Context: an optimization exercise on an open-source flow, tuned for small area. The choices shown serve that exercise and are no tape-out recipe. Only simulation tests tie the RTL to the original design; equivalence was not proved. The series may have gaps, and a smaller design here may also do less where the tests do not look.

==> design.v <==
module inc_cond_mppt (
    input wire clk,
    input wire reset,
    input wire start,
    input wire [15:0] voltage_in,
    input wire [15:0] current_in,
    output wire [15:0] duty_cycle,
    output reg mpp_found,
    output wire [15:0] power_out
);
    reg [7:0] duty_hi;    
    reg       duty_mid;   
    reg       duty_lo;    
    assign duty_cycle = {2'b00, duty_hi, {5{duty_mid}}, duty_lo};
    reg calc, upd;
    reg [15:0] v_prev, i_prev;
    always @(posedge clk) begin
        v_prev <= voltage_in;
        i_prev <= current_in;
    end
    wire i_eq = current_in == i_prev;
    wire i_gt = current_in > i_prev;
    wire v_eq = voltage_in == v_prev;
    wire v_gt = voltage_in > v_prev;
    wire up = v_eq ? i_gt : (i_gt == v_gt);
    wire hi_max = &duty_hi;
    wire dn_sat = (duty_hi[7:1] == 7'd0) & (duty_hi[0] ? ~duty_lo : 1'b1);
    always @(posedge clk or posedge reset) begin
        if (reset) begin
            calc <= 1'b0;
            upd <= 1'b0;
            duty_hi <= 8'h80;
            duty_mid <= 1'b0;
            duty_lo <= 1'b0;
            mpp_found <= 1'b0;
        end else begin
            calc <= ~calc & ~upd & start;
            upd <= calc;
            if (calc) begin
                mpp_found <= i_eq;
                if (!i_eq) begin
                    if (up) begin
                        if (hi_max) begin
                            duty_mid <= 1'b1;
                            duty_lo <= 1'b1;
                        end else begin
                            duty_hi <= duty_hi + 8'd1;
                        end
                    end else begin
                        if (dn_sat) begin
                            duty_hi <= 8'd0;
                            duty_mid <= 1'b0;
                            duty_lo <= 1'b1;
                        end else begin
                            duty_hi <= duty_hi - 8'd1;
                        end
                    end
                end
            end
        end
    end
    mul24 u_mul (.a(voltage_in), .b(current_in), .p(power_out));
endmodule
module mul24(input [15:0] a, input [15:0] b, output [15:0] p);
  wire [15:0] pp [0:15];
  genvar gi, gj;
  generate for (gi = 0; gi < 16; gi = gi + 1) begin : g_pp
    for (gj = 0; gj < 16; gj = gj + 1) begin : g_ppj
      assign pp[gi][gj] = a[gi] & b[gj];
    end
  end endgenerate
  wire s1, c2;
  assign {c2, s1} = pp[0][1] + pp[1][0];
  wire s3, c4;
  assign {c4, s3} = pp[0][2] + pp[1][1] + pp[2][0];
  wire s5, c6;
  assign {c6, s5} = c2 + s3;
  wire s7, c8;
  assign {c8, s7} = pp[0][3] + pp[1][2] + pp[2][1];
  wire s9, c10;
  assign {c10, s9} = pp[3][0] + c4 + s7;
  wire s11, c12;
  assign {c12, s11} = c6 + s9;
  wire s13, c14;
  assign {c14, s13} = pp[0][4] + pp[1][3] + pp[2][2];
  wire s15, c16;
  assign {c16, s15} = pp[3][1] + pp[4][0] + c8;
  wire s17, c18;
  assign {c18, s17} = s13 + c10 + s15;
  wire s19, c20;
  assign {c20, s19} = c12 + s17;
  wire s21, c22;
  assign {c22, s21} = pp[0][5] + pp[1][4] + pp[2][3];
  wire s23, c24;
  assign {c24, s23} = pp[3][2] + pp[4][1] + pp[5][0];
  wire s25, c26;
  assign {c26, s25} = c14 + s21 + s23;
  wire s27, c28;
  assign {c28, s27} = c16 + s25 + c18;
  wire s29, c30;
  assign {c30, s29} = c20 + s27;
  wire s31, c32;
  assign {c32, s31} = pp[0][6] + pp[1][5] + pp[2][4];
  wire s33, c34;
  assign {c34, s33} = pp[3][3] + pp[4][2] + pp[5][1];
  wire s35, c36;
  assign {c36, s35} = pp[6][0] + c22 + c24;
  wire s37, c38;
  assign {c38, s37} = s31 + s33 + c26;
  wire s39, c40;
  assign {c40, s39} = s35 + s37 + c28;
  wire s41, c42;
  assign {c42, s41} = c30 + s39;
  wire s43, c44;
  assign {c44, s43} = pp[0][7] + pp[1][6] + pp[2][5];
  wire s45, c46;
  assign {c46, s45} = pp[3][4] + pp[4][3] + pp[5][2];
  wire s47, c48;
  assign {c48, s47} = pp[6][1] + pp[7][0] + c32;
  wire s49, c50;
  assign {c50, s49} = c34 + s43 + s45;
  wire s51, c52;
  assign {c52, s51} = c36 + s47 + s49;
  wire s53, c54;
  assign {c54, s53} = c38 + s51 + c40;
  wire s55, c56;
  assign {c56, s55} = c42 + s53;
  wire s57, c58;
  assign {c58, s57} = pp[0][8] + pp[1][7] + pp[2][6];
  wire s59, c60;
  assign {c60, s59} = pp[3][5] + pp[4][4] + pp[5][3];
  wire s61, c62;
  assign {c62, s61} = pp[6][2] + pp[7][1] + pp[8][0];
  wire s63, c64;
  assign {c64, s63} = c44 + c46 + s57;
  wire s65, c66;
  assign {c66, s65} = s59 + s61 + c48;
  wire s67, c68;
  assign {c68, s67} = c50 + s63 + s65;
  wire s69, c70;
  assign {c70, s69} = c52 + s67 + c54;
  wire s71, c72;
  assign {c72, s71} = pp[0][9] + pp[1][8] + pp[2][7];
  wire s73, c74;
  assign {c74, s73} = pp[3][6] + pp[4][5] + pp[5][4];
  wire s75, c76;
  assign {c76, s75} = pp[6][3] + pp[7][2] + pp[8][1];
  wire s77, c78;
  assign {c78, s77} = pp[9][0] + c58 + c60;
  wire s79, c80;
  assign {c80, s79} = c62 + s71 + s73;
  wire s81, c82;
  assign {c82, s81} = s75 + c64 + s77;
  wire s83, c84;
  assign {c84, s83} = s79 + c66 + s81;
  wire s85, c86;
  assign {c86, s85} = c68 + s83;
  wire s87, c88;
  assign {c88, s87} = pp[0][10] + pp[10][0] + pp[1][9];
  wire s89, c90;
  assign {c90, s89} = pp[2][8] + pp[3][7] + pp[4][6];
  wire s91, c92;
  assign {c92, s91} = pp[5][5] + pp[6][4] + pp[7][3];
  wire s93, c94;
  assign {c94, s93} = pp[8][2] + pp[9][1] + c72;
  wire s95, c96;
  assign {c96, s95} = c74 + c76 + s87;
  wire s97, c98;
  assign {c98, s97} = s89 + s91 + c78;
  wire s99, c100;
  assign {c100, s99} = c80 + s93 + s95;
  wire s101, c102;
  assign {c102, s101} = c82 + s97 + s99;
  wire s103, c104;
  assign {c104, s103} = c84 + s101;
  wire s105, c106;
  assign {c106, s105} = pp[0][11] + pp[10][1] + pp[11][0];
  wire s107, c108;
  assign {c108, s107} = pp[1][10] + pp[2][9] + pp[3][8];
  wire s109, c110;
  assign {c110, s109} = pp[4][7] + pp[5][6] + pp[6][5];
  wire s111, c112;
  assign {c112, s111} = pp[7][4] + pp[8][3] + pp[9][2];
  wire s113, c114;
  assign {c114, s113} = c88 + c90 + c92;
  wire s115, c116;
  assign {c116, s115} = s105 + s107 + s109;
  wire s117, c118;
  assign {c118, s117} = s111 + c94 + c96;
  wire s119, c120;
  assign {c120, s119} = s113 + s115 + c98;
  wire s121, c122;
  assign {c122, s121} = c100 + s117 + s119;
  wire s123, c124;
  assign {c124, s123} = c102 + c104;
  wire s125, c126;
  assign {c126, s125} = pp[0][12] + pp[10][2] + pp[11][1];
  wire s127, c128;
  assign {c128, s127} = pp[12][0] + pp[1][11] + pp[2][10];
  wire s129, c130;
  assign {c130, s129} = pp[3][9] + pp[4][8] + pp[5][7];
  wire s131, c132;
  assign {c132, s131} = pp[6][6] + pp[7][5] + pp[8][4];
  wire s133, c134;
  assign {c134, s133} = pp[9][3] + c106 + c108;
  wire s135, c136;
  assign {c136, s135} = c110 + c112 + s125;
  wire s137, c138;
  assign {c138, s137} = s127 + s129 + s131;
  wire s139, c140;
  assign {c140, s139} = c114 + c116 + s133;
  wire s141, c142;
  assign {c142, s141} = s135 + s137 + c118;
  wire s143, c144;
  assign {c144, s143} = s139 + c120 + s141;
  wire s145, c146;
  assign {c146, s145} = c122 + s143;
  wire s147, c148;
  assign {c148, s147} = pp[0][13] + pp[10][3] + pp[11][2];
  wire s149, c150;
  assign {c150, s149} = pp[12][1] + pp[13][0] + pp[1][12];
  wire s151, c152;
  assign {c152, s151} = pp[2][11] + pp[3][10] + pp[4][9];
  wire s153, c154;
  assign {c154, s153} = pp[5][8] + pp[6][7] + pp[7][6];
  wire s155, c156;
  assign {c156, s155} = pp[8][5] + pp[9][4] + c126;
  wire s157, c158;
  assign {c158, s157} = c128 + c130 + c132;
  wire s159, c160;
  assign {c160, s159} = s147 + s149 + s151;
  wire s161, c162;
  assign {c162, s161} = s153 + c134 + c136;
  wire s163, c164;
  assign {c164, s163} = c138 + s155 + s157;
  wire s165, c166;
  assign {c166, s165} = s159 + c140 + s161;
  wire s167, c168;
  assign {c168, s167} = s163 + c142 + s165;
  wire s169, c170;
  assign {c170, s169} = c144 + s167;
  wire s171, c172;
  assign {c172, s171} = pp[0][14] + pp[10][4] + pp[11][3];
  wire s173, c174;
  assign {c174, s173} = pp[12][2] + pp[13][1] + pp[14][0];
  wire s175, c176;
  assign {c176, s175} = pp[1][13] + pp[2][12] + pp[3][11];
  wire s177, c178;
  assign {c178, s177} = pp[4][10] + pp[5][9] + pp[6][8];
  wire s179, c180;
  assign {c180, s179} = pp[7][7] + pp[8][6] + pp[9][5];
  wire s181, c182;
  assign {c182, s181} = c148 + c150 + c152;
  wire s183, c184;
  assign {c184, s183} = c154 + s171 + s173;
  wire s185, c186;
  assign {c186, s185} = s175 + s177 + s179;
  wire s187, c188;
  assign {c188, s187} = c156 + c158 + c160;
  wire s189, c190;
  assign {c190, s189} = s181 + s183 + s185;
  wire s191, c192;
  assign {c192, s191} = c162 + c164 + s187;
  wire s193, c194;
  assign {c194, s193} = s189 + c166 + s191;
  wire s195, c196;
  assign {c196, s195} = c168 + s193;
  wire s197, c198;
  assign {c198, s197} = pp[0][15] + pp[10][5] + pp[11][4];
  wire s199, c200;
  assign {c200, s199} = pp[12][3] + pp[13][2] + pp[14][1];
  wire s201, c202;
  assign {c202, s201} = pp[15][0] + pp[1][14] + pp[2][13];
  wire s203, c204;
  assign {c204, s203} = pp[3][12] + pp[4][11] + pp[5][10];
  wire s205, c206;
  assign {c206, s205} = pp[6][9] + pp[7][8] + pp[8][7];
  wire s207, c208;
  assign {c208, s207} = pp[9][6] + c172 + c174;
  wire s209, c210;
  assign {c210, s209} = c176 + c178 + c180;
  wire s211, c212;
  assign {c212, s211} = s197 + s199 + s201;
  wire s213, c214;
  assign {c214, s213} = s203 + s205 + c182;
  wire s215, c216;
  assign {c216, s215} = c184 + c186 + s207;
  wire s217, c218;
  assign {c218, s217} = s209 + s211 + c188;
  wire s219, c220;
  assign {c220, s219} = s213 + c190 + s215;
  wire s221, c222;
  assign {c222, s221} = s217 + c192 + s219;
  wire s223, c224;
  assign {c224, s223} = c194 + s221;
  wire s225, c226;
  assign {c226, s225} = pp[10][6] + pp[11][5] + pp[12][4];
  wire s227, c228;
  assign {c228, s227} = pp[13][3] + pp[14][2] + pp[15][1];
  wire s229, c230;
  assign {c230, s229} = pp[1][15] + pp[2][14] + pp[3][13];
  wire s231, c232;
  assign {c232, s231} = pp[4][12] + pp[5][11] + pp[6][10];
  wire s233, c234;
  assign {c234, s233} = pp[7][9] + pp[8][8] + pp[9][7];
  wire s235, c236;
  assign {c236, s235} = c198 + c200 + c202;
  wire s237, c238;
  assign {c238, s237} = c204 + c206 + s225;
  wire s239, c240;
  assign {c240, s239} = s227 + s229 + s231;
  wire s241, c242;
  assign {c242, s241} = s233 + c208 + c210;
  wire s243, c244;
  assign {c244, s243} = c212 + s235 + s237;
  wire s245, c246;
  assign {c246, s245} = s239 + c214 + c216;
  wire s247, c248;
  assign {c248, s247} = s241 + s243 + c218;
  wire s249, c250;
  assign {c250, s249} = s245 + c220 + s247;
  wire s251, c252;
  assign {c252, s251} = c222 + c224;
  wire s253, c254;
  assign {c254, s253} = pp[10][7] + pp[11][6] + pp[12][5];
  wire s255, c256;
  assign {c256, s255} = pp[13][4] + pp[14][3] + pp[15][2];
  wire s257, c258;
  assign {c258, s257} = pp[2][15] + pp[3][14] + pp[4][13];
  wire s259, c260;
  assign {c260, s259} = pp[5][12] + pp[6][11] + pp[7][10];
  wire s261, c262;
  assign {c262, s261} = pp[8][9] + pp[9][8] + c226;
  wire s263, c264;
  assign {c264, s263} = c228 + c230 + c232;
  wire s265, c266;
  assign {c266, s265} = c234 + s253 + s255;
  wire s267, c268;
  assign {c268, s267} = s257 + s259 + c236;
  wire s269, c270;
  assign {c270, s269} = c238 + c240 + s261;
  wire s271, c272;
  assign {c272, s271} = s263 + s265 + c242;
  wire s273, c274;
  assign {c274, s273} = s267 + c244 + s269;
  wire s275, c276;
  assign {c276, s275} = c246 + s271 + s273;
  wire s277, c278;
  assign {c278, s277} = c248 + s275 + c250;
  wire s279, c280;
  assign {c280, s279} = pp[10][8] + pp[11][7] + pp[12][6];
  wire s281, c282;
  assign {c282, s281} = pp[13][5] + pp[14][4] + pp[15][3];
  wire s283, c284;
  assign {c284, s283} = pp[3][15] + pp[4][14] + pp[5][13];
  wire s285, c286;
  assign {c286, s285} = pp[6][12] + pp[7][11] + pp[8][10];
  wire s287, c288;
  assign {c288, s287} = pp[9][9] + c254 + c256;
  wire s289, c290;
  assign {c290, s289} = c258 + c260 + s279;
  wire s291, c292;
  assign {c292, s291} = s281 + s283 + s285;
  wire s293, c294;
  assign {c294, s293} = c262 + c264 + c266;
  wire s295, c296;
  assign {c296, s295} = s287 + s289 + s291;
  wire s297, c298;
  assign {c298, s297} = c268 + c270 + s293;
  wire s299, c300;
  assign {c300, s299} = s295 + c272 + c274;
  wire s301, c302;
  assign {c302, s301} = s297 + c276 + s299;
  wire s303, c304;
  assign {c304, s303} = pp[10][9] + pp[11][8] + pp[12][7];
  wire s305, c306;
  assign {c306, s305} = pp[13][6] + pp[14][5] + pp[15][4];
  wire s307, c308;
  assign {c308, s307} = pp[4][15] + pp[5][14] + pp[6][13];
  wire s309, c310;
  assign {c310, s309} = pp[7][12] + pp[8][11] + pp[9][10];
  wire s311, c312;
  assign {c312, s311} = c280 + c282 + c284;
  wire s313, c314;
  assign {c314, s313} = c286 + s303 + s305;
  wire s315, c316;
  assign {c316, s315} = s307 + s309 + c288;
  wire s317, c318;
  assign {c318, s317} = c290 + c292 + s311;
  wire s319, c320;
  assign {c320, s319} = s313 + c294 + s315;
  wire s321, c322;
  assign {c322, s321} = c296 + s317 + s319;
  wire s323, c324;
  assign {c324, s323} = c298 + c300 + s321;
  wire s325, c326;
  assign {c326, s325} = pp[10][10] + pp[11][9] + pp[12][8];
  wire s327, c328;
  assign {c328, s327} = pp[13][7] + pp[14][6] + pp[15][5];
  wire s329, c330;
  assign {c330, s329} = pp[5][15] + pp[6][14] + pp[7][13];
  wire s331, c332;
  assign {c332, s331} = pp[8][12] + pp[9][11] + c304;
  wire s333, c334;
  assign {c334, s333} = c306 + c308 + c310;
  wire s335, c336;
  assign {c336, s335} = s325 + s327 + s329;
  wire s337, c338;
  assign {c338, s337} = c312 + c314 + s331;
  wire s339, c340;
  assign {c340, s339} = s333 + s335 + c316;
  wire s341, c342;
  assign {c342, s341} = c318 + s337 + c320;
  wire s343, c344;
  assign {c344, s343} = s339 + c322 + s341;
  wire s345, c346;
  assign {c346, s345} = pp[10][11] + pp[11][10] + pp[12][9];
  wire s347, c348;
  assign {c348, s347} = pp[13][8] + pp[14][7] + pp[15][6];
  wire s349, c350;
  assign {c350, s349} = pp[6][15] + pp[7][14] + pp[8][13];
  wire s351, c352;
  assign {c352, s351} = pp[9][12] + c326 + c328;
  wire s353, c354;
  assign {c354, s353} = c330 + s345 + s347;
  wire s355, c356;
  assign {c356, s355} = s349 + c332 + c334;
  wire s357, c358;
  assign {c358, s357} = c336 + s351 + s353;
  wire s359, c360;
  assign {c360, s359} = c338 + s355 + s357;
  wire s361, c362;
  assign {c362, s361} = c340 + s359 + c342;
  wire s363, c364;
  assign {c364, s363} = pp[10][12] + pp[11][11] + pp[12][10];
  wire s365, c366;
  assign {c366, s365} = pp[13][9] + pp[14][8] + pp[15][7];
  wire s367, c368;
  assign {c368, s367} = pp[7][15] + pp[8][14] + pp[9][13];
  wire s369, c370;
  assign {c370, s369} = c346 + c348 + c350;
  wire s371, c372;
  assign {c372, s371} = s363 + s365 + s367;
  wire s373, c374;
  assign {c374, s373} = c352 + c354 + s369;
  wire s375, c376;
  assign {c376, s375} = s371 + c356 + c358;
  wire s377, c378;
  assign {c378, s377} = s373 + s375 + c360;
  wire s379, c380;
  assign s379 = pp[10][13] ^ pp[11][12] ^ pp[12][11];
  wire s381, c382;
  assign s381 = pp[13][10] ^ pp[14][9] ^ pp[15][8];
  wire s383, c384;
  assign s383 = pp[8][15] ^ pp[9][14] ^ c364;
  wire s385, c386;
  assign s385 = c366 ^ c368 ^ s379;
  wire s387, c388;
  assign s387 = s381 ^ c370 ^ c372;
  wire s389, c390;
  assign s389 = s383 ^ s385 ^ c374;
  wire s391, c392;
  assign s391 = s387 ^ c376 ^ s389;
  wire [15:0] ra = {c378, c362, c344, c324, c302, c278, c252, s249, c196, c170, c146, c124, s121, c86, c70, c56};
  wire [15:0] rb = {s391, s377, s361, s343, s323, s301, s277, s251, s223, s195, s169, s145, s123, s103, s85, s69};
  wire [15:0] rs = ra + rb;
  assign p = {rs[15], rs[14], rs[13], rs[12], rs[11], rs[10], rs[9], rs[8], rs[7], rs[6], rs[5], rs[4], rs[3], rs[2], rs[1], rs[0]};
endmodule
==> run.sh <==
#!/bin/bash
# synth_recipe.tcl (not shown) runs the flow's synth.tcl, then flattens the netlist and writes it again
# the make line also repeats each setting of config.mk as NAME=value (left out here)
make -C /OpenROAD-flow-scripts/flow DESIGN_CONFIG=/design/flow/config.mk WORK_HOME=/design/flow/orfs CLKGATE_MAP_FILE= SYNTH_SCRIPT=/design/flow/synth_recipe.tcl finish
==> config.mk <==
export PLATFORM = sky130hd
export DESIGN_NAME = inc_cond_mppt
export DESIGN_NICKNAME = inc_cond_mppt
export VERILOG_FILES = /design/flow/design.v
export SDC_FILE = /design/flow/constraint.sdc
export NUM_CORES = 4
export LEC_CHECK = 0
export CAP_MARGIN = 20
export CORE_MARGIN = 2
export CORE_UTILIZATION = 40
export SLEW_MARGIN = 20
==> constraint.sdc <==
create_clock -name core_clock -period 10.0 [get_ports {clk}]
set_input_delay 2.0000 -clock core_clock [delete_from_list [all_inputs] [get_ports {clk}]]
set_output_delay 2.0000 -clock core_clock [all_outputs]
set_load 0.01 [all_outputs]
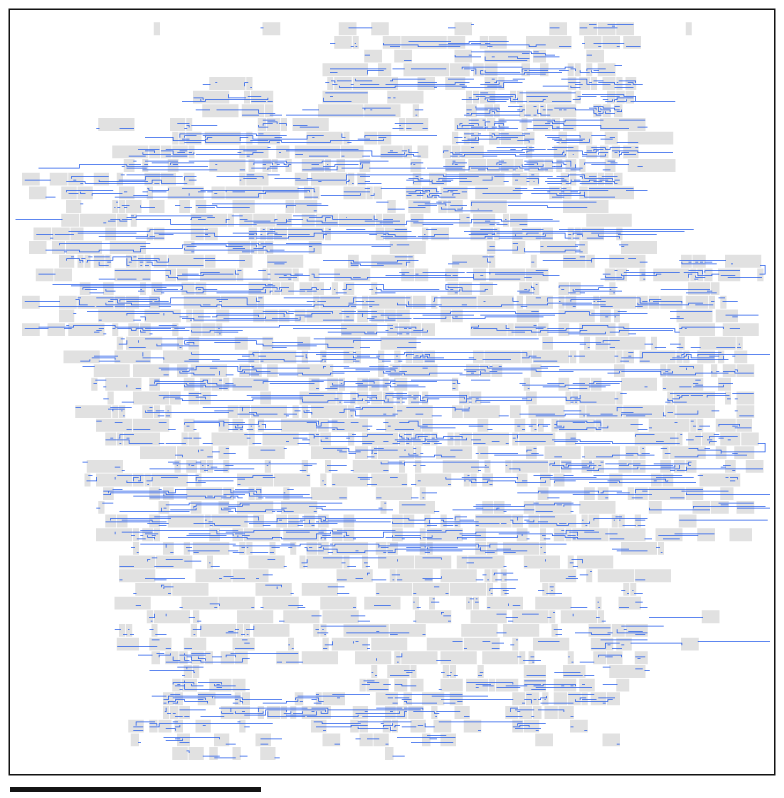
Fig. 1. Metal 1 (run 1).
The bar under the picture is 50 um long.
The longest straight run is 44.6 um. The layer carries 9290 um of wire. The layer holds 43% of the routed length.

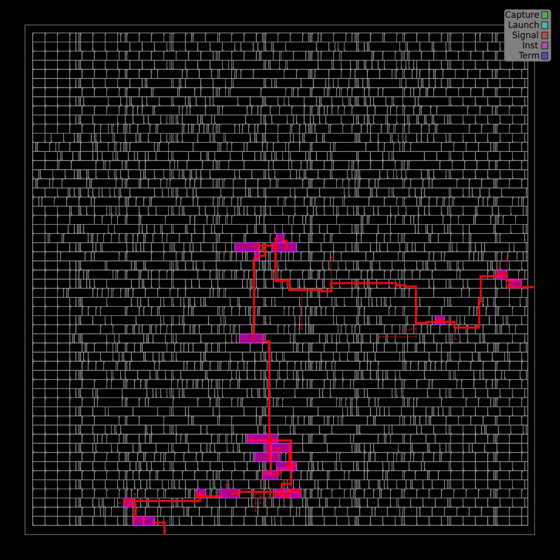
Fig. 2. Path with the least slack (run 1).
TNS Setup: 0 ns
minimum clock period: 9.81 ns
PnR worst setup slack: 0.190 ns

==> reports/metrics.yaml, run 1 <==
clock_tree:
  cts_root_buf: "clkbuf_16"
  clock_path_buffers: 2
  clkLatencyLatePin_ns: 0.28
  h-tree-depth: 2
  cts_tree: "done"
  cts_sinks: 45
  numCtsBuffers: 5
synth:
  ys.flop_type: "dfxtp_1"
  yosysSeqAreaShare_pct: 11.0
  yosys_warnings: 2
  synth-compound-area-share_pct: 7.30
  async_flop_share_pct: 28.9
  synth_top_family_by_area: "adder cells"
  syn_inst: 950
  synth_fa_ha_area_share_pct: 48.1
  synth.distinct_cells: 60
  synth.area.mux_share_pct: 0.486
  synth_area_per_cell_um2: 9.22
drt:
  drt-pass1-iter-count: 4
  drc: 0
  via_per_inst: 4.95
  drt_iter0_markers: 427
  post_drt_wl_per_cell_um: 16.3
  totalWireLength_um: 21600
  ant_nets: 0
grt:
  antenna_found_initial: 0
  grt_pass1_wl_um: 35900
  gr-usage-all-layers_pct: 19.4
  grt_max_degree: 18
timing:
  hold_violations: 0
  tightest_slew_ns: 0.683
  fin_crit_sh_pct: 98.1
  fin_worst_skew_ns: 0.00470
  setup_viol: 0
  fin_hold_ws_ns: 0.402
  relSlewSlack_pct: 54.4
  max_freq_mhz: 102
  rsz0062_at_grt: "false"
worst_setup_path:
  critPathBufInv: 8
  cp_max_fo: 10
  r2r_slack_ns: 6.94
  path_depth: 22
  r2r_end: "duty_hi[0]$_DFFE_PP0P_"
  critPathCapture: "power_out[11]"
  crit_path_start: "current_in[0]"
  cp.arrival_ns: 7.81
  worst_path_max_delay_cell: "fa_1"
  cpMostUsedCell: "fa_1"
  cp-end-kind: "output pin"
  cp-start-kind: "input pin"
  cp_slowest_stage_delay_ns: 0.60
  path_cells: "clkdlybuf4s50_1, buf_4, buf_4, and2_1, fa_1, fa_1, inv_1, fa_1, fa_1, fa_1, inv_1, ha_1, ha_1, ha_4, and2_1, a31oi_1, o21ai_2, o41ai_2, buf_4, buf_4, xnor2_1, dlygate4sd2_1"
  required_ns: 8.00
  critical_path.top_delay_family: "adder cells"
run_status:
  status: "finished clean"
die:
  initial_core_util_pct: 40.4
  ios: 68
  die_y_um: 152
  die_w_um: 152
  dieArea_um2: 23100
cells_and_area:
  multi_input_comb_area_um2: 6960
  final_nets: 1311
  n_antenna_cell: 0
worst_hold_path:
  min-delay-path-class: "flop to flop"
placement:
  place.port_buffers: 65
job:
  max_cap_viol_count: 0
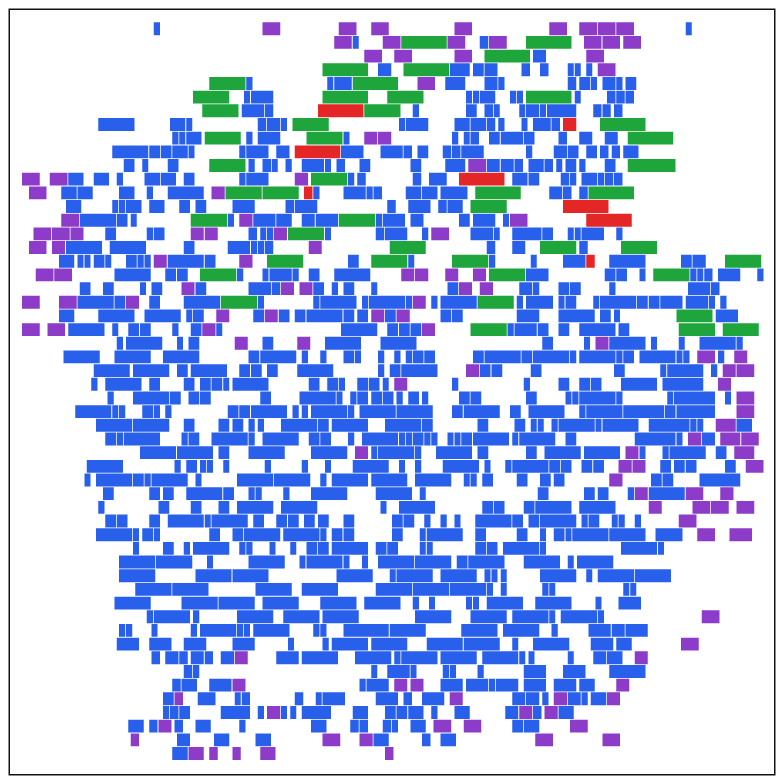
Fig. 3. Cell classes on the final placement (run 1).
Key: blue = combinational and other logic [cells 863, share of their area 78%]; purple = other buffers and delay cells [cells 129, share of their area 11%]; red = clock drivers and dummy loads [cells 8, share of their area 1.4%]; green = flops [cells 45, share of their area 9.8%]
row cnt: 54
Seq area share: 9.43%
core area: 21700 um2
fin util: 47.3%

[run 1: through the flow]
stage               utilization (%)  area (um2)  std cells
global placement               46.2       10000       1315
floorplan                         -        8760        951
finish                         47.3       10300       1325
detailed placement             46.2       10000       1315
CTS                            47.2       10200       1324
global route                   47.3       10300       1325
[run 1: area by class of cell]
type | count | share of cell area, %
Sequential cell | 45 | 9.43
Clock inverter | 3 | 0.171
Clock buffer | 5 | 1.22
Tap cell | 280 | 3.42
Multi-Input combinational cell | 670 | 67.8
Inverter | 193 | 7.06
Timing Repair Buffer | 129 | 10.9
[run 1: layer usage]
layer / up-vias / GRT usage (%) / wire length (um)
li1: 3064 / - / -
met1: 3309 / 26.5 / 9290
met2: 158 / 32.8 / 10800
met3: 30 / 2.60 / 1010
met4: 0 / 4.98 / 499
met5: - / 0 / 0
[run 1: cells by family after synthesis]
family	Yosys count
AO/OA/AOI/OAI	91
XOR/XNOR	28
adder cells (fa/ha/maj)	232
buffers and inverters	236
flip-flops	45
multiplexers	4
other	1
AND/OR/NAND/NOR	313
[run 1: flip-flops by register name, summed over array words and instances (netlist names)]
name	count
calc	1
duty_hi	8
duty_lo	1
duty_mid	1
i_prev	16
mpp_found	1
upd	1
v_prev	16
[run 1: cell usage in the layout, fill, tap and decap left out, types with 13 or more instances in the layout]
| cell type | instances |
|---|---|
| a21oi_1 | 18 |
| and2_1 | 177 |
| buf_4 | 61 |
| clkdlybuf4s50_1 | 57 |
| dfxtp_1 | 32 |
| fa_1 | 169 |
| ha_1 | 55 |
| inv_1 | 192 |
| nand2_1 | 65 |
| nand3_1 | 15 |
| nor2_1 | 19 |
| nor3_1 | 13 |
| xnor2_1 | 23 |
[run 1: how the worst min path moves through the flow]
| stage | startpoint | to | slack, ns | cells past startpoint |
|---|---|---|---|---|
| after floorplan | upd$_DFF_PP0_ | calc$_DFF_PP0_ | 0.38 | 1 |
| after global placement | upd$_DFF_PP0_ | calc$_DFF_PP0_ | 0.39 | 1 |
| after detailed placement | upd$_DFF_PP0_ | calc$_DFF_PP0_ | 0.39 | 1 |
| after CTS | upd$_DFF_PP0_ | calc$_DFF_PP0_ | 0.40 | 1 |
| after global routing | upd$_DFF_PP0_ | calc$_DFF_PP0_ | 0.42 | 1 |
| final | upd$_DFF_PP0_ | calc$_DFF_PP0_ | 0.40 | 1 |
[run 1: what timing repair did]
action / in CTS / in global routing
hold buffers: 0 / 0
cloned: 0 / 0
setup buffers: 1 / 1
gates resized for setup: 26 / 18
pin swaps: 6 / 8
setup endpoints to repair: 9 / 8
endpoints found under the hold margin: 0 / 0
[run 1: Yosys cell counts, types with 3 or more instances]
cell type  number  area (um2)
a21o_1          6        45.0
and2_1        178        1110
a211oi_1        4        30.0
dfxtp_1        32         641
clkbuf_1       31         116
or3_1           3        18.8
o31ai_1         3        22.5
o22ai_1         3        18.8
nand2_1        65         244
nand4_1         3        18.8
o21ai_0        13        65.1
nor3_1         13        65.1
fa_1          175        3500
nand3_1        15        75.1
o21ai_1         4        20.0
a21oi_1        21         105
ha_1           57         713
and3_1          4        25.0
o41ai_1         3        26.3
dfrtp_1        12         300
nor2_1         19        71.3
inv_1         193         724
nand2b_1        3        18.8
o21bai_1        5        37.5
xor2_1          5        43.8
xnor2_1        23         201
o21a_1          3        22.5
o211ai_1        6        45.0
buf_4           8        60.1
Fig. 4: run 1, cell sizes after repair
The bar under the picture is 50 um long.
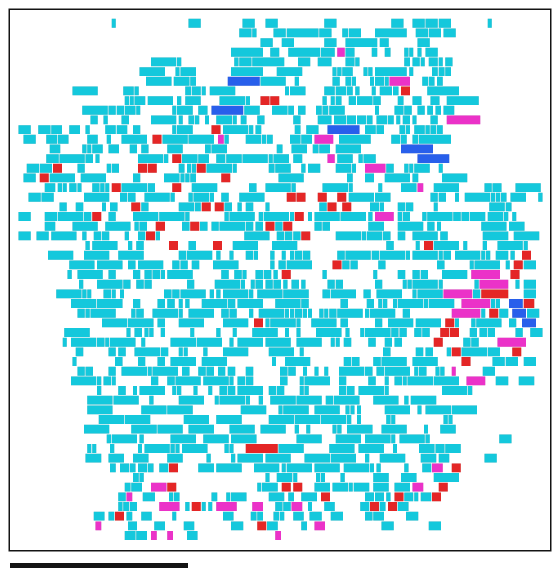

## Run 2: files that changed since run 1, shown whole
removed: run.sh
==> design.v <==
module inc_cond_mppt (
    input wire clk,
    input wire reset,
    input wire start,
    input wire [15:0] voltage_in,
    input wire [15:0] current_in,
    output wire [15:0] duty_cycle,
    output reg mpp_found,
    output wire [15:0] power_out
);
    reg [7:0] duty_hi;    
    reg       duty_mid;   
    reg       duty_lo;    
    assign duty_cycle = {2'b00, duty_hi, {5{duty_mid}}, duty_lo};
    reg calc, upd;
    reg [15:0] v_prev, i_prev;
    always @(posedge clk) begin
        v_prev <= voltage_in;
        i_prev <= current_in;
    end
    wire i_eq = current_in == i_prev;
    wire i_ge = current_in >= i_prev;
    wire v_ge = voltage_in >= v_prev;
    wire up = ~(i_ge ^ v_ge);
    wire step = calc & ~i_eq;
    wire [7:0] m = ~(duty_hi ^ {8{up}});
    wire [8:0] t;
    assign t[0] = 1'b1;
    genvar k;
    generate for (k = 0; k < 8; k = k + 1) begin : g_t
        assign t[k+1] = t[k] & m[k];
    end endgenerate
    wire sat = t[8];                        
    wire lo_zero = (duty_hi == 8'd1) & ~duty_lo;  
    wire set_l = sat | (~up & lo_zero);
    always @(posedge clk or posedge reset) begin
        if (reset) begin
            calc <= 1'b0;
            upd <= 1'b0;
            duty_hi <= 8'h80;
            duty_mid <= 1'b0;
            duty_lo <= 1'b0;
            mpp_found <= 1'b0;
        end else begin
            calc <= ~calc & ~upd & start;
            upd <= calc;
            if (calc)
                mpp_found <= i_eq;
            if (step & ~sat)
                duty_hi <= duty_hi ^ t[7:0];
            if (step & set_l) begin
                duty_mid <= up;
                duty_lo <= 1'b1;
            end
        end
    end
    mul24 u_mul (.a(voltage_in), .b(current_in), .p(power_out));
endmodule
module mfa(input a, input b, input c, output s, output co);
  assign {co, s} = a + b + c;
endmodule
module mha(input a, input b, output s, output co);
  assign {co, s} = a + b;
endmodule
module mul24(input [15:0] a, input [15:0] b, output [15:0] p);
  wire [16:0] bx = {b, 1'b0};
  wire [7:0] one, two, neg;
  genvar gk;
  generate for (gk = 0; gk < 8; gk = gk + 1) begin : g_enc
    assign one[gk] = bx[2*gk+1] ^ bx[2*gk];
    assign two[gk] = (bx[2*gk+2] & ~bx[2*gk+1] & ~bx[2*gk]) | (~bx[2*gk+2] & bx[2*gk+1] & bx[2*gk]);
    assign neg[gk] = bx[2*gk+2];
  end endgenerate
  wire [17:0] ax = {1'b0, a, 1'b0};   
  wire bp0_0 = ~(((one[0] & ax[1]) | (two[0] & ax[0])) ^ neg[0]);
  wire bp0_1 = ~(((one[0] & ax[2]) | (two[0] & ax[1])) ^ neg[0]);
  wire bp0_2 = ~(((one[0] & ax[3]) | (two[0] & ax[2])) ^ neg[0]);
  wire bp0_3 = ~(((one[0] & ax[4]) | (two[0] & ax[3])) ^ neg[0]);
  wire bp0_4 = ~(((one[0] & ax[5]) | (two[0] & ax[4])) ^ neg[0]);
  wire bp0_5 = ~(((one[0] & ax[6]) | (two[0] & ax[5])) ^ neg[0]);
  wire bp0_6 = ~(((one[0] & ax[7]) | (two[0] & ax[6])) ^ neg[0]);
  wire bp0_7 = ~(((one[0] & ax[8]) | (two[0] & ax[7])) ^ neg[0]);
  wire bp0_8 = ~(((one[0] & ax[9]) | (two[0] & ax[8])) ^ neg[0]);
  wire bp0_9 = ~(((one[0] & ax[10]) | (two[0] & ax[9])) ^ neg[0]);
  wire bp0_10 = ~(((one[0] & ax[11]) | (two[0] & ax[10])) ^ neg[0]);
  wire bp0_11 = ~(((one[0] & ax[12]) | (two[0] & ax[11])) ^ neg[0]);
  wire bp0_12 = ~(((one[0] & ax[13]) | (two[0] & ax[12])) ^ neg[0]);
  wire bp0_13 = ~(((one[0] & ax[14]) | (two[0] & ax[13])) ^ neg[0]);
  wire bp0_14 = ~(((one[0] & ax[15]) | (two[0] & ax[14])) ^ neg[0]);
  wire bp0_15 = ~(((one[0] & ax[16]) | (two[0] & ax[15])) ^ neg[0]);
  wire bp0_16 = ~(((one[0] & ax[17]) | (two[0] & ax[16])) ^ neg[0]);
  wire bp1_0 = ~(((one[1] & ax[1]) | (two[1] & ax[0])) ^ neg[1]);
  wire bp1_1 = ~(((one[1] & ax[2]) | (two[1] & ax[1])) ^ neg[1]);
  wire bp1_2 = ~(((one[1] & ax[3]) | (two[1] & ax[2])) ^ neg[1]);
  wire bp1_3 = ~(((one[1] & ax[4]) | (two[1] & ax[3])) ^ neg[1]);
  wire bp1_4 = ~(((one[1] & ax[5]) | (two[1] & ax[4])) ^ neg[1]);
  wire bp1_5 = ~(((one[1] & ax[6]) | (two[1] & ax[5])) ^ neg[1]);
  wire bp1_6 = ~(((one[1] & ax[7]) | (two[1] & ax[6])) ^ neg[1]);
  wire bp1_7 = ~(((one[1] & ax[8]) | (two[1] & ax[7])) ^ neg[1]);
  wire bp1_8 = ~(((one[1] & ax[9]) | (two[1] & ax[8])) ^ neg[1]);
  wire bp1_9 = ~(((one[1] & ax[10]) | (two[1] & ax[9])) ^ neg[1]);
  wire bp1_10 = ~(((one[1] & ax[11]) | (two[1] & ax[10])) ^ neg[1]);
  wire bp1_11 = ~(((one[1] & ax[12]) | (two[1] & ax[11])) ^ neg[1]);
  wire bp1_12 = ~(((one[1] & ax[13]) | (two[1] & ax[12])) ^ neg[1]);
  wire bp1_13 = ~(((one[1] & ax[14]) | (two[1] & ax[13])) ^ neg[1]);
  wire bp1_14 = ~(((one[1] & ax[15]) | (two[1] & ax[14])) ^ neg[1]);
  wire bp1_15 = ~(((one[1] & ax[16]) | (two[1] & ax[15])) ^ neg[1]);
  wire bp1_16 = ~(((one[1] & ax[17]) | (two[1] & ax[16])) ^ neg[1]);
  wire bp2_0 = ~(((one[2] & ax[1]) | (two[2] & ax[0])) ^ neg[2]);
  wire bp2_1 = ~(((one[2] & ax[2]) | (two[2] & ax[1])) ^ neg[2]);
  wire bp2_2 = ~(((one[2] & ax[3]) | (two[2] & ax[2])) ^ neg[2]);
  wire bp2_3 = ~(((one[2] & ax[4]) | (two[2] & ax[3])) ^ neg[2]);
  wire bp2_4 = ~(((one[2] & ax[5]) | (two[2] & ax[4])) ^ neg[2]);
  wire bp2_5 = ~(((one[2] & ax[6]) | (two[2] & ax[5])) ^ neg[2]);
  wire bp2_6 = ~(((one[2] & ax[7]) | (two[2] & ax[6])) ^ neg[2]);
  wire bp2_7 = ~(((one[2] & ax[8]) | (two[2] & ax[7])) ^ neg[2]);
  wire bp2_8 = ~(((one[2] & ax[9]) | (two[2] & ax[8])) ^ neg[2]);
  wire bp2_9 = ~(((one[2] & ax[10]) | (two[2] & ax[9])) ^ neg[2]);
  wire bp2_10 = ~(((one[2] & ax[11]) | (two[2] & ax[10])) ^ neg[2]);
  wire bp2_11 = ~(((one[2] & ax[12]) | (two[2] & ax[11])) ^ neg[2]);
  wire bp2_12 = ~(((one[2] & ax[13]) | (two[2] & ax[12])) ^ neg[2]);
  wire bp2_13 = ~(((one[2] & ax[14]) | (two[2] & ax[13])) ^ neg[2]);
  wire bp2_14 = ~(((one[2] & ax[15]) | (two[2] & ax[14])) ^ neg[2]);
  wire bp2_15 = ~(((one[2] & ax[16]) | (two[2] & ax[15])) ^ neg[2]);
  wire bp2_16 = ~(((one[2] & ax[17]) | (two[2] & ax[16])) ^ neg[2]);
  wire bp3_0 = ~(((one[3] & ax[1]) | (two[3] & ax[0])) ^ neg[3]);
  wire bp3_1 = ~(((one[3] & ax[2]) | (two[3] & ax[1])) ^ neg[3]);
  wire bp3_2 = ~(((one[3] & ax[3]) | (two[3] & ax[2])) ^ neg[3]);
  wire bp3_3 = ~(((one[3] & ax[4]) | (two[3] & ax[3])) ^ neg[3]);
  wire bp3_4 = ~(((one[3] & ax[5]) | (two[3] & ax[4])) ^ neg[3]);
  wire bp3_5 = ~(((one[3] & ax[6]) | (two[3] & ax[5])) ^ neg[3]);
  wire bp3_6 = ~(((one[3] & ax[7]) | (two[3] & ax[6])) ^ neg[3]);
  wire bp3_7 = ~(((one[3] & ax[8]) | (two[3] & ax[7])) ^ neg[3]);
  wire bp3_8 = ~(((one[3] & ax[9]) | (two[3] & ax[8])) ^ neg[3]);
  wire bp3_9 = ~(((one[3] & ax[10]) | (two[3] & ax[9])) ^ neg[3]);
  wire bp3_10 = ~(((one[3] & ax[11]) | (two[3] & ax[10])) ^ neg[3]);
  wire bp3_11 = ~(((one[3] & ax[12]) | (two[3] & ax[11])) ^ neg[3]);
  wire bp3_12 = ~(((one[3] & ax[13]) | (two[3] & ax[12])) ^ neg[3]);
  wire bp3_13 = ~(((one[3] & ax[14]) | (two[3] & ax[13])) ^ neg[3]);
  wire bp3_14 = ~(((one[3] & ax[15]) | (two[3] & ax[14])) ^ neg[3]);
  wire bp3_15 = ~(((one[3] & ax[16]) | (two[3] & ax[15])) ^ neg[3]);
  wire bp3_16 = ~(((one[3] & ax[17]) | (two[3] & ax[16])) ^ neg[3]);
  wire bp4_0 = ~(((one[4] & ax[1]) | (two[4] & ax[0])) ^ neg[4]);
  wire bp4_1 = ~(((one[4] & ax[2]) | (two[4] & ax[1])) ^ neg[4]);
  wire bp4_2 = ~(((one[4] & ax[3]) | (two[4] & ax[2])) ^ neg[4]);
  wire bp4_3 = ~(((one[4] & ax[4]) | (two[4] & ax[3])) ^ neg[4]);
  wire bp4_4 = ~(((one[4] & ax[5]) | (two[4] & ax[4])) ^ neg[4]);
  wire bp4_5 = ~(((one[4] & ax[6]) | (two[4] & ax[5])) ^ neg[4]);
  wire bp4_6 = ~(((one[4] & ax[7]) | (two[4] & ax[6])) ^ neg[4]);
  wire bp4_7 = ~(((one[4] & ax[8]) | (two[4] & ax[7])) ^ neg[4]);
  wire bp4_8 = ~(((one[4] & ax[9]) | (two[4] & ax[8])) ^ neg[4]);
  wire bp4_9 = ~(((one[4] & ax[10]) | (two[4] & ax[9])) ^ neg[4]);
  wire bp4_10 = ~(((one[4] & ax[11]) | (two[4] & ax[10])) ^ neg[4]);
  wire bp4_11 = ~(((one[4] & ax[12]) | (two[4] & ax[11])) ^ neg[4]);
  wire bp4_12 = ~(((one[4] & ax[13]) | (two[4] & ax[12])) ^ neg[4]);
  wire bp4_13 = ~(((one[4] & ax[14]) | (two[4] & ax[13])) ^ neg[4]);
  wire bp4_14 = ~(((one[4] & ax[15]) | (two[4] & ax[14])) ^ neg[4]);
  wire bp4_15 = ~(((one[4] & ax[16]) | (two[4] & ax[15])) ^ neg[4]);
  wire bp5_0 = ~(((one[5] & ax[1]) | (two[5] & ax[0])) ^ neg[5]);
  wire bp5_1 = ~(((one[5] & ax[2]) | (two[5] & ax[1])) ^ neg[5]);
  wire bp5_2 = ~(((one[5] & ax[3]) | (two[5] & ax[2])) ^ neg[5]);
  wire bp5_3 = ~(((one[5] & ax[4]) | (two[5] & ax[3])) ^ neg[5]);
  wire bp5_4 = ~(((one[5] & ax[5]) | (two[5] & ax[4])) ^ neg[5]);
  wire bp5_5 = ~(((one[5] & ax[6]) | (two[5] & ax[5])) ^ neg[5]);
  wire bp5_6 = ~(((one[5] & ax[7]) | (two[5] & ax[6])) ^ neg[5]);
  wire bp5_7 = ~(((one[5] & ax[8]) | (two[5] & ax[7])) ^ neg[5]);
  wire bp5_8 = ~(((one[5] & ax[9]) | (two[5] & ax[8])) ^ neg[5]);
  wire bp5_9 = ~(((one[5] & ax[10]) | (two[5] & ax[9])) ^ neg[5]);
  wire bp5_10 = ~(((one[5] & ax[11]) | (two[5] & ax[10])) ^ neg[5]);
  wire bp5_11 = ~(((one[5] & ax[12]) | (two[5] & ax[11])) ^ neg[5]);
  wire bp5_12 = ~(((one[5] & ax[13]) | (two[5] & ax[12])) ^ neg[5]);
  wire bp5_13 = ~(((one[5] & ax[14]) | (two[5] & ax[13])) ^ neg[5]);
  wire bp6_0 = ~(((one[6] & ax[1]) | (two[6] & ax[0])) ^ neg[6]);
  wire bp6_1 = ~(((one[6] & ax[2]) | (two[6] & ax[1])) ^ neg[6]);
  wire bp6_2 = ~(((one[6] & ax[3]) | (two[6] & ax[2])) ^ neg[6]);
  wire bp6_3 = ~(((one[6] & ax[4]) | (two[6] & ax[3])) ^ neg[6]);
  wire bp6_4 = ~(((one[6] & ax[5]) | (two[6] & ax[4])) ^ neg[6]);
  wire bp6_5 = ~(((one[6] & ax[6]) | (two[6] & ax[5])) ^ neg[6]);
  wire bp6_6 = ~(((one[6] & ax[7]) | (two[6] & ax[6])) ^ neg[6]);
  wire bp6_7 = ~(((one[6] & ax[8]) | (two[6] & ax[7])) ^ neg[6]);
  wire bp6_8 = ~(((one[6] & ax[9]) | (two[6] & ax[8])) ^ neg[6]);
  wire bp6_9 = ~(((one[6] & ax[10]) | (two[6] & ax[9])) ^ neg[6]);
  wire bp6_10 = ~(((one[6] & ax[11]) | (two[6] & ax[10])) ^ neg[6]);
  wire bp6_11 = ~(((one[6] & ax[12]) | (two[6] & ax[11])) ^ neg[6]);
  wire bp7_0 = ~(((one[7] & ax[1]) | (two[7] & ax[0])) ^ neg[7]);
  wire bp7_1 = ~(((one[7] & ax[2]) | (two[7] & ax[1])) ^ neg[7]);
  wire bp7_2 = ~(((one[7] & ax[3]) | (two[7] & ax[2])) ^ neg[7]);
  wire bp7_3 = ~(((one[7] & ax[4]) | (two[7] & ax[3])) ^ neg[7]);
  wire bp7_4 = ~(((one[7] & ax[5]) | (two[7] & ax[4])) ^ neg[7]);
  wire bp7_5 = ~(((one[7] & ax[6]) | (two[7] & ax[5])) ^ neg[7]);
  wire bp7_6 = ~(((one[7] & ax[7]) | (two[7] & ax[6])) ^ neg[7]);
  wire bp7_7 = ~(((one[7] & ax[8]) | (two[7] & ax[7])) ^ neg[7]);
  wire bp7_8 = ~(((one[7] & ax[9]) | (two[7] & ax[8])) ^ neg[7]);
  wire bp7_9 = ~(((one[7] & ax[10]) | (two[7] & ax[9])) ^ neg[7]);
  wire bq0 = ~(a[0] & b[15]);
  wire bq1 = ~(a[1] & b[15]);
  wire bq2 = ~(a[2] & b[15]);
  wire bq3 = ~(a[3] & b[15]);
  wire bq4 = ~(a[4] & b[15]);
  wire bq5 = ~(a[5] & b[15]);
  wire bq6 = ~(a[6] & b[15]);
  wire bq7 = ~(a[7] & b[15]);
  wire s1, c2;
  assign s1 = ~(~neg[1] ^ bp0_2);
  assign c2 = ~neg[1] | bp0_2;
  wire s3, c4;
  assign s3 = ~(bp0_3 ^ bp1_1);
  assign c4 = bp0_3 | bp1_1;
  wire s5, c6;
  mfa f6 (.a(~neg[2]), .b(bp0_4), .c(bp1_2), .s(s5), .co(c6));
  wire s7, c8;
  assign s7 = ~(bp2_0 ^ c4);
  assign c8 = bp2_0 | c4;
  wire s9, c10;
  mfa f10 (.a(bp0_5), .b(bp1_3), .c(bp2_1), .s(s9), .co(c10));
  wire s11, c12;
  assign s11 = ~(c6 ^ c8);
  assign c12 = c6 | c8;
  wire s13, c14;
  mfa f14 (.a(~neg[3]), .b(bp0_6), .c(bp1_4), .s(s13), .co(c14));
  wire s15, c16;
  mfa f16 (.a(bp2_2), .b(bp3_0), .c(c10), .s(s15), .co(c16));
  wire s17, c18;
  assign s17 = ~(s13 ^ c12);
  assign c18 = s13 | c12;
  wire s19, c20;
  mfa f20 (.a(bp0_7), .b(bp1_5), .c(bp2_3), .s(s19), .co(c20));
  wire s21, c22;
  mfa f22 (.a(bp3_1), .b(c14), .c(s19), .s(s21), .co(c22));
  wire s23, c24;
  assign s23 = ~(c16 ^ c18);
  assign c24 = c16 | c18;
  wire s25, c26;
  mfa f26 (.a(~neg[4]), .b(bp0_8), .c(bp1_6), .s(s25), .co(c26));
  wire s27, c28;
  mfa f28 (.a(bp2_4), .b(bp3_2), .c(bp4_0), .s(s27), .co(c28));
  wire s29, c30;
  mfa f30 (.a(c20), .b(s25), .c(s27), .s(s29), .co(c30));
  wire s31, c32;
  assign s31 = ~(c22 ^ s29);
  assign c32 = c22 | s29;
  wire s33, c34;
  mfa f34 (.a(bp0_9), .b(bp1_7), .c(bp2_5), .s(s33), .co(c34));
  wire s35, c36;
  mfa f36 (.a(bp3_3), .b(bp4_1), .c(c26), .s(s35), .co(c36));
  wire s37, c38;
  mfa f38 (.a(c28), .b(s33), .c(c30), .s(s37), .co(c38));
  wire s39, c40;
  assign s39 = ~(s35 ^ c32);
  assign c40 = s35 | c32;
  wire s41, c42;
  mfa f42 (.a(~neg[5]), .b(bp0_10), .c(bp1_8), .s(s41), .co(c42));
  wire s43, c44;
  mfa f44 (.a(bp2_6), .b(bp3_4), .c(bp4_2), .s(s43), .co(c44));
  wire s45, c46;
  mfa f46 (.a(bp5_0), .b(c34), .c(s41), .s(s45), .co(c46));
  wire s47, c48;
  mfa f48 (.a(s43), .b(c36), .c(s45), .s(s47), .co(c48));
  wire s49, c50;
  assign s49 = ~(c38 ^ c40);
  assign c50 = c38 | c40;
  wire s51, c52;
  mfa f52 (.a(bp0_11), .b(bp1_9), .c(bp2_7), .s(s51), .co(c52));
  wire s53, c54;
  mfa f54 (.a(bp3_5), .b(bp4_3), .c(bp5_1), .s(s53), .co(c54));
  wire s55, c56;
  mfa f56 (.a(c42), .b(c44), .c(s51), .s(s55), .co(c56));
  wire s57, c58;
  mfa f58 (.a(s53), .b(c46), .c(s55), .s(s57), .co(c58));
  wire s59, c60;
  assign s59 = ~(c48 ^ s57);
  assign c60 = c48 | s57;
  wire s61, c62;
  mfa f62 (.a(~neg[6]), .b(bp0_12), .c(bp1_10), .s(s61), .co(c62));
  wire s63, c64;
  mfa f64 (.a(bp2_8), .b(bp3_6), .c(bp4_4), .s(s63), .co(c64));
  wire s65, c66;
  mfa f66 (.a(bp5_2), .b(bp6_0), .c(c52), .s(s65), .co(c66));
  wire s67, c68;
  mfa f68 (.a(c54), .b(s61), .c(s63), .s(s67), .co(c68));
  wire s69, c70;
  mfa f70 (.a(c56), .b(s65), .c(s67), .s(s69), .co(c70));
  wire s71, c72;
  assign s71 = ~(c58 ^ s69);
  assign c72 = c58 | s69;
  wire s73, c74;
  mfa f74 (.a(bp0_13), .b(bp1_11), .c(bp2_9), .s(s73), .co(c74));
  wire s75, c76;
  mfa f76 (.a(bp3_7), .b(bp4_5), .c(bp5_3), .s(s75), .co(c76));
  wire s77, c78;
  mfa f78 (.a(bp6_1), .b(c62), .c(c64), .s(s77), .co(c78));
  wire s79, c80;
  mfa f80 (.a(s73), .b(s75), .c(c66), .s(s79), .co(c80));
  wire s81, c82;
  mfa f82 (.a(c68), .b(s77), .c(s79), .s(s81), .co(c82));
  wire s83, c84;
  assign s83 = ~(c70 ^ c72);
  assign c84 = c70 | c72;
  wire s85, c86;
  mfa f86 (.a(~neg[7]), .b(bp0_14), .c(bp1_12), .s(s85), .co(c86));
  wire s87, c88;
  mfa f88 (.a(bp2_10), .b(bp3_8), .c(bp4_6), .s(s87), .co(c88));
  wire s89, c90;
  mfa f90 (.a(bp5_4), .b(bp6_2), .c(bp7_0), .s(s89), .co(c90));
  wire s91, c92;
  mfa f92 (.a(c74), .b(c76), .c(s85), .s(s91), .co(c92));
  wire s93, c94;
  mfa f94 (.a(s87), .b(s89), .c(c78), .s(s93), .co(c94));
  wire s95, c96;
  mfa f96 (.a(s91), .b(c80), .c(s93), .s(s95), .co(c96));
  wire s97, c98;
  assign s97 = ~(c82 ^ s95);
  assign c98 = c82 | s95;
  wire s99, c100;
  mfa f100 (.a(bp0_15), .b(bp1_13), .c(bp2_11), .s(s99), .co(c100));
  wire s101, c102;
  mfa f102 (.a(bp3_9), .b(bp4_7), .c(bp5_5), .s(s101), .co(c102));
  wire s103, c104;
  mfa f104 (.a(bp6_3), .b(bp7_1), .c(c86), .s(s103), .co(c104));
  wire s105, c106;
  mfa f106 (.a(c88), .b(c90), .c(s101), .s(s105), .co(c106));
  wire s107, c108;
  mfa f108 (.a(s99), .b(c92), .c(s103), .s(s107), .co(c108));
  wire s109, c110;
  mfa f110 (.a(s105), .b(c94), .c(s107), .s(s109), .co(c110));
  wire s111, c112;
  assign s111 = ~(c96 ^ s109);
  assign c112 = c96 | s109;
  wire s113, c114;
  mfa f114 (.a(bq0), .b(bp0_16), .c(bp1_14), .s(s113), .co(c114));
  wire s115, c116;
  mfa f116 (.a(bp2_12), .b(bp3_10), .c(bp4_8), .s(s115), .co(c116));
  wire s117, c118;
  mfa f118 (.a(bp5_6), .b(bp6_4), .c(bp7_2), .s(s117), .co(c118));
  wire s119, c120;
  mfa f120 (.a(c100), .b(c102), .c(s113), .s(s119), .co(c120));
  wire s121, c122;
  mfa f122 (.a(s115), .b(s117), .c(c104), .s(s121), .co(c122));
  wire s123, c124;
  mfa f124 (.a(c106), .b(s119), .c(c108), .s(s123), .co(c124));
  wire s125, c126;
  mfa f126 (.a(s121), .b(c110), .c(s123), .s(s125), .co(c126));
  wire s127, c128;
  mha h128 (.a(neg[0]), .b(bq1), .s(s127), .co(c128));
  wire s129, c130;
  mfa f130 (.a(bp1_15), .b(bp2_13), .c(bp3_11), .s(s129), .co(c130));
  wire s131, c132;
  mfa f132 (.a(bp4_9), .b(bp5_7), .c(bp6_5), .s(s131), .co(c132));
  wire s133, c134;
  mfa f134 (.a(bp7_3), .b(s127), .c(c114), .s(s133), .co(c134));
  wire s135, c136;
  mfa f136 (.a(c116), .b(c118), .c(s129), .s(s135), .co(c136));
  wire s137, c138;
  mfa f138 (.a(s131), .b(c120), .c(s133), .s(s137), .co(c138));
  wire s139, c140;
  mfa f140 (.a(s135), .b(c122), .c(s137), .s(s139), .co(c140));
  wire s141, c142;
  assign s141 = ~(c124 ^ s139);
  assign c142 = c124 | s139;
  wire s143, c144;
  mha h144 (.a(bq2), .b(bp1_16), .s(s143), .co(c144));
  wire s145, c146;
  mfa f146 (.a(bp2_14), .b(bp3_12), .c(bp4_10), .s(s145), .co(c146));
  wire s147, c148;
  mfa f148 (.a(bp5_8), .b(bp6_6), .c(bp7_4), .s(s147), .co(c148));
  wire s149, c150;
  mfa f150 (.a(c128), .b(c130), .c(c132), .s(s149), .co(c150));
  wire s151, c152;
  mfa f152 (.a(s143), .b(s145), .c(s147), .s(s151), .co(c152));
  wire s153, c154;
  mfa f154 (.a(c134), .b(c136), .c(s149), .s(s153), .co(c154));
  wire s155, c156;
  mfa f156 (.a(s151), .b(c138), .c(s153), .s(s155), .co(c156));
  wire s157, c158;
  assign s157 = ~(c140 ^ s155);
  assign c158 = c140 | s155;
  wire s159, c160;
  mfa f160 (.a(neg[1]), .b(bq3), .c(bp2_15), .s(s159), .co(c160));
  wire s161, c162;
  mfa f162 (.a(bp3_13), .b(bp4_11), .c(bp5_9), .s(s161), .co(c162));
  wire s163, c164;
  mfa f164 (.a(bp6_7), .b(bp7_5), .c(c144), .s(s163), .co(c164));
  wire s165, c166;
  mfa f166 (.a(c146), .b(c148), .c(s159), .s(s165), .co(c166));
  wire s167, c168;
  mfa f168 (.a(s161), .b(c150), .c(c152), .s(s167), .co(c168));
  wire s169, c170;
  mfa f170 (.a(s163), .b(s165), .c(c154), .s(s169), .co(c170));
  wire s171, c172;
  mfa f172 (.a(s167), .b(c156), .c(s169), .s(s171), .co(c172));
  wire s173, c174;
  mha h174 (.a(bq4), .b(bp2_16), .s(s173), .co(c174));
  wire s175, c176;
  mfa f176 (.a(bp3_14), .b(bp4_12), .c(bp5_10), .s(s175), .co(c176));
  wire s177, c178;
  mfa f178 (.a(bp6_8), .b(bp7_6), .c(c160), .s(s177), .co(c178));
  wire s179, c180;
  mfa f180 (.a(c162), .b(s173), .c(s175), .s(s179), .co(c180));
  wire s181, c182;
  mfa f182 (.a(c164), .b(c166), .c(s177), .s(s181), .co(c182));
  wire s183, c184;
  mfa f184 (.a(s179), .b(c168), .c(s181), .s(s183), .co(c184));
  wire s185, c186;
  assign s185 = ~(c170 ^ s183);
  assign c186 = c170 | s183;
  wire s187, c188;
  mfa f188 (.a(neg[2]), .b(bq5), .c(bp3_15), .s(s187), .co(c188));
  wire s189, c190;
  mfa f190 (.a(bp4_13), .b(bp5_11), .c(bp6_9), .s(s189), .co(c190));
  wire s191, c192;
  mfa f192 (.a(bp7_7), .b(c174), .c(c176), .s(s191), .co(c192));
  wire s193, c194;
  mfa f194 (.a(s187), .b(s189), .c(c178), .s(s193), .co(c194));
  wire s195, c196;
  mfa f196 (.a(c180), .b(s191), .c(c182), .s(s195), .co(c196));
  wire s197, c198;
  mfa f198 (.a(s193), .b(c184), .c(s195), .s(s197), .co(c198));
  wire s199, c200;
  mha h200 (.a(bq6), .b(bp3_16), .s(s199), .co(c200));
  wire s201, c202;
  mfa f202 (.a(bp4_14), .b(bp5_12), .c(bp6_10), .s(s201), .co(c202));
  wire s203, c204;
  mfa f204 (.a(bp7_8), .b(c188), .c(c190), .s(s203), .co(c204));
  wire s205, c206;
  mfa f206 (.a(s199), .b(s201), .c(c192), .s(s205), .co(c206));
  wire s207, c208;
  mfa f208 (.a(s203), .b(c194), .c(s205), .s(s207), .co(c208));
  wire s209, c210;
  assign s209 = ~(c196 ^ s207);
  assign c210 = c196 | s207;
  wire s211, c212;
  mfa f212 (.a(neg[3]), .b(bq7), .c(bp4_15), .s(s211), .co(c212));
  wire s213, c214;
  mfa f214 (.a(bp5_13), .b(bp6_11), .c(bp7_9), .s(s213), .co(c214));
  wire s215, c216;
  mfa f216 (.a(c200), .b(c202), .c(s211), .s(s215), .co(c216));
  wire s217, c218;
  mfa f218 (.a(s213), .b(c204), .c(s215), .s(s217), .co(c218));
  wire s219, c220;
  mfa f220 (.a(c206), .b(s217), .c(c208), .s(s219), .co(c220));
  wire [23:0] rx = {c210, s209, c186, s185, c158, c142, s141, c112, c98, c84, s81, c60, c50, s47, s37, c24, s21, s15, s9, s5, c2, bp1_0, bp0_1, ~neg[0]};
  wire [23:0] ry = {s219, c198, s197, c172, s171, s157, c126, s125, s111, s97, s83, s71, s59, s49, s39, s31, s23, s17, s11, s7, s3, s1, 1'b1, bp0_0};
  wire [23:0] g0 = rx & ry;
  wire [23:0] p0 = rx ^ ry;
  wire pg221 = g0[0] | (p0[0] & 1'b1);
  wire pg223 = g0[2] | (p0[2] & g0[1]);
  wire pp224 = p0[2] & p0[1];
  wire pg225 = g0[4] | (p0[4] & g0[3]);
  wire pp226 = p0[4] & p0[3];
  wire pg227 = g0[6] | (p0[6] & g0[5]);
  wire pp228 = p0[6] & p0[5];
  wire pg229 = g0[8] | (p0[8] & g0[7]);
  wire pp230 = p0[8] & p0[7];
  wire pg231 = g0[10] | (p0[10] & g0[9]);
  wire pp232 = p0[10] & p0[9];
  wire pg233 = g0[12] | (p0[12] & g0[11]);
  wire pp234 = p0[12] & p0[11];
  wire pg235 = g0[14] | (p0[14] & g0[13]);
  wire pp236 = p0[14] & p0[13];
  wire pg237 = g0[16] | (p0[16] & g0[15]);
  wire pp238 = p0[16] & p0[15];
  wire pg239 = g0[18] | (p0[18] & g0[17]);
  wire pp240 = p0[18] & p0[17];
  wire pg241 = g0[20] | (p0[20] & g0[19]);
  wire pp242 = p0[20] & p0[19];
  wire pg243 = g0[22] | (p0[22] & g0[21]);
  wire pp244 = p0[22] & p0[21];
  wire pg245 = pg223 | (pp224 & pg221);
  wire pg247 = pg227 | (pp228 & pg225);
  wire pp248 = pp228 & pp226;
  wire pg249 = pg231 | (pp232 & pg229);
  wire pp250 = pp232 & pp230;
  wire pg251 = pg235 | (pp236 & pg233);
  wire pp252 = pp236 & pp234;
  wire pg253 = pg239 | (pp240 & pg237);
  wire pp254 = pp240 & pp238;
  wire pg255 = pg243 | (pp244 & pg241);
  wire pp256 = pp244 & pp242;
  wire pg257 = pg247 | (pp248 & pg245);
  wire pg259 = pg251 | (pp252 & pg249);
  wire pp260 = pp252 & pp250;
  wire pg261 = pg255 | (pp256 & pg253);
  wire pp262 = pp256 & pp254;
  wire pg263 = pg259 | (pp260 & pg257);
  wire pg265 = pg261 | (pp262 & pg263);
  wire pg267 = pg249 | (pp250 & pg257);
  wire pg269 = pg253 | (pp254 & pg263);
  wire pg271 = pg225 | (pp226 & pg245);
  wire pg273 = pg229 | (pp230 & pg257);
  wire pg275 = pg233 | (pp234 & pg267);
  wire pg277 = pg237 | (pp238 & pg263);
  wire pg279 = pg241 | (pp242 & pg269);
  wire pg281 = g0[1] | (p0[1] & pg221);
  wire pg283 = g0[3] | (p0[3] & pg245);
  wire pg285 = g0[5] | (p0[5] & pg271);
  wire pg287 = g0[7] | (p0[7] & pg257);
  wire pg289 = g0[9] | (p0[9] & pg273);
  wire pg291 = g0[11] | (p0[11] & pg267);
  wire pg293 = g0[13] | (p0[13] & pg275);
  wire pg295 = g0[15] | (p0[15] & pg263);
  wire pg297 = g0[17] | (p0[17] & pg277);
  wire pg299 = g0[19] | (p0[19] & pg269);
  wire pg301 = g0[21] | (p0[21] & pg279);
  wire pg303 = g0[23] | (p0[23] & pg265);
  wire [15:0] hc = {pg265, pg301, pg279, pg299, pg269, pg297, pg277, pg295, pg263, pg293, pg275, pg291, pg267, pg289, pg273, pg287};
  assign p = ~(p0[23:8] ^ hc);
endmodule
==> flow/run.sh <==
#!/bin/bash
# Layout flow: the standard ORFS flow, except that
#  - the adder cells mfa/mha of the RTL are mapped straight onto the
#    sky130 full/half adder cells (map.py), and Yosys's own full-adder
#    extraction is off (the design's adders are already explicit),
#  - ABC uses an area-oriented mapping script (abc.script),
#  - port buffers use the smallest buffer cell.
# Each tool's output goes to a log in this folder (make.log, orfs/logs/).
set -euo pipefail
W=$(pwd)
F=$W/flow
python3 $F/map.py $W/design.v $W/design_mapped.v
sed "s#^\(\s*\)log_cmd abc {\*}\$abc_args#\1log_cmd abc {*}[lreplace \$abc_args 1 1 $F/abc.script]#" \
  $FLOW_HOME/scripts/synth.tcl > $W/flow_synth.tcl
grep -q "lreplace" $W/flow_synth.tcl
sed "s#source \$::env(SCRIPTS_DIR)/synth.tcl#source $W/flow_synth.tcl#" $W/synth_recipe.tcl > $W/flow_synth_recipe.tcl
grep -q "flow_synth.tcl" $W/flow_synth_recipe.tcl
sed "s#^export VERILOG_FILES = .*#export VERILOG_FILES = $W/design_mapped.v#" $W/config.mk > $W/flow_config.mk
source $F/settings.sh
make -C $FLOW_HOME DESIGN_CONFIG=$W/flow_config.mk WORK_HOME=$W/orfs CLKGATE_MAP_FILE= \
  SYNTH_SCRIPT=$W/flow_synth_recipe.tcl ADDER_MAP_FILE= \
  "${MAKE_ARGS[@]}" finish > $W/make.log 2>&1
: # left out here: write the final layout as DEF
==> flow/abc.script <==
strash
dch
map -a
topo
stime -c
==> flow/map.py <==
#!/usr/bin/env python3
# Replace the bodies of the adder modules mfa/mha with sky130 cells.
import re, sys
src = open(sys.argv[1]).read()
cells = {
    'mfa': "  sky130_fd_sc_hd__fa_1 u (.A(a), .B(b), .CIN(c), .SUM(s), .COUT(co));\n",
    'mha': "  sky130_fd_sc_hd__ha_1 u (.A(a), .B(b), .SUM(s), .COUT(co));\n",
}
def rep(m):
    name, ports = m.group(1), m.group(2)
    if name in cells:
        return f"module {name}({ports});\n{cells[name]}endmodule"
    return m.group(0)
out = re.sub(r"module\s+(\w+)\s*\(([^;]*?)\);(.*?)endmodule", rep, src, flags=re.S)
open(sys.argv[2], 'w').write(out)
==> flow/place_pre.tcl <==
# Buffer every input and output port (as the standard flow does), with a
# buffer cell sized for each side: inputs drive many loads, outputs one pin.
buffer_ports -inputs -buffer_cell sky130_fd_sc_hd__buf_2
buffer_ports -outputs -buffer_cell sky130_fd_sc_hd__buf_1
==> flow/settings.sh <==
MAKE_ARGS=(CAP_MARGIN=20 CORE_MARGIN=2 CORE_UTILIZATION=40 SLEW_MARGIN=20
DONT_BUFFER_PORTS=1 PRE_GLOBAL_PLACE_TCL=$F/place_pre.tcl
"MIN_BUF_CELL_AND_PORTS=sky130_fd_sc_hd__buf_1 A X"
"GPL_TIMING_DRIVEN=0"
"CTS_BUF_LIST=sky130_fd_sc_hd__clkbuf_8"
"SYNTH_INSBUF=0"
)
==> standard.sh <==
#!/bin/bash
# synth_recipe.tcl (not shown) runs the flow's synth.tcl, then flattens the netlist and writes it again
# the make line also repeats each setting of config.mk as NAME=value (left out here)
make -C /OpenROAD-flow-scripts/flow DESIGN_CONFIG=/design/flow/config.mk WORK_HOME=/design/flow/orfs CLKGATE_MAP_FILE= SYNTH_SCRIPT=/design/flow/synth_recipe.tcl "${@:-finish}"
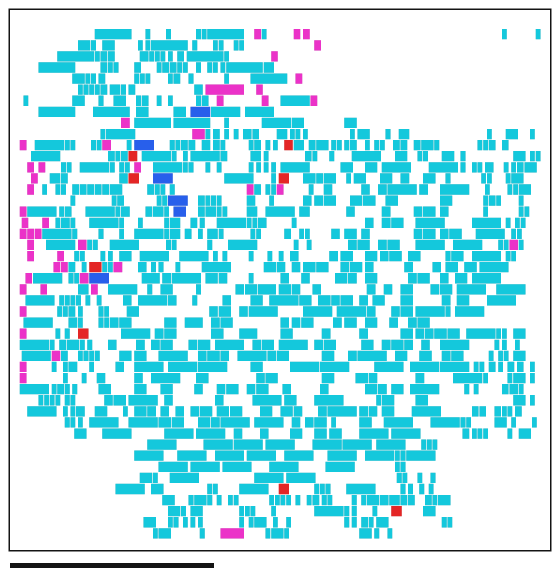
Fig. 5. Cell sizes after repair (run 2).
The bar under the picture is 50 um long.
Key: blue = _6 and larger [cells 6, share 0.67%]; cyan = _0 and _1 cells [cells 839, share 93%]; red = _3 and _4 cells [cells 8, share 0.89%]; magenta = _2 cells [cells 47, share 5.2%]
area grow syn2layout: 10.5%
PnR worst setup slack: 0.463 ns
Final Cell Area: 7290 um2
nonclk buf count: 67

==> run 2 against run 1 <==
  * Final cell count shrank 16%
  * Area after synthesis shrank 25%
  * Sequential share of layout area grew 3.8 points
  * Maximum frequency grew 2.9%
  * Synthesized cell count shrank 13%
  * Utilization shrank 1.7 points
  * Clock skew grew 0.0062 ns
  * Via count shrank 12%
  * Register-to-register slack lost 0.88 ns
  * Critical path type unchanged
  * Critical endpoint is now power_out[15]
==> reports/metrics.yaml, run 2 <==
timing:
  fin_worst_skew_ns: 0.0109  # +0.00624 ns
  period_minus_slack_ns: 9.54  # -0.273 ns
  tns_ns: 0  # unchanged
  setup_viol: 0  # unchanged
  relSlewSlack_pct: 42.0  # -12 points
  hold_violations: 0  # unchanged
  fin_hold_ws_ns: 0.400  # -0.00212 ns
  max_freq_mhz: 105  # +2.9%
  fin_crit_sh_pct: 95.4  # -2.7 points
  tightest_slew_ns: 0.847  # +0.164 ns
  rsz0062_at_grt: "false"
synth:
  async_flop_share_pct: 28.9  # unchanged
  synth_top_area_cell: "fa_1"
  synth.distinct_cells: 31  # -48%
  syn_inst: 824  # -13%
  synthTopCellsByArea: "fa_1 27%, xor2_1 18%, o22ai_1 11%"
  yosys_warnings: 1  # -1
  ys.flop_type: "dfxtp_1"
  yosysMostFrequentCell: "nand2_1"
  yosysSeqAreaShare_pct: 14.7  # +3.6 points
  netlist_top_cells_count: "138 x nand2_1, 135 x xor2_1, 111 x o22ai_1, 92 x nor2_1, 90 x clkinv_1"
  netlist.area_leader.share_pct: 26.7  # -13 points
  synth_area_per_cell_um2: 8.01  # -13%
grt:
  grt_pass1_vias: 5586
  overflow: 0
  antenna_found_initial: 0  # unchanged
  busiest_layer: "met2"
  grt_util_met1_pct: 26.5  # about the same
  grt_max_degree: 22  # +4
  grt_use_met2_pct: 31.8  # -1.1 points
  gr-usage-all-layers_pct: 18.8  # -0.61 points
  gr-usage-met3_pct: 1.53  # -1.1 points
  grt_pass1_wl_um: 27400  # -24%
worst_setup_path:
  required_ns: 8.00  # about the same
  path_depth: 23  # +4.5%
  cp-start-kind: "input pin"
  cpMostUsedCell: "fa_1"
  critical_path.top_delay_family: "adder cells"
  path_cells: "buf_2, clkinv_2, nand2_1, nand2_1, nand2_1, o22ai_1, xor2_1, fa_1, fa_1, fa_1, fa_1, fa_1, clkinv_1, nor2_1, nor2_1, a21oi_1, o311ai_0, a31oi_1, buf_4, o311ai_2, a221oi_1, xor2_1, buf_1"
  cp.arrival_ns: 7.54  # -0.27 ns
  worst_path_max_delay_cell: "fa_1"
  cp_max_fo: 21  # +11
  critPathBufInv: 5  # -3
  cp_slowest_stage_delay_ns: 0.54  # -0.06 ns
  cp-end-kind: "output pin"
drt:
  drt-pass1-iter-count: 4  # unchanged
  drt_iter0_markers: 394  # -7.7%
  totalWireLength_um: 16300  # -25%
  post_drt_wl_per_cell_um: 14.6  # -11%
  via_per_inst: 5.20  # +5.0%
  drc: 0  # unchanged
worst_hold_path:
  min_path_cells: 1  # unchanged
  min-delay-path-class: "flop to flop"
run_status:
  status: "finished clean"
cells_and_area:
  final_nets: 1026  # -22%
  final_common_cell: "nand2_1"
  final_cell_mix: "137 x nand2_1, 135 x xor2_1, 111 x o22ai_1"
  n_antenna_cell: 0  # unchanged
  top_regs: "i_prev: 16 flops, v_prev: 16 flops, duty_hi: 8 flops"
clock_tree:
  clkLatencyLatePin_ns: 0.31  # +0.03 ns
  h-tree-depth: 2  # unchanged
  cts_tree: "done"
  clock_path_buffers: 2  # unchanged
  numCtsBuffers: 5  # unchanged
  cts_root_buf: "clkbuf_8"
  cts_sinks: 45  # unchanged
die:
  core_um2: 16000  # -26%
  num_rows: 46  # -15%
  die_w_um: 132  # -13%
  die_y_um: 132  # -13%
  initial_core_util_pct: 41.2  # +0.84 points
  dieArea_um2: 17500  # -24%
  ios: 68  # unchanged
placement:
  place.port_buffers: 65  # unchanged
  gp_congestion: 0.829
  place_area_um2: 7160  # -29%
job:
  max_cap_viol_count: 0  # unchanged
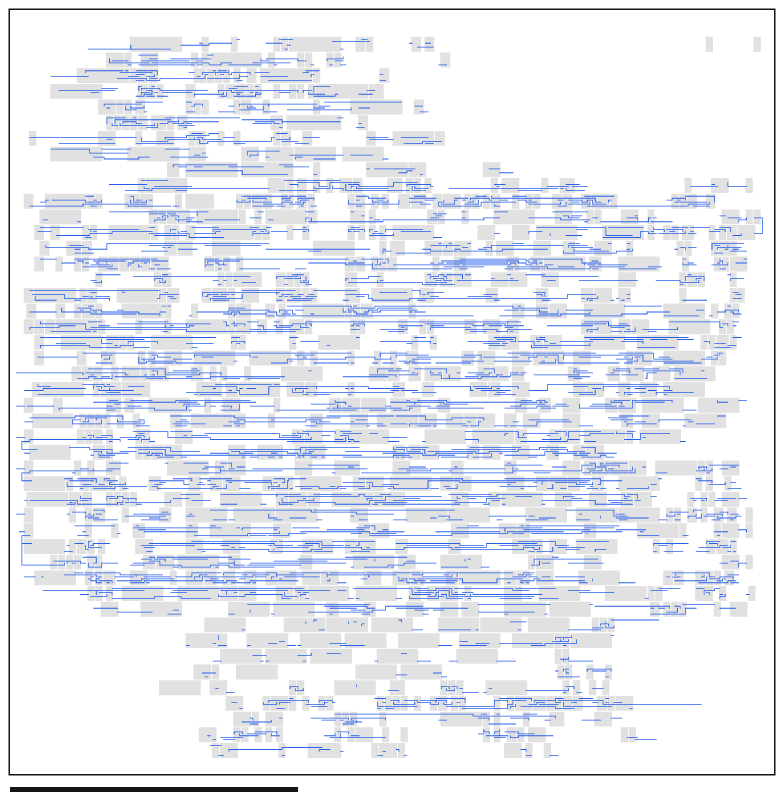
Fig. 6. Metal 1 (run 2).
The bar under the picture is 50 um long.
The layer carries 7680 um of wire. The layer holds 47% of the routed length. 914 nets have wire on it. The longest straight run is 46.5 um. The wires run mostly horizontal.

[run 2: per-layer routing]
layer,wire length (um),vias to the layer above,part of all wire [%]
met1,7680,2730,47
met3,464,20,2.9
met2,7850,116,48
li1,-,2935,-
met5,0,-,0
met4,269,0,1.7
[run 2: worst paths after layout]
| path | from | end | slack [ns] |
|---|---|---|---|
| max in group asynchronous | reset | duty_hi[7]$_DFFE_PP1P_ | 8.07 |
| min reg2reg | upd$_DFF_PP0_ | calc$_DFF_PP0_ | 0.40 |
| max reg2reg | i_prev[9]$_DFF_P_ | duty_hi[5]$_DFFE_PP0P_ | 6.06 |
| min in group asynchronous | reset | mpp_found$_DFFE_PP0P_ | 1.63 |
| min | upd$_DFF_PP0_ | calc$_DFF_PP0_ | 0.40 |
| max | current_in[9] | power_out[15] | 0.46 |
[run 2: area by class of cell]
type | count | area, um2 | share of cell area [%]
clock inverters | 3 | 25.0 | 0.343
repair buffers | 67 | 302 | 4.14
clock buffers | 5 | 68.8 | 0.944
flip-flops and latches | 45 | 967 | 13.3
well taps | 216 | 270 | 3.71
inverters | 90 | 354 | 4.86
multi-input cells | 690 | 5310 | 72.8
[run 2: what timing repair did]
action | CTS | global route
buffers inserted | 0 | 2
resized for setup | 7 | 6
hold buffers | 0 | 0
setup endpoints to repair | 5 | 4
gates cloned | 0 | 0
[run 2: logic make-up after synthesis]
logic type / count (synthesis) / share of synthesized area, %
adder cells (fa/ha/maj): 92 / 27.5
XOR/XNOR: 146 / 19.4
AND/OR/NAND/NOR: 266 / 16.2
flip-flops: 45 / 14.7
AO/OA/AOI/OAI: 184 / 17.1
other: 1 / 0.0568
buffers and inverters: 90 / 5.12
[run 2: stage by stage]
| step | cells | util, % |
|---|---|---|
| final | 1116 | 45.6 |
| after global routing | 1116 | 45.6 |
| after CTS | 1114 | 45.4 |
| after detailed placement | 1106 | 44.7 |
| after global placement | 1106 | 44.7 |
| after floorplan | 825 | - |
Fig. 7: run 2, path with the least slack
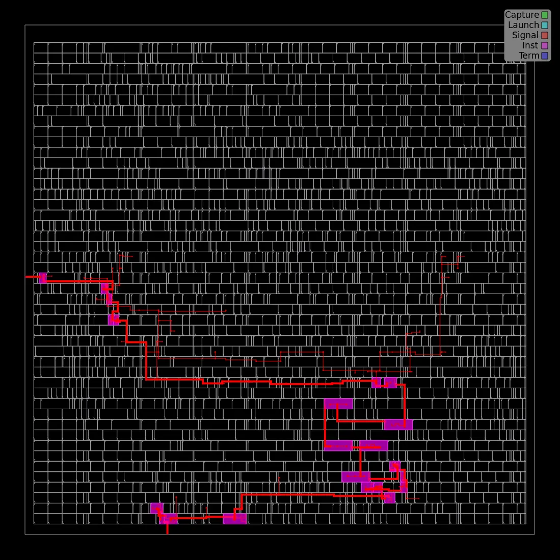

--- run 3 (diff from run 2) ---
--- a/design.v
+++ b/design.v
@@ -18,9 +18,24 @@
         v_prev <= voltage_in;
         i_prev <= current_in;
     end
-    wire i_eq = current_in == i_prev;
-    wire i_ge = current_in >= i_prev;
-    wire v_ge = voltage_in >= v_prev;
+    wire [15:0] i_same = ~(current_in ^ i_prev);
+    wire [15:0] v_same = ~(voltage_in ^ v_prev);
+    wire i_eq = &i_same;
+    wire [16:0] ic, vc;
+    assign ic[0] = 1'b1;
+    assign vc[0] = 1'b1;
+    genvar q;
+    generate for (q = 0; q < 16; q = q + 1) begin : g_cmp
+        if (q % 2 == 0) begin : g_even
+            assign ic[q+1] = ~(i_same[q] ? ic[q] : current_in[q]);
+            assign vc[q+1] = ~(v_same[q] ? vc[q] : voltage_in[q]);
+        end else begin : g_odd
+            assign ic[q+1] = ~(i_same[q] ? ic[q] : i_prev[q]);
+            assign vc[q+1] = ~(v_same[q] ? vc[q] : v_prev[q]);
+        end
+    end endgenerate
+    wire i_ge = ic[16];
+    wire v_ge = vc[16];
     wire up = ~(i_ge ^ v_ge);
     wire step = calc & ~i_eq;
     wire [7:0] m = ~(duty_hi ^ {8{up}});
==> flow/place_pre.tcl (replaced) <==
# Buffer every input and output port (as the standard flow does), with a
# buffer cell sized for each side: inputs drive many loads, outputs one pin.
buffer_ports -inputs -buffer_cell sky130_fd_sc_hd__buf_1
buffer_ports -outputs -buffer_cell sky130_fd_sc_hd__buf_1
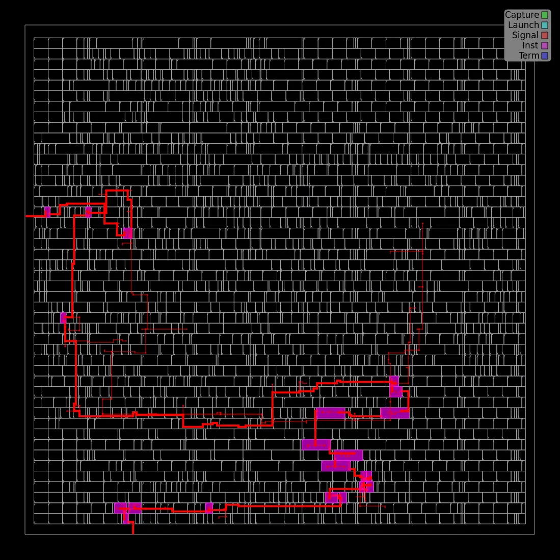
Fig. 8. Path with the least slack (run 3).
Final Non-Filler Cells: 1071
PnR worst setup slack: 0.457 ns
fin util: 45.7%

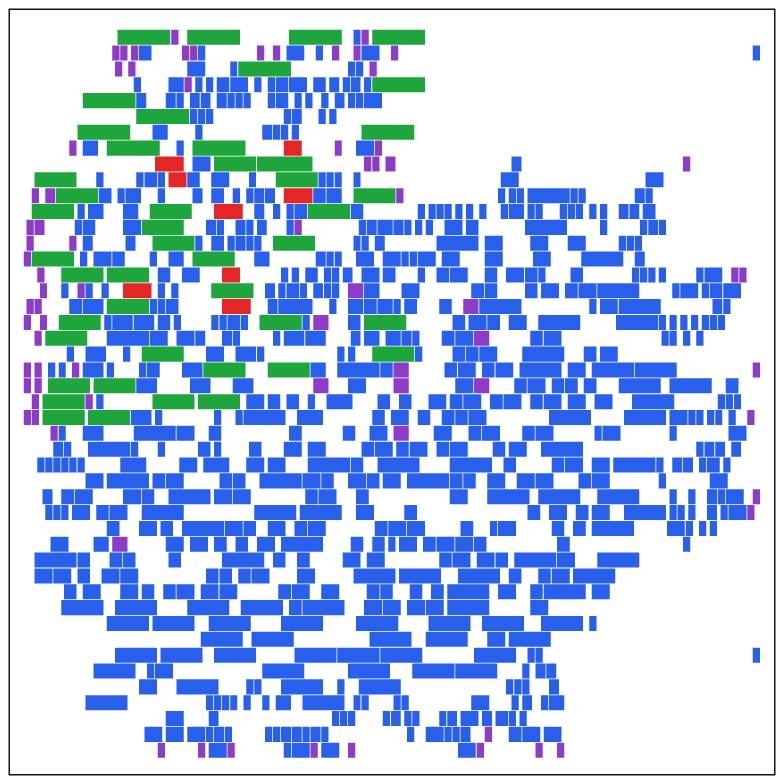
Fig. 9. Cell classes on the final placement (run 3).
Key: purple = other buffers and delay cells [cells 75, share of their area 4.6%]; green = flops [cells 45, share of their area 14%]; blue = combinational and other logic [cells 727, share of their area 80%]; red = clock drivers and dummy loads [cells 8, share of their area 1.4%]
Final Cell Area: 7230 um2
Seq area share: 13.4%
core area: 15800 um2
row cnt: 46

==> run 3 against run 2 <==
  * Still clean on timing, DRC and antenna
  * Die area is 1.9% lower
  * Synthesized cell count is 6.4% lower
  * Via count is 1.2% lower
  * Critical path type unchanged
==> reports/metrics.yaml, run 3 <==
run_status:
  status: "finished clean"
worst_setup_path:
  cpMostUsedCell: "fa_1"
  worst_path_max_delay_cell: "fa_1"
  cp-end-kind: "output pin"
  cp-start-kind: "input pin"
  cp_slowest_stage_delay_ns: 0.54  # about the same
  cp_max_fo: 21  # unchanged
  r2r_start: "v_prev[1]$_DFF_P_"
  required_ns: 8.00  # about the same
  cp.arrival_ns: 7.54  # about the same
  path_cells: "buf_1, inv_4, nand2_1, nand2_1, o22ai_1, xor2_1, fa_1, fa_1, fa_1, fa_1, fa_1, clkinv_1, nor2_1, nor2_1, a21oi_1, o221ai_1, a21oi_1, o21ai_1, a221oi_1, xor2_1, buf_1"
  crit_type: "input pin to output pin"
  crit_path_start: "current_in[9]"
timing:
  fin_crit_sh_pct: 95.4  # about the same
  rsz0062_at_grt: "false"
  maxSlewViolCount: 0
  tns_ns: 0  # unchanged
  period_minus_slack_ns: 9.54  # +0.00601 ns
  hold_violations: 0  # unchanged
  max_freq_mhz: 105  # about the same
  setup_viol: 0  # unchanged
  relSlewSlack_pct: 36.9  # -5.1 points
  fin_worst_skew_ns: 0.0106  # -0.000354 ns
  tightest_slew_ns: 0.940  # +0.0922 ns
die:
  initial_core_util_pct: 40.9  # -0.36 points
  ios: 68  # unchanged
  die_w_um: 131  # -0.95%
  die_y_um: 131  # -0.95%
  dieArea_um2: 17200  # -1.9%
synth:
  synth_edf_count: 0
  synth_top_area_cell: "fa_1"
  yosysMostFrequentCell: "xor2_1"
  yosysSeqAreaShare_pct: 15.0  # +0.29 points
  netlist.area_leader.share_pct: 27.2  # +0.53 points
  syn_inst: 771  # -6.4%
  synthTopCellsByArea: "fa_1 27%, xor2_1 18%, o22ai_1 11%"
  async_flop_share_pct: 28.9  # unchanged
  synth_area_per_cell_um2: 8.39  # +4.8%
  yosys_warnings: 1  # unchanged
  synth.distinct_cells: 33  # +6.5%
  ys_ff_latch: 45
  ys.flop_type: "dfxtp_1"
  syn_area_um2: 6470
  netlist_top_cells_count: "135 x xor2_1, 114 x o22ai_1, 102 x nand2_1, 92 x clkinv_1, 88 x fa_1"
cells_and_area:
  multi_input_comb_area_um2: 5180  # -2.3%
  final_common_cell: "xor2_1"
  ff_latch_area_um2: 967  # unchanged
  n_antenna_cell: 0  # unchanged
  nFillCells: 1606
  final_nets: 981  # -4.4%
  drive_above_1_share_pct: 5.61
  synthToLayoutAreaGrowth_pct: 11.8
  top_regs: "i_prev: 16 flops, v_prev: 16 flops, duty_hi: 8 flops"
  final_cell_mix: "135 x xor2_1, 114 x o22ai_1, 97 x nand2_1"
grt:
  grt_pass1_wl_um: 28000  # +2.4%
  gr-usage-all-layers_pct: 19.7  # +0.89 points
  antenna_found_initial: 0  # unchanged
  overflow: 0  # unchanged
  grt_max_degree: 22  # unchanged
  grt_pass1_vias: 5565  # -0.38%
clock_tree:
  h-tree-depth: 2  # unchanged
  hold_buffers: 0  # unchanged
  clk_pin_slew_worst_paths_ns: 0.09
  clock_path_buffers: 2  # unchanged
  cts_sinks: 45  # unchanged
  cts_root_buf: "clkbuf_8"
  cts_tree: "done"
  numCtsBuffers: 5  # unchanged
  clkLatencyLatePin_ns: 0.30  # about the same
placement:
  place.port_buffers: 65  # unchanged
  gp_congestion: 0.841  # +1.4%
  dp_hpwl_um: 12500
  place_area_um2: 6990  # -2.3%
  dpl.cell_count: 1053  # -4.8%
drt:
  drt_iter0_markers: 329  # -16%
  post_drt_wl_per_cell_um: 15.6  # +7.1%
  drt-pass1-iter-count: 5  # +1
  via_per_inst: 5.35  # +3.0%
  drc: 0  # unchanged
  ant_nets: 0
  vias: 5732
  totalWireLength_um: 16700  # +2.7%
worst_hold_path:
  min-delay-path-class: "flop to flop"
  min_from: "upd$_DFF_PP0_"
job:
  max_cap_viol_count: 0  # unchanged
-- run 3: per-stage QoR --
| stage | utilization (%) | setup slack [ns] | hold slack, ns |
|---|---|---|---|
| final | 45.7 | 0.457 | 0.417 |
| after global routing | 45.7 | 0.000130 | 0.435 |
| after CTS | 44.9 | 0.0208 | 0.417 |
| after detailed placement | 44.2 | -0.822 | 0.396 |
| after global placement | 44.1 | -0.723 | 0.399 |
| after floorplan | - | 0.762 | 0.382 |
-- run 3: worst paths after layout --
check	slack [ns]	end	cells after the start
min in group asynchronous	1.63	duty_hi[6]$_DFFE_PP0P_	2
worst min-delay path	0.42	calc$_DFF_PP0_	1
worst max register to register	2.49	duty_mid$_DFFE_PP0P_	30
worst min register to register	0.42	calc$_DFF_PP0_	1
max in group asynchronous	8.07	duty_hi[7]$_DFFE_PP1P_	2
worst max-delay path	0.46	power_out[15]	21
-- run 3: repair_timing --
item | CTS | global route
setup endpoints to repair | 9 | 13
pin swaps | 0 | 0
gates resized for setup | 11 | 20
setup buffers | 0 | 9
-- run 3: area by class of cell --
type | instances | area share [%]
Inverter | 92 | 5.42
Clock inverter | 3 | 0.363
Tap cell | 216 | 3.74
Timing Repair Buffer | 75 | 4.46
Clock buffer | 5 | 0.952
Sequential cell | 45 | 13.4
Multi-Input combinational cell | 635 | 71.7
-- run 3: metal layers --
layer | global-route usage [%] | vias to the layer above | share of wire, %
li1 | - | 2799 | -
met4 | 3.44 | 0 | 0.90
met3 | 1.50 | 14 | 4.6
met1 | 28.0 | 2753 | 45
met5 | 0 | - | 0
met2 | 33.4 | 166 | 49
-- run 3: cell families after synthesis --
| logic type | synth area share [%] |
|---|---|
| compound gates | 17.2 |
| xor+xnor | 19.8 |
| fa+ha+maj | 30.2 |
| buf+inv | 5.34 |
| flops | 15.0 |
| other cells | 0.0580 |
| simple gates | 12.5 |
-- run 3: worst max-delay path, delay by kind of cell --
family,cells,cell delay (ns)
adders and majority gates,5,2.27
and+or+nand+nor,4,0.93
AOI/OAI and AO/OA,6,1.33
buffers and inverters,4,0.67
xor gates and xnor gates,2,0.36
Fig. 10: run 3, routed metal, one colour a layer
The bar under the picture is 50 um long. Two of the layers only.
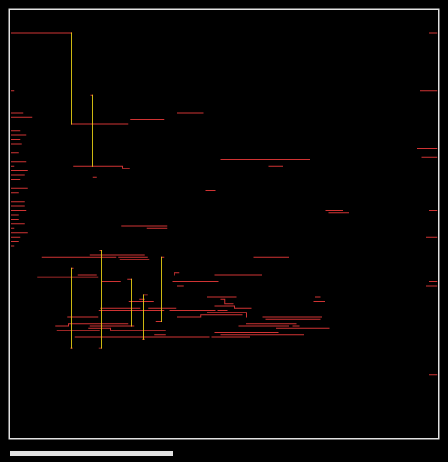

--- run 4 (diff from run 3) ---
--- a/design.v
+++ b/design.v
@@ -216,35 +216,29 @@
   wire bq6 = ~(a[6] & b[15]);
   wire bq7 = ~(a[7] & b[15]);
   wire s1, c2;
-  assign s1 = ~(~neg[1] ^ bp0_2);
-  assign c2 = ~neg[1] | bp0_2;
+  mfa f2 (.a(~neg[1]), .b(bp0_2), .c(bp1_0), .s(s1), .co(c2));
   wire s3, c4;
-  assign s3 = ~(bp0_3 ^ bp1_1);
-  assign c4 = bp0_3 | bp1_1;
+  mfa f4 (.a(bp0_3), .b(bp1_1), .c(c2), .s(s3), .co(c4));
   wire s5, c6;
   mfa f6 (.a(~neg[2]), .b(bp0_4), .c(bp1_2), .s(s5), .co(c6));
   wire s7, c8;
-  assign s7 = ~(bp2_0 ^ c4);
-  assign c8 = bp2_0 | c4;
+  mfa f8 (.a(bp2_0), .b(s5), .c(c4), .s(s7), .co(c8));
   wire s9, c10;
   mfa f10 (.a(bp0_5), .b(bp1_3), .c(bp2_1), .s(s9), .co(c10));
   wire s11, c12;
-  assign s11 = ~(c6 ^ c8);
-  assign c12 = c6 | c8;
+  mfa f12 (.a(c6), .b(s9), .c(c8), .s(s11), .co(c12));
   wire s13, c14;
   mfa f14 (.a(~neg[3]), .b(bp0_6), .c(bp1_4), .s(s13), .co(c14));
   wire s15, c16;
   mfa f16 (.a(bp2_2), .b(bp3_0), .c(c10), .s(s15), .co(c16));
   wire s17, c18;
-  assign s17 = ~(s13 ^ c12);
-  assign c18 = s13 | c12;
+  mfa f18 (.a(s13), .b(s15), .c(c12), .s(s17), .co(c18));
   wire s19, c20;
   mfa f20 (.a(bp0_7), .b(bp1_5), .c(bp2_3), .s(s19), .co(c20));
   wire s21, c22;
   mfa f22 (.a(bp3_1), .b(c14), .c(s19), .s(s21), .co(c22));
   wire s23, c24;
-  assign s23 = ~(c16 ^ c18);
-  assign c24 = c16 | c18;
+  mfa f24 (.a(c16), .b(s21), .c(c18), .s(s23), .co(c24));
   wire s25, c26;
   mfa f26 (.a(~neg[4]), .b(bp0_8), .c(bp1_6), .s(s25), .co(c26));
   wire s27, c28;
@@ -261,8 +255,7 @@
   wire s37, c38;
   mfa f38 (.a(c28), .b(s33), .c(c30), .s(s37), .co(c38));
   wire s39, c40;
-  assign s39 = ~(s35 ^ c32);
-  assign c40 = s35 | c32;
+  mfa f40 (.a(s35), .b(c32), .c(s37), .s(s39), .co(c40));
   wire s41, c42;
   mfa f42 (.a(~neg[5]), .b(bp0_10), .c(bp1_8), .s(s41), .co(c42));
   wire s43, c44;
@@ -272,8 +265,7 @@
   wire s47, c48;
   mfa f48 (.a(s43), .b(c36), .c(s45), .s(s47), .co(c48));
   wire s49, c50;
-  assign s49 = ~(c38 ^ c40);
-  assign c50 = c38 | c40;
+  mfa f50 (.a(c38), .b(s47), .c(c40), .s(s49), .co(c50));
   wire s51, c52;
   mfa f52 (.a(bp0_11), .b(bp1_9), .c(bp2_7), .s(s51), .co(c52));
   wire s53, c54;
@@ -296,8 +288,7 @@
   wire s69, c70;
   mfa f70 (.a(c56), .b(s65), .c(s67), .s(s69), .co(c70));
   wire s71, c72;
-  assign s71 = ~(c58 ^ s69);
-  assign c72 = c58 | s69;
+  mfa f72 (.a(c58), .b(s69), .c(c60), .s(s71), .co(c72));
   wire s73, c74;
   mfa f74 (.a(bp0_13), .b(bp1_11), .c(bp2_9), .s(s73), .co(c74));
   wire s75, c76;
@@ -309,8 +300,7 @@
   wire s81, c82;
   mfa f82 (.a(c68), .b(s77), .c(s79), .s(s81), .co(c82));
   wire s83, c84;
-  assign s83 = ~(c70 ^ c72);
-  assign c84 = c70 | c72;
+  mfa f84 (.a(c70), .b(s81), .c(c72), .s(s83), .co(c84));
   wire s85, c86;
   mfa f86 (.a(~neg[7]), .b(bp0_14), .c(bp1_12), .s(s85), .co(c86));
   wire s87, c88;
@@ -339,8 +329,7 @@
   wire s109, c110;
   mfa f110 (.a(s105), .b(c94), .c(s107), .s(s109), .co(c110));
   wire s111, c112;
-  assign s111 = ~(c96 ^ s109);
-  assign c112 = c96 | s109;
+  mfa f112 (.a(c96), .b(s109), .c(c98), .s(s111), .co(c112));
   wire s113, c114;
   mfa f114 (.a(bq0), .b(bp0_16), .c(bp1_14), .s(s113), .co(c114));
   wire s115, c116;
@@ -387,8 +376,7 @@
   wire s155, c156;
   mfa f156 (.a(s151), .b(c138), .c(s153), .s(s155), .co(c156));
   wire s157, c158;
-  assign s157 = ~(c140 ^ s155);
-  assign c158 = c140 | s155;
+  mfa f158 (.a(c140), .b(s155), .c(c142), .s(s157), .co(c158));
   wire s159, c160;
   mfa f160 (.a(neg[1]), .b(bq3), .c(bp2_15), .s(s159), .co(c160));
   wire s161, c162;
@@ -443,80 +431,71 @@
   wire s209, c210;
   assign s209 = ~(c196 ^ s207);
   assign c210 = c196 | s207;
-  wire s211, c212;
-  mfa f212 (.a(neg[3]), .b(bq7), .c(bp4_15), .s(s211), .co(c212));
-  wire s213, c214;
-  mfa f214 (.a(bp5_13), .b(bp6_11), .c(bp7_9), .s(s213), .co(c214));
-  wire s215, c216;
-  mfa f216 (.a(c200), .b(c202), .c(s211), .s(s215), .co(c216));
-  wire s217, c218;
-  mfa f218 (.a(s213), .b(c204), .c(s215), .s(s217), .co(c218));
-  wire s219, c220;
-  mfa f220 (.a(c206), .b(s217), .c(c208), .s(s219), .co(c220));
-  wire [23:0] rx = {c210, s209, c186, s185, c158, c142, s141, c112, c98, c84, s81, c60, c50, s47, s37, c24, s21, s15, s9, s5, c2, bp1_0, bp0_1, ~neg[0]};
-  wire [23:0] ry = {s219, c198, s197, c172, s171, s157, c126, s125, s111, s97, s83, s71, s59, s49, s39, s31, s23, s17, s11, s7, s3, s1, 1'b1, bp0_0};
+  wire x211 = ~(neg[3] ^ bp4_15 ^ bp5_13 ^ bp6_11 ^ bp7_9 ^ bq7 ^ c200 ^ c202 ^ c204 ^ c206 ^ c208 ^ c210);
+  wire [23:0] rx = {x211, s209, c186, s185, s171, s157, s141, s125, s111, s97, s83, s71, s59, s49, s39, s31, s23, s17, s11, s7, s3, s1, bp0_1, ~neg[0]};
+  wire [23:0] ry = {1'b1, c198, s197, c172, c158, 1'b1, c126, c112, 1'b1, c84, 1'b1, 1'b1, c50, 1'b1, 1'b1, c24, 1'b1, 1'b1, 1'b1, 1'b1, 1'b1, 1'b1, 1'b1, bp0_0};
   wire [23:0] g0 = rx & ry;
   wire [23:0] p0 = rx ^ ry;
-  wire pg221 = g0[0] | (p0[0] & 1'b1);
-  wire pg223 = g0[2] | (p0[2] & g0[1]);
-  wire pp224 = p0[2] & p0[1];
-  wire pg225 = g0[4] | (p0[4] & g0[3]);
-  wire pp226 = p0[4] & p0[3];
-  wire pg227 = g0[6] | (p0[6] & g0[5]);
-  wire pp228 = p0[6] & p0[5];
-  wire pg229 = g0[8] | (p0[8] & g0[7]);
-  wire pp230 = p0[8] & p0[7];
-  wire pg231 = g0[10] | (p0[10] & g0[9]);
-  wire pp232 = p0[10] & p0[9];
-  wire pg233 = g0[12] | (p0[12] & g0[11]);
-  wire pp234 = p0[12] & p0[11];
-  wire pg235 = g0[14] | (p0[14] & g0[13]);
-  wire pp236 = p0[14] & p0[13];
-  wire pg237 = g0[16] | (p0[16] & g0[15]);
-  wire pp238 = p0[16] & p0[15];
-  wire pg239 = g0[18] | (p0[18] & g0[17]);
-  wire pp240 = p0[18] & p0[17];
-  wire pg241 = g0[20] | (p0[20] & g0[19]);
-  wire pp242 = p0[20] & p0[19];
-  wire pg243 = g0[22] | (p0[22] & g0[21]);
-  wire pp244 = p0[22] & p0[21];
-  wire pg245 = pg223 | (pp224 & pg221);
-  wire pg247 = pg227 | (pp228 & pg225);
-  wire pp248 = pp228 & pp226;
-  wire pg249 = pg231 | (pp232 & pg229);
-  wire pp250 = pp232 & pp230;
-  wire pg251 = pg235 | (pp236 & pg233);
-  wire pp252 = pp236 & pp234;
-  wire pg253 = pg239 | (pp240 & pg237);
-  wire pp254 = pp240 & pp238;
-  wire pg255 = pg243 | (pp244 & pg241);
-  wire pp256 = pp244 & pp242;
-  wire pg257 = pg247 | (pp248 & pg245);
-  wire pg259 = pg251 | (pp252 & pg249);
-  wire pp260 = pp252 & pp250;
-  wire pg261 = pg255 | (pp256 & pg253);
-  wire pp262 = pp256 & pp254;
-  wire pg263 = pg259 | (pp260 & pg257);
-  wire pg265 = pg261 | (pp262 & pg263);
-  wire pg267 = pg249 | (pp250 & pg257);
-  wire pg269 = pg253 | (pp254 & pg263);
-  wire pg271 = pg225 | (pp226 & pg245);
-  wire pg273 = pg229 | (pp230 & pg257);
-  wire pg275 = pg233 | (pp234 & pg267);
-  wire pg277 = pg237 | (pp238 & pg263);
-  wire pg279 = pg241 | (pp242 & pg269);
-  wire pg281 = g0[1] | (p0[1] & pg221);
-  wire pg283 = g0[3] | (p0[3] & pg245);
-  wire pg285 = g0[5] | (p0[5] & pg271);
-  wire pg287 = g0[7] | (p0[7] & pg257);
-  wire pg289 = g0[9] | (p0[9] & pg273);
-  wire pg291 = g0[11] | (p0[11] & pg267);
-  wire pg293 = g0[13] | (p0[13] & pg275);
-  wire pg295 = g0[15] | (p0[15] & pg263);
-  wire pg297 = g0[17] | (p0[17] & pg277);
-  wire pg299 = g0[19] | (p0[19] & pg269);
-  wire pg301 = g0[21] | (p0[21] & pg279);
-  wire pg303 = g0[23] | (p0[23] & pg265);
-  wire [15:0] hc = {pg265, pg301, pg279, pg299, pg269, pg297, pg277, pg295, pg263, pg293, pg275, pg291, pg267, pg289, pg273, pg287};
+  wire pg212 = g0[0] | (p0[0] & 1'b1);
+  wire pg214 = g0[2] | (p0[2] & g0[1]);
+  wire pp215 = p0[2] & p0[1];
+  wire pg216 = g0[4] | (p0[4] & g0[3]);
+  wire pp217 = p0[4] & p0[3];
+  wire pg218 = g0[6] | (p0[6] & g0[5]);
+  wire pp219 = p0[6] & p0[5];
+  wire pg220 = g0[8] | (p0[8] & g0[7]);
+  wire pp221 = p0[8] & p0[7];
+  wire pg222 = g0[10] | (p0[10] & g0[9]);
+  wire pp223 = p0[10] & p0[9];
+  wire pg224 = g0[12] | (p0[12] & g0[11]);
+  wire pp225 = p0[12] & p0[11];
+  wire pg226 = g0[14] | (p0[14] & g0[13]);
+  wire pp227 = p0[14] & p0[13];
+  wire pg228 = g0[16] | (p0[16] & g0[15]);
+  wire pp229 = p0[16] & p0[15];
+  wire pg230 = g0[18] | (p0[18] & g0[17]);
+  wire pp231 = p0[18] & p0[17];
+  wire pg232 = g0[20] | (p0[20] & g0[19]);
+  wire pp233 = p0[20] & p0[19];
+  wire pg234 = g0[22] | (p0[22] & g0[21]);
+  wire pp235 = p0[22] & p0[21];
+  wire pg236 = pg214 | (pp215 & pg212);
+  wire pg238 = pg218 | (pp219 & pg216);
+  wire pp239 = pp219 & pp217;
+  wire pg240 = pg222 | (pp223 & pg220);
+  wire pp241 = pp223 & pp221;
+  wire pg242 = pg226 | (pp227 & pg224);
+  wire pp243 = pp227 & pp225;
+  wire pg244 = pg230 | (pp231 & pg228);
+  wire pp245 = pp231 & pp229;
+  wire pg246 = pg234 | (pp235 & pg232);
+  wire pp247 = pp235 & pp233;
+  wire pg248 = pg238 | (pp239 & pg236);
+  wire pg250 = pg242 | (pp243 & pg240);
+  wire pp251 = pp243 & pp241;
+  wire pg252 = pg246 | (pp247 & pg244);
+  wire pp253 = pp247 & pp245;
+  wire pg254 = pg250 | (pp251 & pg248);
+  wire pg256 = pg252 | (pp253 & pg254);
+  wire pg258 = pg240 | (pp241 & pg248);
+  wire pg260 = pg244 | (pp245 & pg254);
+  wire pg262 = pg216 | (pp217 & pg236);
+  wire pg264 = pg220 | (pp221 & pg248);
+  wire pg266 = pg224 | (pp225 & pg258);
+  wire pg268 = pg228 | (pp229 & pg254);
+  wire pg270 = pg232 | (pp233 & pg260);
+  wire pg272 = g0[1] | (p0[1] & pg212);
+  wire pg274 = g0[3] | (p0[3] & pg236);
+  wire pg276 = g0[5] | (p0[5] & pg262);
+  wire pg278 = g0[7] | (p0[7] & pg248);
+  wire pg280 = g0[9] | (p0[9] & pg264);
+  wire pg282 = g0[11] | (p0[11] & pg258);
+  wire pg284 = g0[13] | (p0[13] & pg266);
+  wire pg286 = g0[15] | (p0[15] & pg254);
+  wire pg288 = g0[17] | (p0[17] & pg268);
+  wire pg290 = g0[19] | (p0[19] & pg260);
+  wire pg292 = g0[21] | (p0[21] & pg270);
+  wire pg294 = g0[23] | (p0[23] & pg256);
+  wire [15:0] hc = {pg256, pg292, pg270, pg290, pg260, pg288, pg268, pg286, pg254, pg284, pg266, pg282, pg258, pg280, pg264, pg278};
   assign p = ~(p0[23:8] ^ hc);
 endmodule
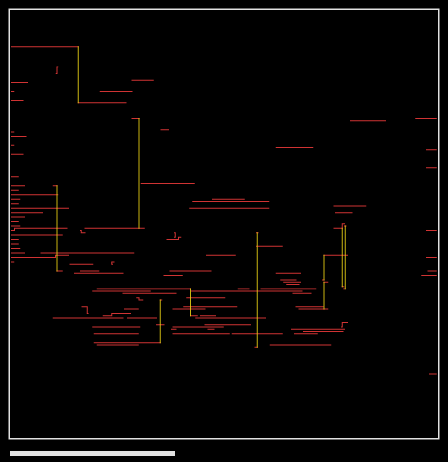
Fig. 11. Routed metal, one colour a layer (run 4).
The bar under the picture is 50 um long. Two of the layers only.
Key: red = metal 3 [wire length 928 um]; yellow = metal 4 [wire length 184 um]

==> run 4 against run 3 <==
  * Final cell count is 4.2% lower
  * Still clean on timing, DRC and antenna
  * Die area is 2.1% lower
  * Maximum frequency is 0.19% higher
  * First-iteration DRC count is 10% higher
  * Design area is 0.76% lower
  * Clock skew is 0.0073 ns lower
  * Sequential share of layout area is 0.10 points higher
  * Hold slack worse by 0.0085 ns
  * Critical path type unchanged
==> reports/metrics.yaml, run 4 <==
cells_and_area:
  final_cell_mix: "135 x xor2_1, 117 x o22ai_1, 95 x fa_1"
  final_nets: 948  # -3.4%
  n_antenna_cell: 0  # unchanged
  final_cells: 1026  # -4.2%
  drive_above_1_share_pct: 8.10  # +2.5 points
  top_regs: "i_prev: 16 flops, v_prev: 16 flops, duty_hi: 8 flops"
  final_common_cell: "xor2_1"
  final_util_pct: 46.9  # +1.2 points
timing:
  setup_viol: 0  # unchanged
  relSlewSlack_pct: 49.6  # +13 points
  rsz0062_at_grt: "false"
  fin_worst_skew_ns: 0.00327  # -0.00732 ns
  period_minus_slack_ns: 9.53  # -0.0182 ns
  hold_violations: 0  # unchanged
  tightest_slew_ns: 0.757  # -0.183 ns
  tns_ns: 0  # unchanged
  maxSlewViolCount: 0  # unchanged
  max_freq_mhz: 105  # +0.19%
  fin_crit_sh_pct: 95.3  # -0.18 points
synth:
  ys.flop_type: "dfxtp_1"
  synth_top_area_cell: "fa_1"
  syn_area_um2: 6330  # -2.1%
  synthTopCellsByArea: "fa_1 30%, xor2_1 19%, o22ai_1 12%"
  async_flop_share_pct: 28.9  # unchanged
  syn_inst: 728  # -5.6%
  ys_ff_latch: 45  # unchanged
  netlist.area_leader.share_pct: 30.1  # +2.8 points
  yosys_warnings: 1  # unchanged
  synth_edf_count: 0  # unchanged
  yosysMostFrequentCell: "xor2_1"
  netlist_top_cells_count: "135 x xor2_1, 117 x o22ai_1, 97 x nand2_1, 95 x fa_1, 77 x clkinv_1"
  synth_area_per_cell_um2: 8.69  # +3.6%
  yosysSeqAreaShare_pct: 15.3  # +0.33 points
  synth.distinct_cells: 29  # -12%
drt:
  drt-pass1-iter-count: 5  # unchanged
  totalWireLength_um: 16700  # about the same
  ant_nets: 0  # unchanged
  via_per_inst: 5.39  # +0.73%
  drc: 0  # unchanged
  drt_iter0_markers: 363  # +10%
  vias: 5531  # -3.5%
  post_drt_wl_per_cell_um: 16.3  # +4.3%
clock_tree:
  cts_tree: "done"
  cts_root_buf: "clkbuf_8"
  hold_buffers: 0  # unchanged
  clk_pin_slew_worst_paths_ns: 0.08  # about the same
  cts_sinks: 45  # unchanged
  numCtsBuffers: 5  # unchanged
  clock_path_buffers: 2  # unchanged
  clkLatencyLatePin_ns: 0.30  # about the same
  h-tree-depth: 2  # unchanged
grt:
  antenna_found_initial: 0  # unchanged
  grt_util_met1_pct: 28.8  # +0.73 points
  busiest_layer: "met2"
  grt_pass1_vias: 5388  # -3.2%
  grt_pass1_wl_um: 27100  # -3.4%
  overflow: 0  # unchanged
  grt_use_met2_pct: 33.1  # -0.25 points
  gr-usage-met3_pct: 2.58  # +1.1 points
  gr-usage-all-layers_pct: 20.3  # +0.56 points
  grt_max_degree: 21  # -4.5%
die:
  dieArea_um2: 16800  # -2.1%
  num_rows: 45  # -2.2%
  die_y_um: 130  # -1.0%
  initial_core_util_pct: 41.3  # +0.46 points
  core_um2: 15300  # -3.2%
  ios: 68  # unchanged
  die_w_um: 130  # -1.0%
worst_setup_path:
  cp_slowest_stage_delay_ns: 0.52  # -0.02 ns
  cp-start-kind: "input pin"
  cp_max_fo: 17  # -19%
  r2r_slack_ns: 5.60  # +3.11 ns
  cp-end-kind: "output pin"
  required_ns: 8.00  # about the same
  path_cells: "buf_1, clkinv_1, o22ai_1, xor2_1, fa_1, fa_1, fa_1, or2_2, fa_1, fa_1, nor2_1, nand4_1, nand2_1, clkinv_1, nor3_1, nor3_1, nor2_1, clkinv_1, o21ai_2, clkinv_1, nor2_1, a21oi_1, xor2_1, buf_1"
  crit_type: "input pin to output pin"
  cp.arrival_ns: 7.53  # about the same
  worst_path_max_delay_cell: "fa_1"
  cpMostUsedCell: "fa_1"
placement:
  place.port_buffers: 65  # unchanged
  dp_slack_ns: -0.569  # +0.253 ns
  gp_congestion: 0.872  # +3.7%
  dpl.cell_count: 1005  # -4.6%
  dp_hpwl_um: 12400  # -1.1%
  place_area_um2: 6840  # -2.1%
worst_hold_path:
  min-delay-path-class: "flop to flop"
job:
  max_cap_viol_count: 0  # unchanged
run_status:
  status: "finished clean"
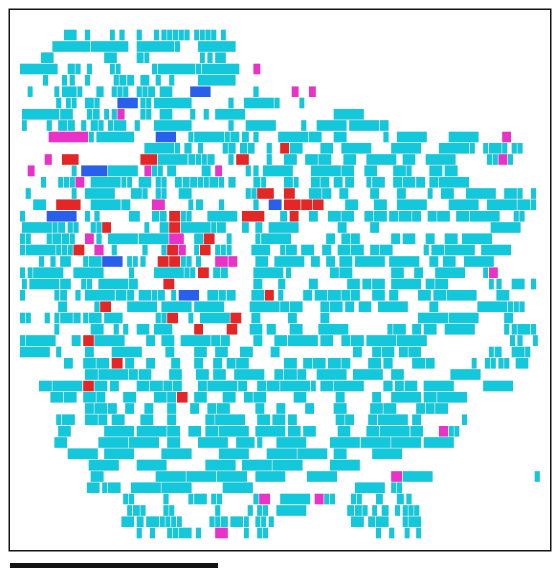
Fig. 12. Cell sizes after repair (run 4).
The bar under the picture is 50 um long.
Key: blue = _6 and larger [cells 8, share 0.98%]; cyan = _0 and _1 cells [cells 749, share 92%]; red = _3 and _4 cells [cells 33, share 4.0%]; magenta = _2 cells [cells 25, share 3.1%]
area grow syn2layout: 13.4%
PnR worst setup slack: 0.475 ns
nonclk buf count: 78
Final Cell Area: 7180 um2

-- run 4: cell count changes in the layout (fill, tap and decap cells not counted), sizes merged, moves of 6 or more --
| cell | change |
|---|---|
| a21oi | -10 |
| clkinv | -19 |
| fa | +7 |
| maj3 | -14 |
| nand3 | -6 |
| nor2 | -7 |
-- run 4: path summary, 6_finish.rpt --
kind / from / endpoint / cells past startpoint
setup / recovery: voltage_in[9] / power_out[15] / 24
hold / removal: upd$_DFF_PP0_ / calc$_DFF_PP0_ / 1
setup reg to reg: v_prev[0]$_DFF_P_ / duty_hi[1]$_DFFE_PP0P_ / 23
hold reg to reg: upd$_DFF_PP0_ / calc$_DFF_PP0_ / 1
max in group asynchronous: reset / duty_hi[7]$_DFFE_PP1P_ / 2
min in group asynchronous: reset / duty_hi[3]$_DFFE_PP0P_ / 2
-- run 4: critical path: cells and delay by family --
| family | cells | cell delay, ns |
|---|---|---|
| adder cells (fa/ha/maj) | 5 | 2.27 |
| buffers and inverters | 6 | 1.02 |
| AO/OA/AOI/OAI | 3 | 0.61 |
| XOR/XNOR | 2 | 0.34 |
| AND/OR/NAND/NOR | 8 | 1.26 |
-- run 4: per-layer routing --
layer	share of wire [%]	vias to the layer above
li1	-	2657
met1	45	2664
met2	49	190
met3	5.6	20
met4	1.1	0
met5	0	-
-- run 4: kinds of logic after synthesis --
logic type | Yosys count | synth area share (%)
AND/OR/NAND/NOR | 182 | 11.6
flip-flops | 45 | 15.3
AO/OA/AOI/OAI | 176 | 17.1
XOR/XNOR | 148 | 20.5
adder cells (fa/ha/maj) | 99 | 30.8
other | 1 | 0.0593
buffers and inverters | 77 | 4.57
-- run 4: per-stage QoR --
| stage | hold WS (ns) |
|---|---|
| after floorplan | 0.382 |
| after global placement | 0.393 |
| after detailed placement | 0.402 |
| after CTS | 0.414 |
| after global routing | 0.436 |
| final | 0.408 |
-- run 4: layout make-up --
| class | count | area, um2 |
|---|---|---|
| Fill cell | 1555 | 8140 |
| Multi-Input combinational cell | 607 | 5140 |
| Sequential cell | 45 | 967 |
| Inverter | 77 | 362 |
| Timing Repair Buffer | 78 | 360 |
| Tap cell | 211 | 264 |
| Clock buffer | 5 | 68.8 |
| Clock inverter | 3 | 13.8 |
-- run 4: what timing repair did --
action                     4_1_cts  5_1_grt
setup endpoints to repair        3        3
hold endpoints to repair         0        0
resized for setup               23       29
gates cloned                     0        0
buffers inserted                 0       13
pin swaps                        0        2
Fig. 13: run 4, metal 1
The bar under the picture is 50 um long.
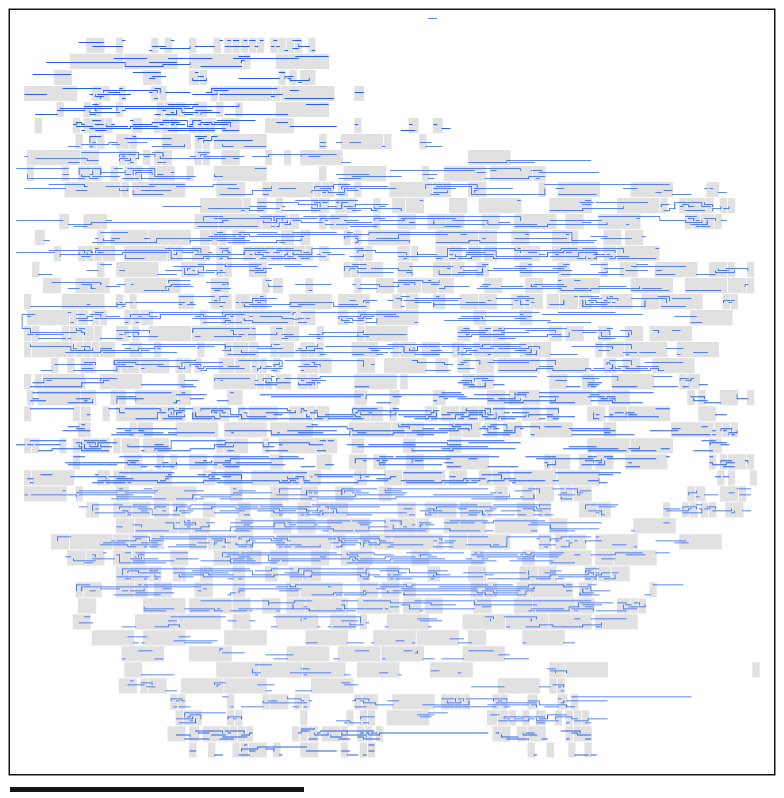

--- run 5 (diff from run 4) ---
==> flow/abc.script (replaced) <==
strash
dch -f
map -a
topo
stime -c
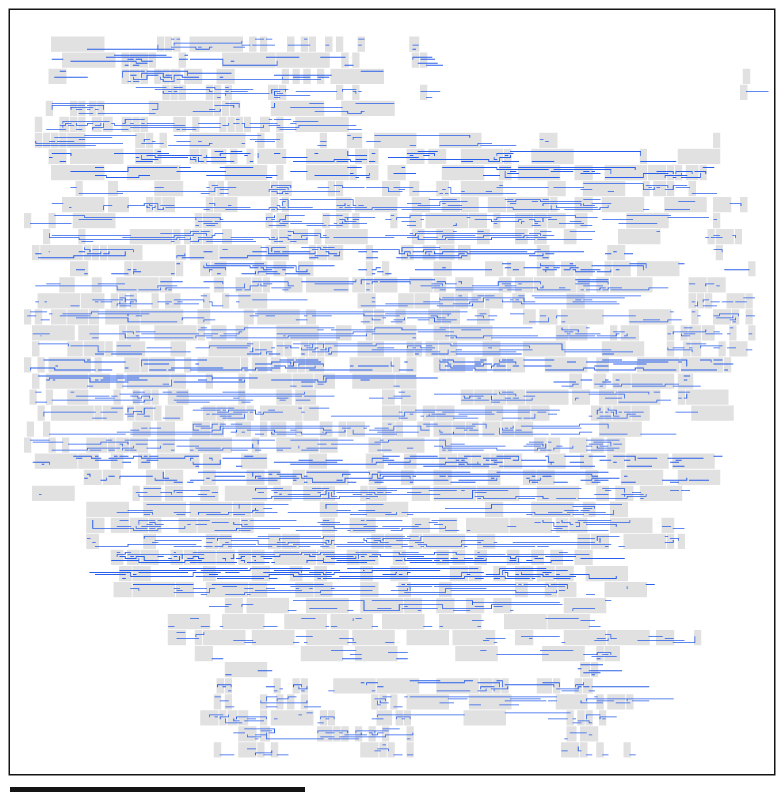
Fig. 14. Metal 1 (run 5).
The bar under the picture is 50 um long.
Vias: 5347
drt total wl: 16600 um
met1 Use GR: 28.3%

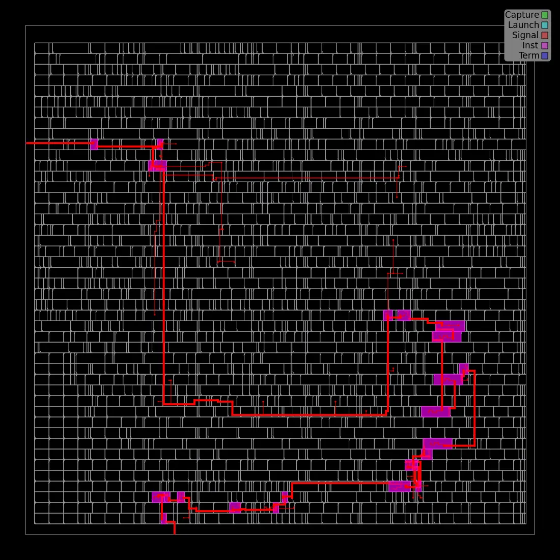
Fig. 15. Path with the least slack (run 5).
PnR worst setup slack: 0.405 ns
minimum clock period: 9.59 ns

==> run 5 against run 4 <==
  * Via count shrank 3.3%
  * First-iteration DRC count grew 12%
  * Utilization shrank 0.26 points
  * Worst setup slack lost 0.070 ns
  * Count of clock-buffer cells in the layout is the same
  * Sequential share of layout area grew 0.076 points
  * Critical endpoint unchanged
  * Non-clock buffer count shrank 5
  * Clock skew grew 0.0094 ns
==> reports/metrics.yaml, run 5 <==
run_status:
  status: "finished clean"
synth:
  syn_inst: 705  # -3.2%
  yosysSeqAreaShare_pct: 15.3  # +0.055 points
  synth_top_area_cell: "fa_1"
  yosysMostFrequentCell: "xor2_1"
  synth_edf_count: 0  # unchanged
  synthTopCellsByArea: "fa_1 30%, xor2_1 19%, o22ai_1 11%"
  netlist.area_leader.share_pct: 30.2  # +0.11 points
  netlist_top_cells_count: "136 x xor2_1, 114 x o22ai_1, 95 x fa_1, 86 x nand2_1, 68 x clkinv_1"
  synth.distinct_cells: 30  # +3.4%
  ys.flop_type: "dfxtp_1"
  syn_area_um2: 6310  # -0.36%
  async_flop_share_pct: 28.9  # unchanged
  synth_area_per_cell_um2: 8.94  # +2.9%
die:
  die_y_um: 130  # -0.17%
  core_um2: 15300  # unchanged
  num_rows: 45  # unchanged
  ios: 68  # unchanged
  die_w_um: 130  # -0.17%
worst_setup_path:
  worst_path_max_delay_cell: "fa_1"
  cp-start-kind: "input pin"
  crit_path_start: "current_in[5]"
  r2r_end: "duty_hi[5]$_DFFE_PP0P_"
  crit_type: "input pin to output pin"
  path_cells: "clkbuf_2, nor2_1, nand2_1, o21a_2, o22ai_1, xor2_1, fa_1, fa_1, fa_1, fa_1, or2_2, fa_1, and2_2, nor2_1, clkinv_1, nor3_1, a2111oi_2, nor2_1, clkinv_1, o211ai_1, nand3_1, nand2_1, xor2_1, buf_1"
  critical_path.top_delay_family: "adder cells"
  critPathCapture: "power_out[15]"
  cp.arrival_ns: 7.59  # +0.06 ns
  cp_slowest_stage_delay_ns: 0.51  # about the same
  cpMostUsedCell: "fa_1"
  critPathBufInv: 4  # -2
  path_depth: 24  # unchanged
  required_ns: 8.00  # about the same
  cp-end-kind: "output pin"
grt:
  gr-usage-all-layers_pct: 20.3  # +0.091 points
  grt_pass1_vias: 5313  # -1.4%
  overflow: 0  # unchanged
  grt_max_degree: 22  # +4.8%
timing:
  fin_hold_ws_ns: 0.409  # +0.000765 ns
  relSlewSlack_pct: 51.4  # +1.8 points
  hold_violations: 0  # unchanged
  setup_viol: 0  # unchanged
  max_freq_mhz: 104  # -0.72%
  tightest_slew_ns: 0.729  # -0.0274 ns
  fin_worst_skew_ns: 0.0126  # +0.00938 ns
job:
  max_cap_viol_count: 0  # unchanged
placement:
  place.port_buffers: 65  # unchanged
  gp_congestion: 0.834  # -4.3%
  dpl.cell_count: 982  # -2.3%
cells_and_area:
  top_regs: "i_prev: 16 flops, v_prev: 16 flops, duty_hi: 8 flops"
  n_antenna_cell: 0  # unchanged
  final_nets: 920  # -3.0%
  final_common_cell: "xor2_1"
  final_cells: 998  # -2.7%
clock_tree:
  h-tree-depth: 2  # unchanged
  clkLatencyLatePin_ns: 0.30  # about the same
  clock_path_buffers: 2  # unchanged
  hold_buffers: 0  # unchanged
  numCtsBuffers: 5  # unchanged
  cts_root_buf: "clkbuf_8"
  cts_tree: "done"
  clk_pin_slew_worst_paths_ns: 0.09  # about the same
drt:
  drt_iter0_markers: 408  # +12%
  post_drt_wl_per_cell_um: 16.7  # +2.4%
  drc: 0  # unchanged
[run 5: cell types whose count changed in the layout (fill, tap and decap cells not counted), moves of 5 or more]
cell	change
nor3_1	-5
nand2_1	-10
clkinv_1	-9
buf_4	-5
maj3_1	+14
a21oi_1	-5
o21ai_0	-7
[run 5: kinds of logic (layout without fill, tap and decap cells)]
family          Yosys count  count (layout)  synth area share [%]
compound gates          162             162                  15.9
xor+xnor                148             148                  20.6
fa+ha+maj               113             113                  33.2
buf+inv                  68             149                  4.05
flops                    45              45                  15.3
other cells               1               2                0.0595
simple gates            168             168                  10.9
[run 5: metal layers]
| metal | global-route usage [%] | up-vias | wire [um] |
|---|---|---|---|
| li1 | - | 2573 | - |
| met1 | 28.3 | 2582 | 7390 |
| met2 | 34.3 | 171 | 8050 |
| met3 | 2.31 | 21 | 967 |
| met4 | 4.43 | 0 | 214 |
| met5 | 0 | - | 0 |
[run 5: final cells by class]
class                      instances  area [um2]
sequential                        45         967
clock buffer                       5        68.8
timing repair buffer              73         322
fill                            1578        8180
multi-input combinational        593        5160
inverter                          68         313
tap                              211         264
clock inverter                     3        38.8
[run 5: timing repair]
action,4_1_cts,5_1_grt
setup endpoints to repair,5,7
gates resized for setup,14,31
pin swaps,0,0
buffers inserted,0,8
[run 5: metrics by stage]
step | util (%) | TNS [ns] | area (um2) | setup slack, ns
CTS | 45.4 | 0 | 6960 | 0.0245
detailed placement | 44.6 | -1.41 | 6830 | -0.456
finish | 46.6 | 0 | 7140 | 0.405
global placement | 44.5 | -1.76 | 6820 | -0.527
global route | 46.6 | -0.0260 | 7140 | -0.0141
floorplan | - | 0 | 6310 | 0.817
[run 5: how the worst min path moves through the flow]
| stage | start | endpoint | slack [ns] |
|---|---|---|---|
| 2_1_floorplan | upd$_DFF_PP0_ | calc$_DFF_PP0_ | 0.38 |
| 3_3_place_gp | upd$_DFF_PP0_ | calc$_DFF_PP0_ | 0.38 |
| 3_5_place_dp | upd$_DFF_PP0_ | calc$_DFF_PP0_ | 0.39 |
| 4_1_cts | upd$_DFF_PP0_ | calc$_DFF_PP0_ | 0.41 |
| 5_1_grt | upd$_DFF_PP0_ | calc$_DFF_PP0_ | 0.41 |
| 6_report | upd$_DFF_PP0_ | calc$_DFF_PP0_ | 0.41 |

## Gallery

Routed metal, one colour a layer.
The bar under the picture is 50 um long. Two of the layers only.
shot_01.png
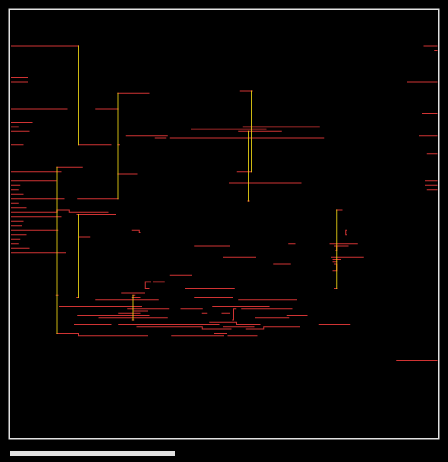
shot_02.png
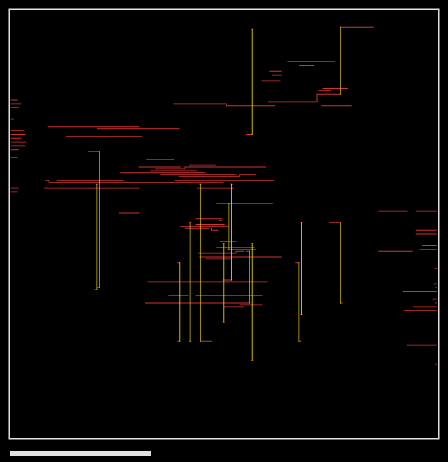
shot_01.png is run 5.
shot_02.png is run 1.

-- port drivers added, routing unchanged --
No port has a modelled driver above. Below, the same layouts with a new extraction and two added sets of constraints.
Step 1 (the two cells are an assumption about what drives the block):
set clk [get_ports {clk}]
set_driving_cell -lib_cell sky130_fd_sc_hd__clkbuf_16 $clk
set_driving_cell -lib_cell sky130_fd_sc_hd__buf_2 [delete_from_list [all_inputs] $clk]
Step 2 moves the port delays by t, midway between the first and last clock arrival at a register: inputs arrive t later, outputs are due t later. That takes back most of the time a late clock gives input paths.
Three values: ideal, step 1, step 2; two values: the first two.
| run | shift t [ns] | setup WS [ns] | worst setup path at the end | worst register clock-pin slew, ns | worst data-port slew with drivers (ns) |
|---|---|---|---|---|---|
| run 1 | 0.317 | 0.190 / 0.166 / 0.166 | input to output | 0.06 / 0.06 | 0.06 |
| run 2 | 0.328 | 0.463 / 0.442 / 0.442 | input to output | 0.10 / 0.10 | 0.04 |
| run 3 | 0.328 | 0.457 / 0.427 / 0.371 | input to register | 0.10 / 0.10 | 0.05 |
| run 4 | 0.321 | 0.475 / 0.443 / 0.443 | input to output | 0.08 / 0.08 | 0.04 |
| run 5 | 0.321 | 0.405 / 0.374 / 0.263 | input to register | 0.09 / 0.09 | 0.05 |
After both steps every run listed still meets setup and hold. The setup slack of run 5, which loses most, moves by -0.031 ns with the drivers and by -0.142 ns with both steps.
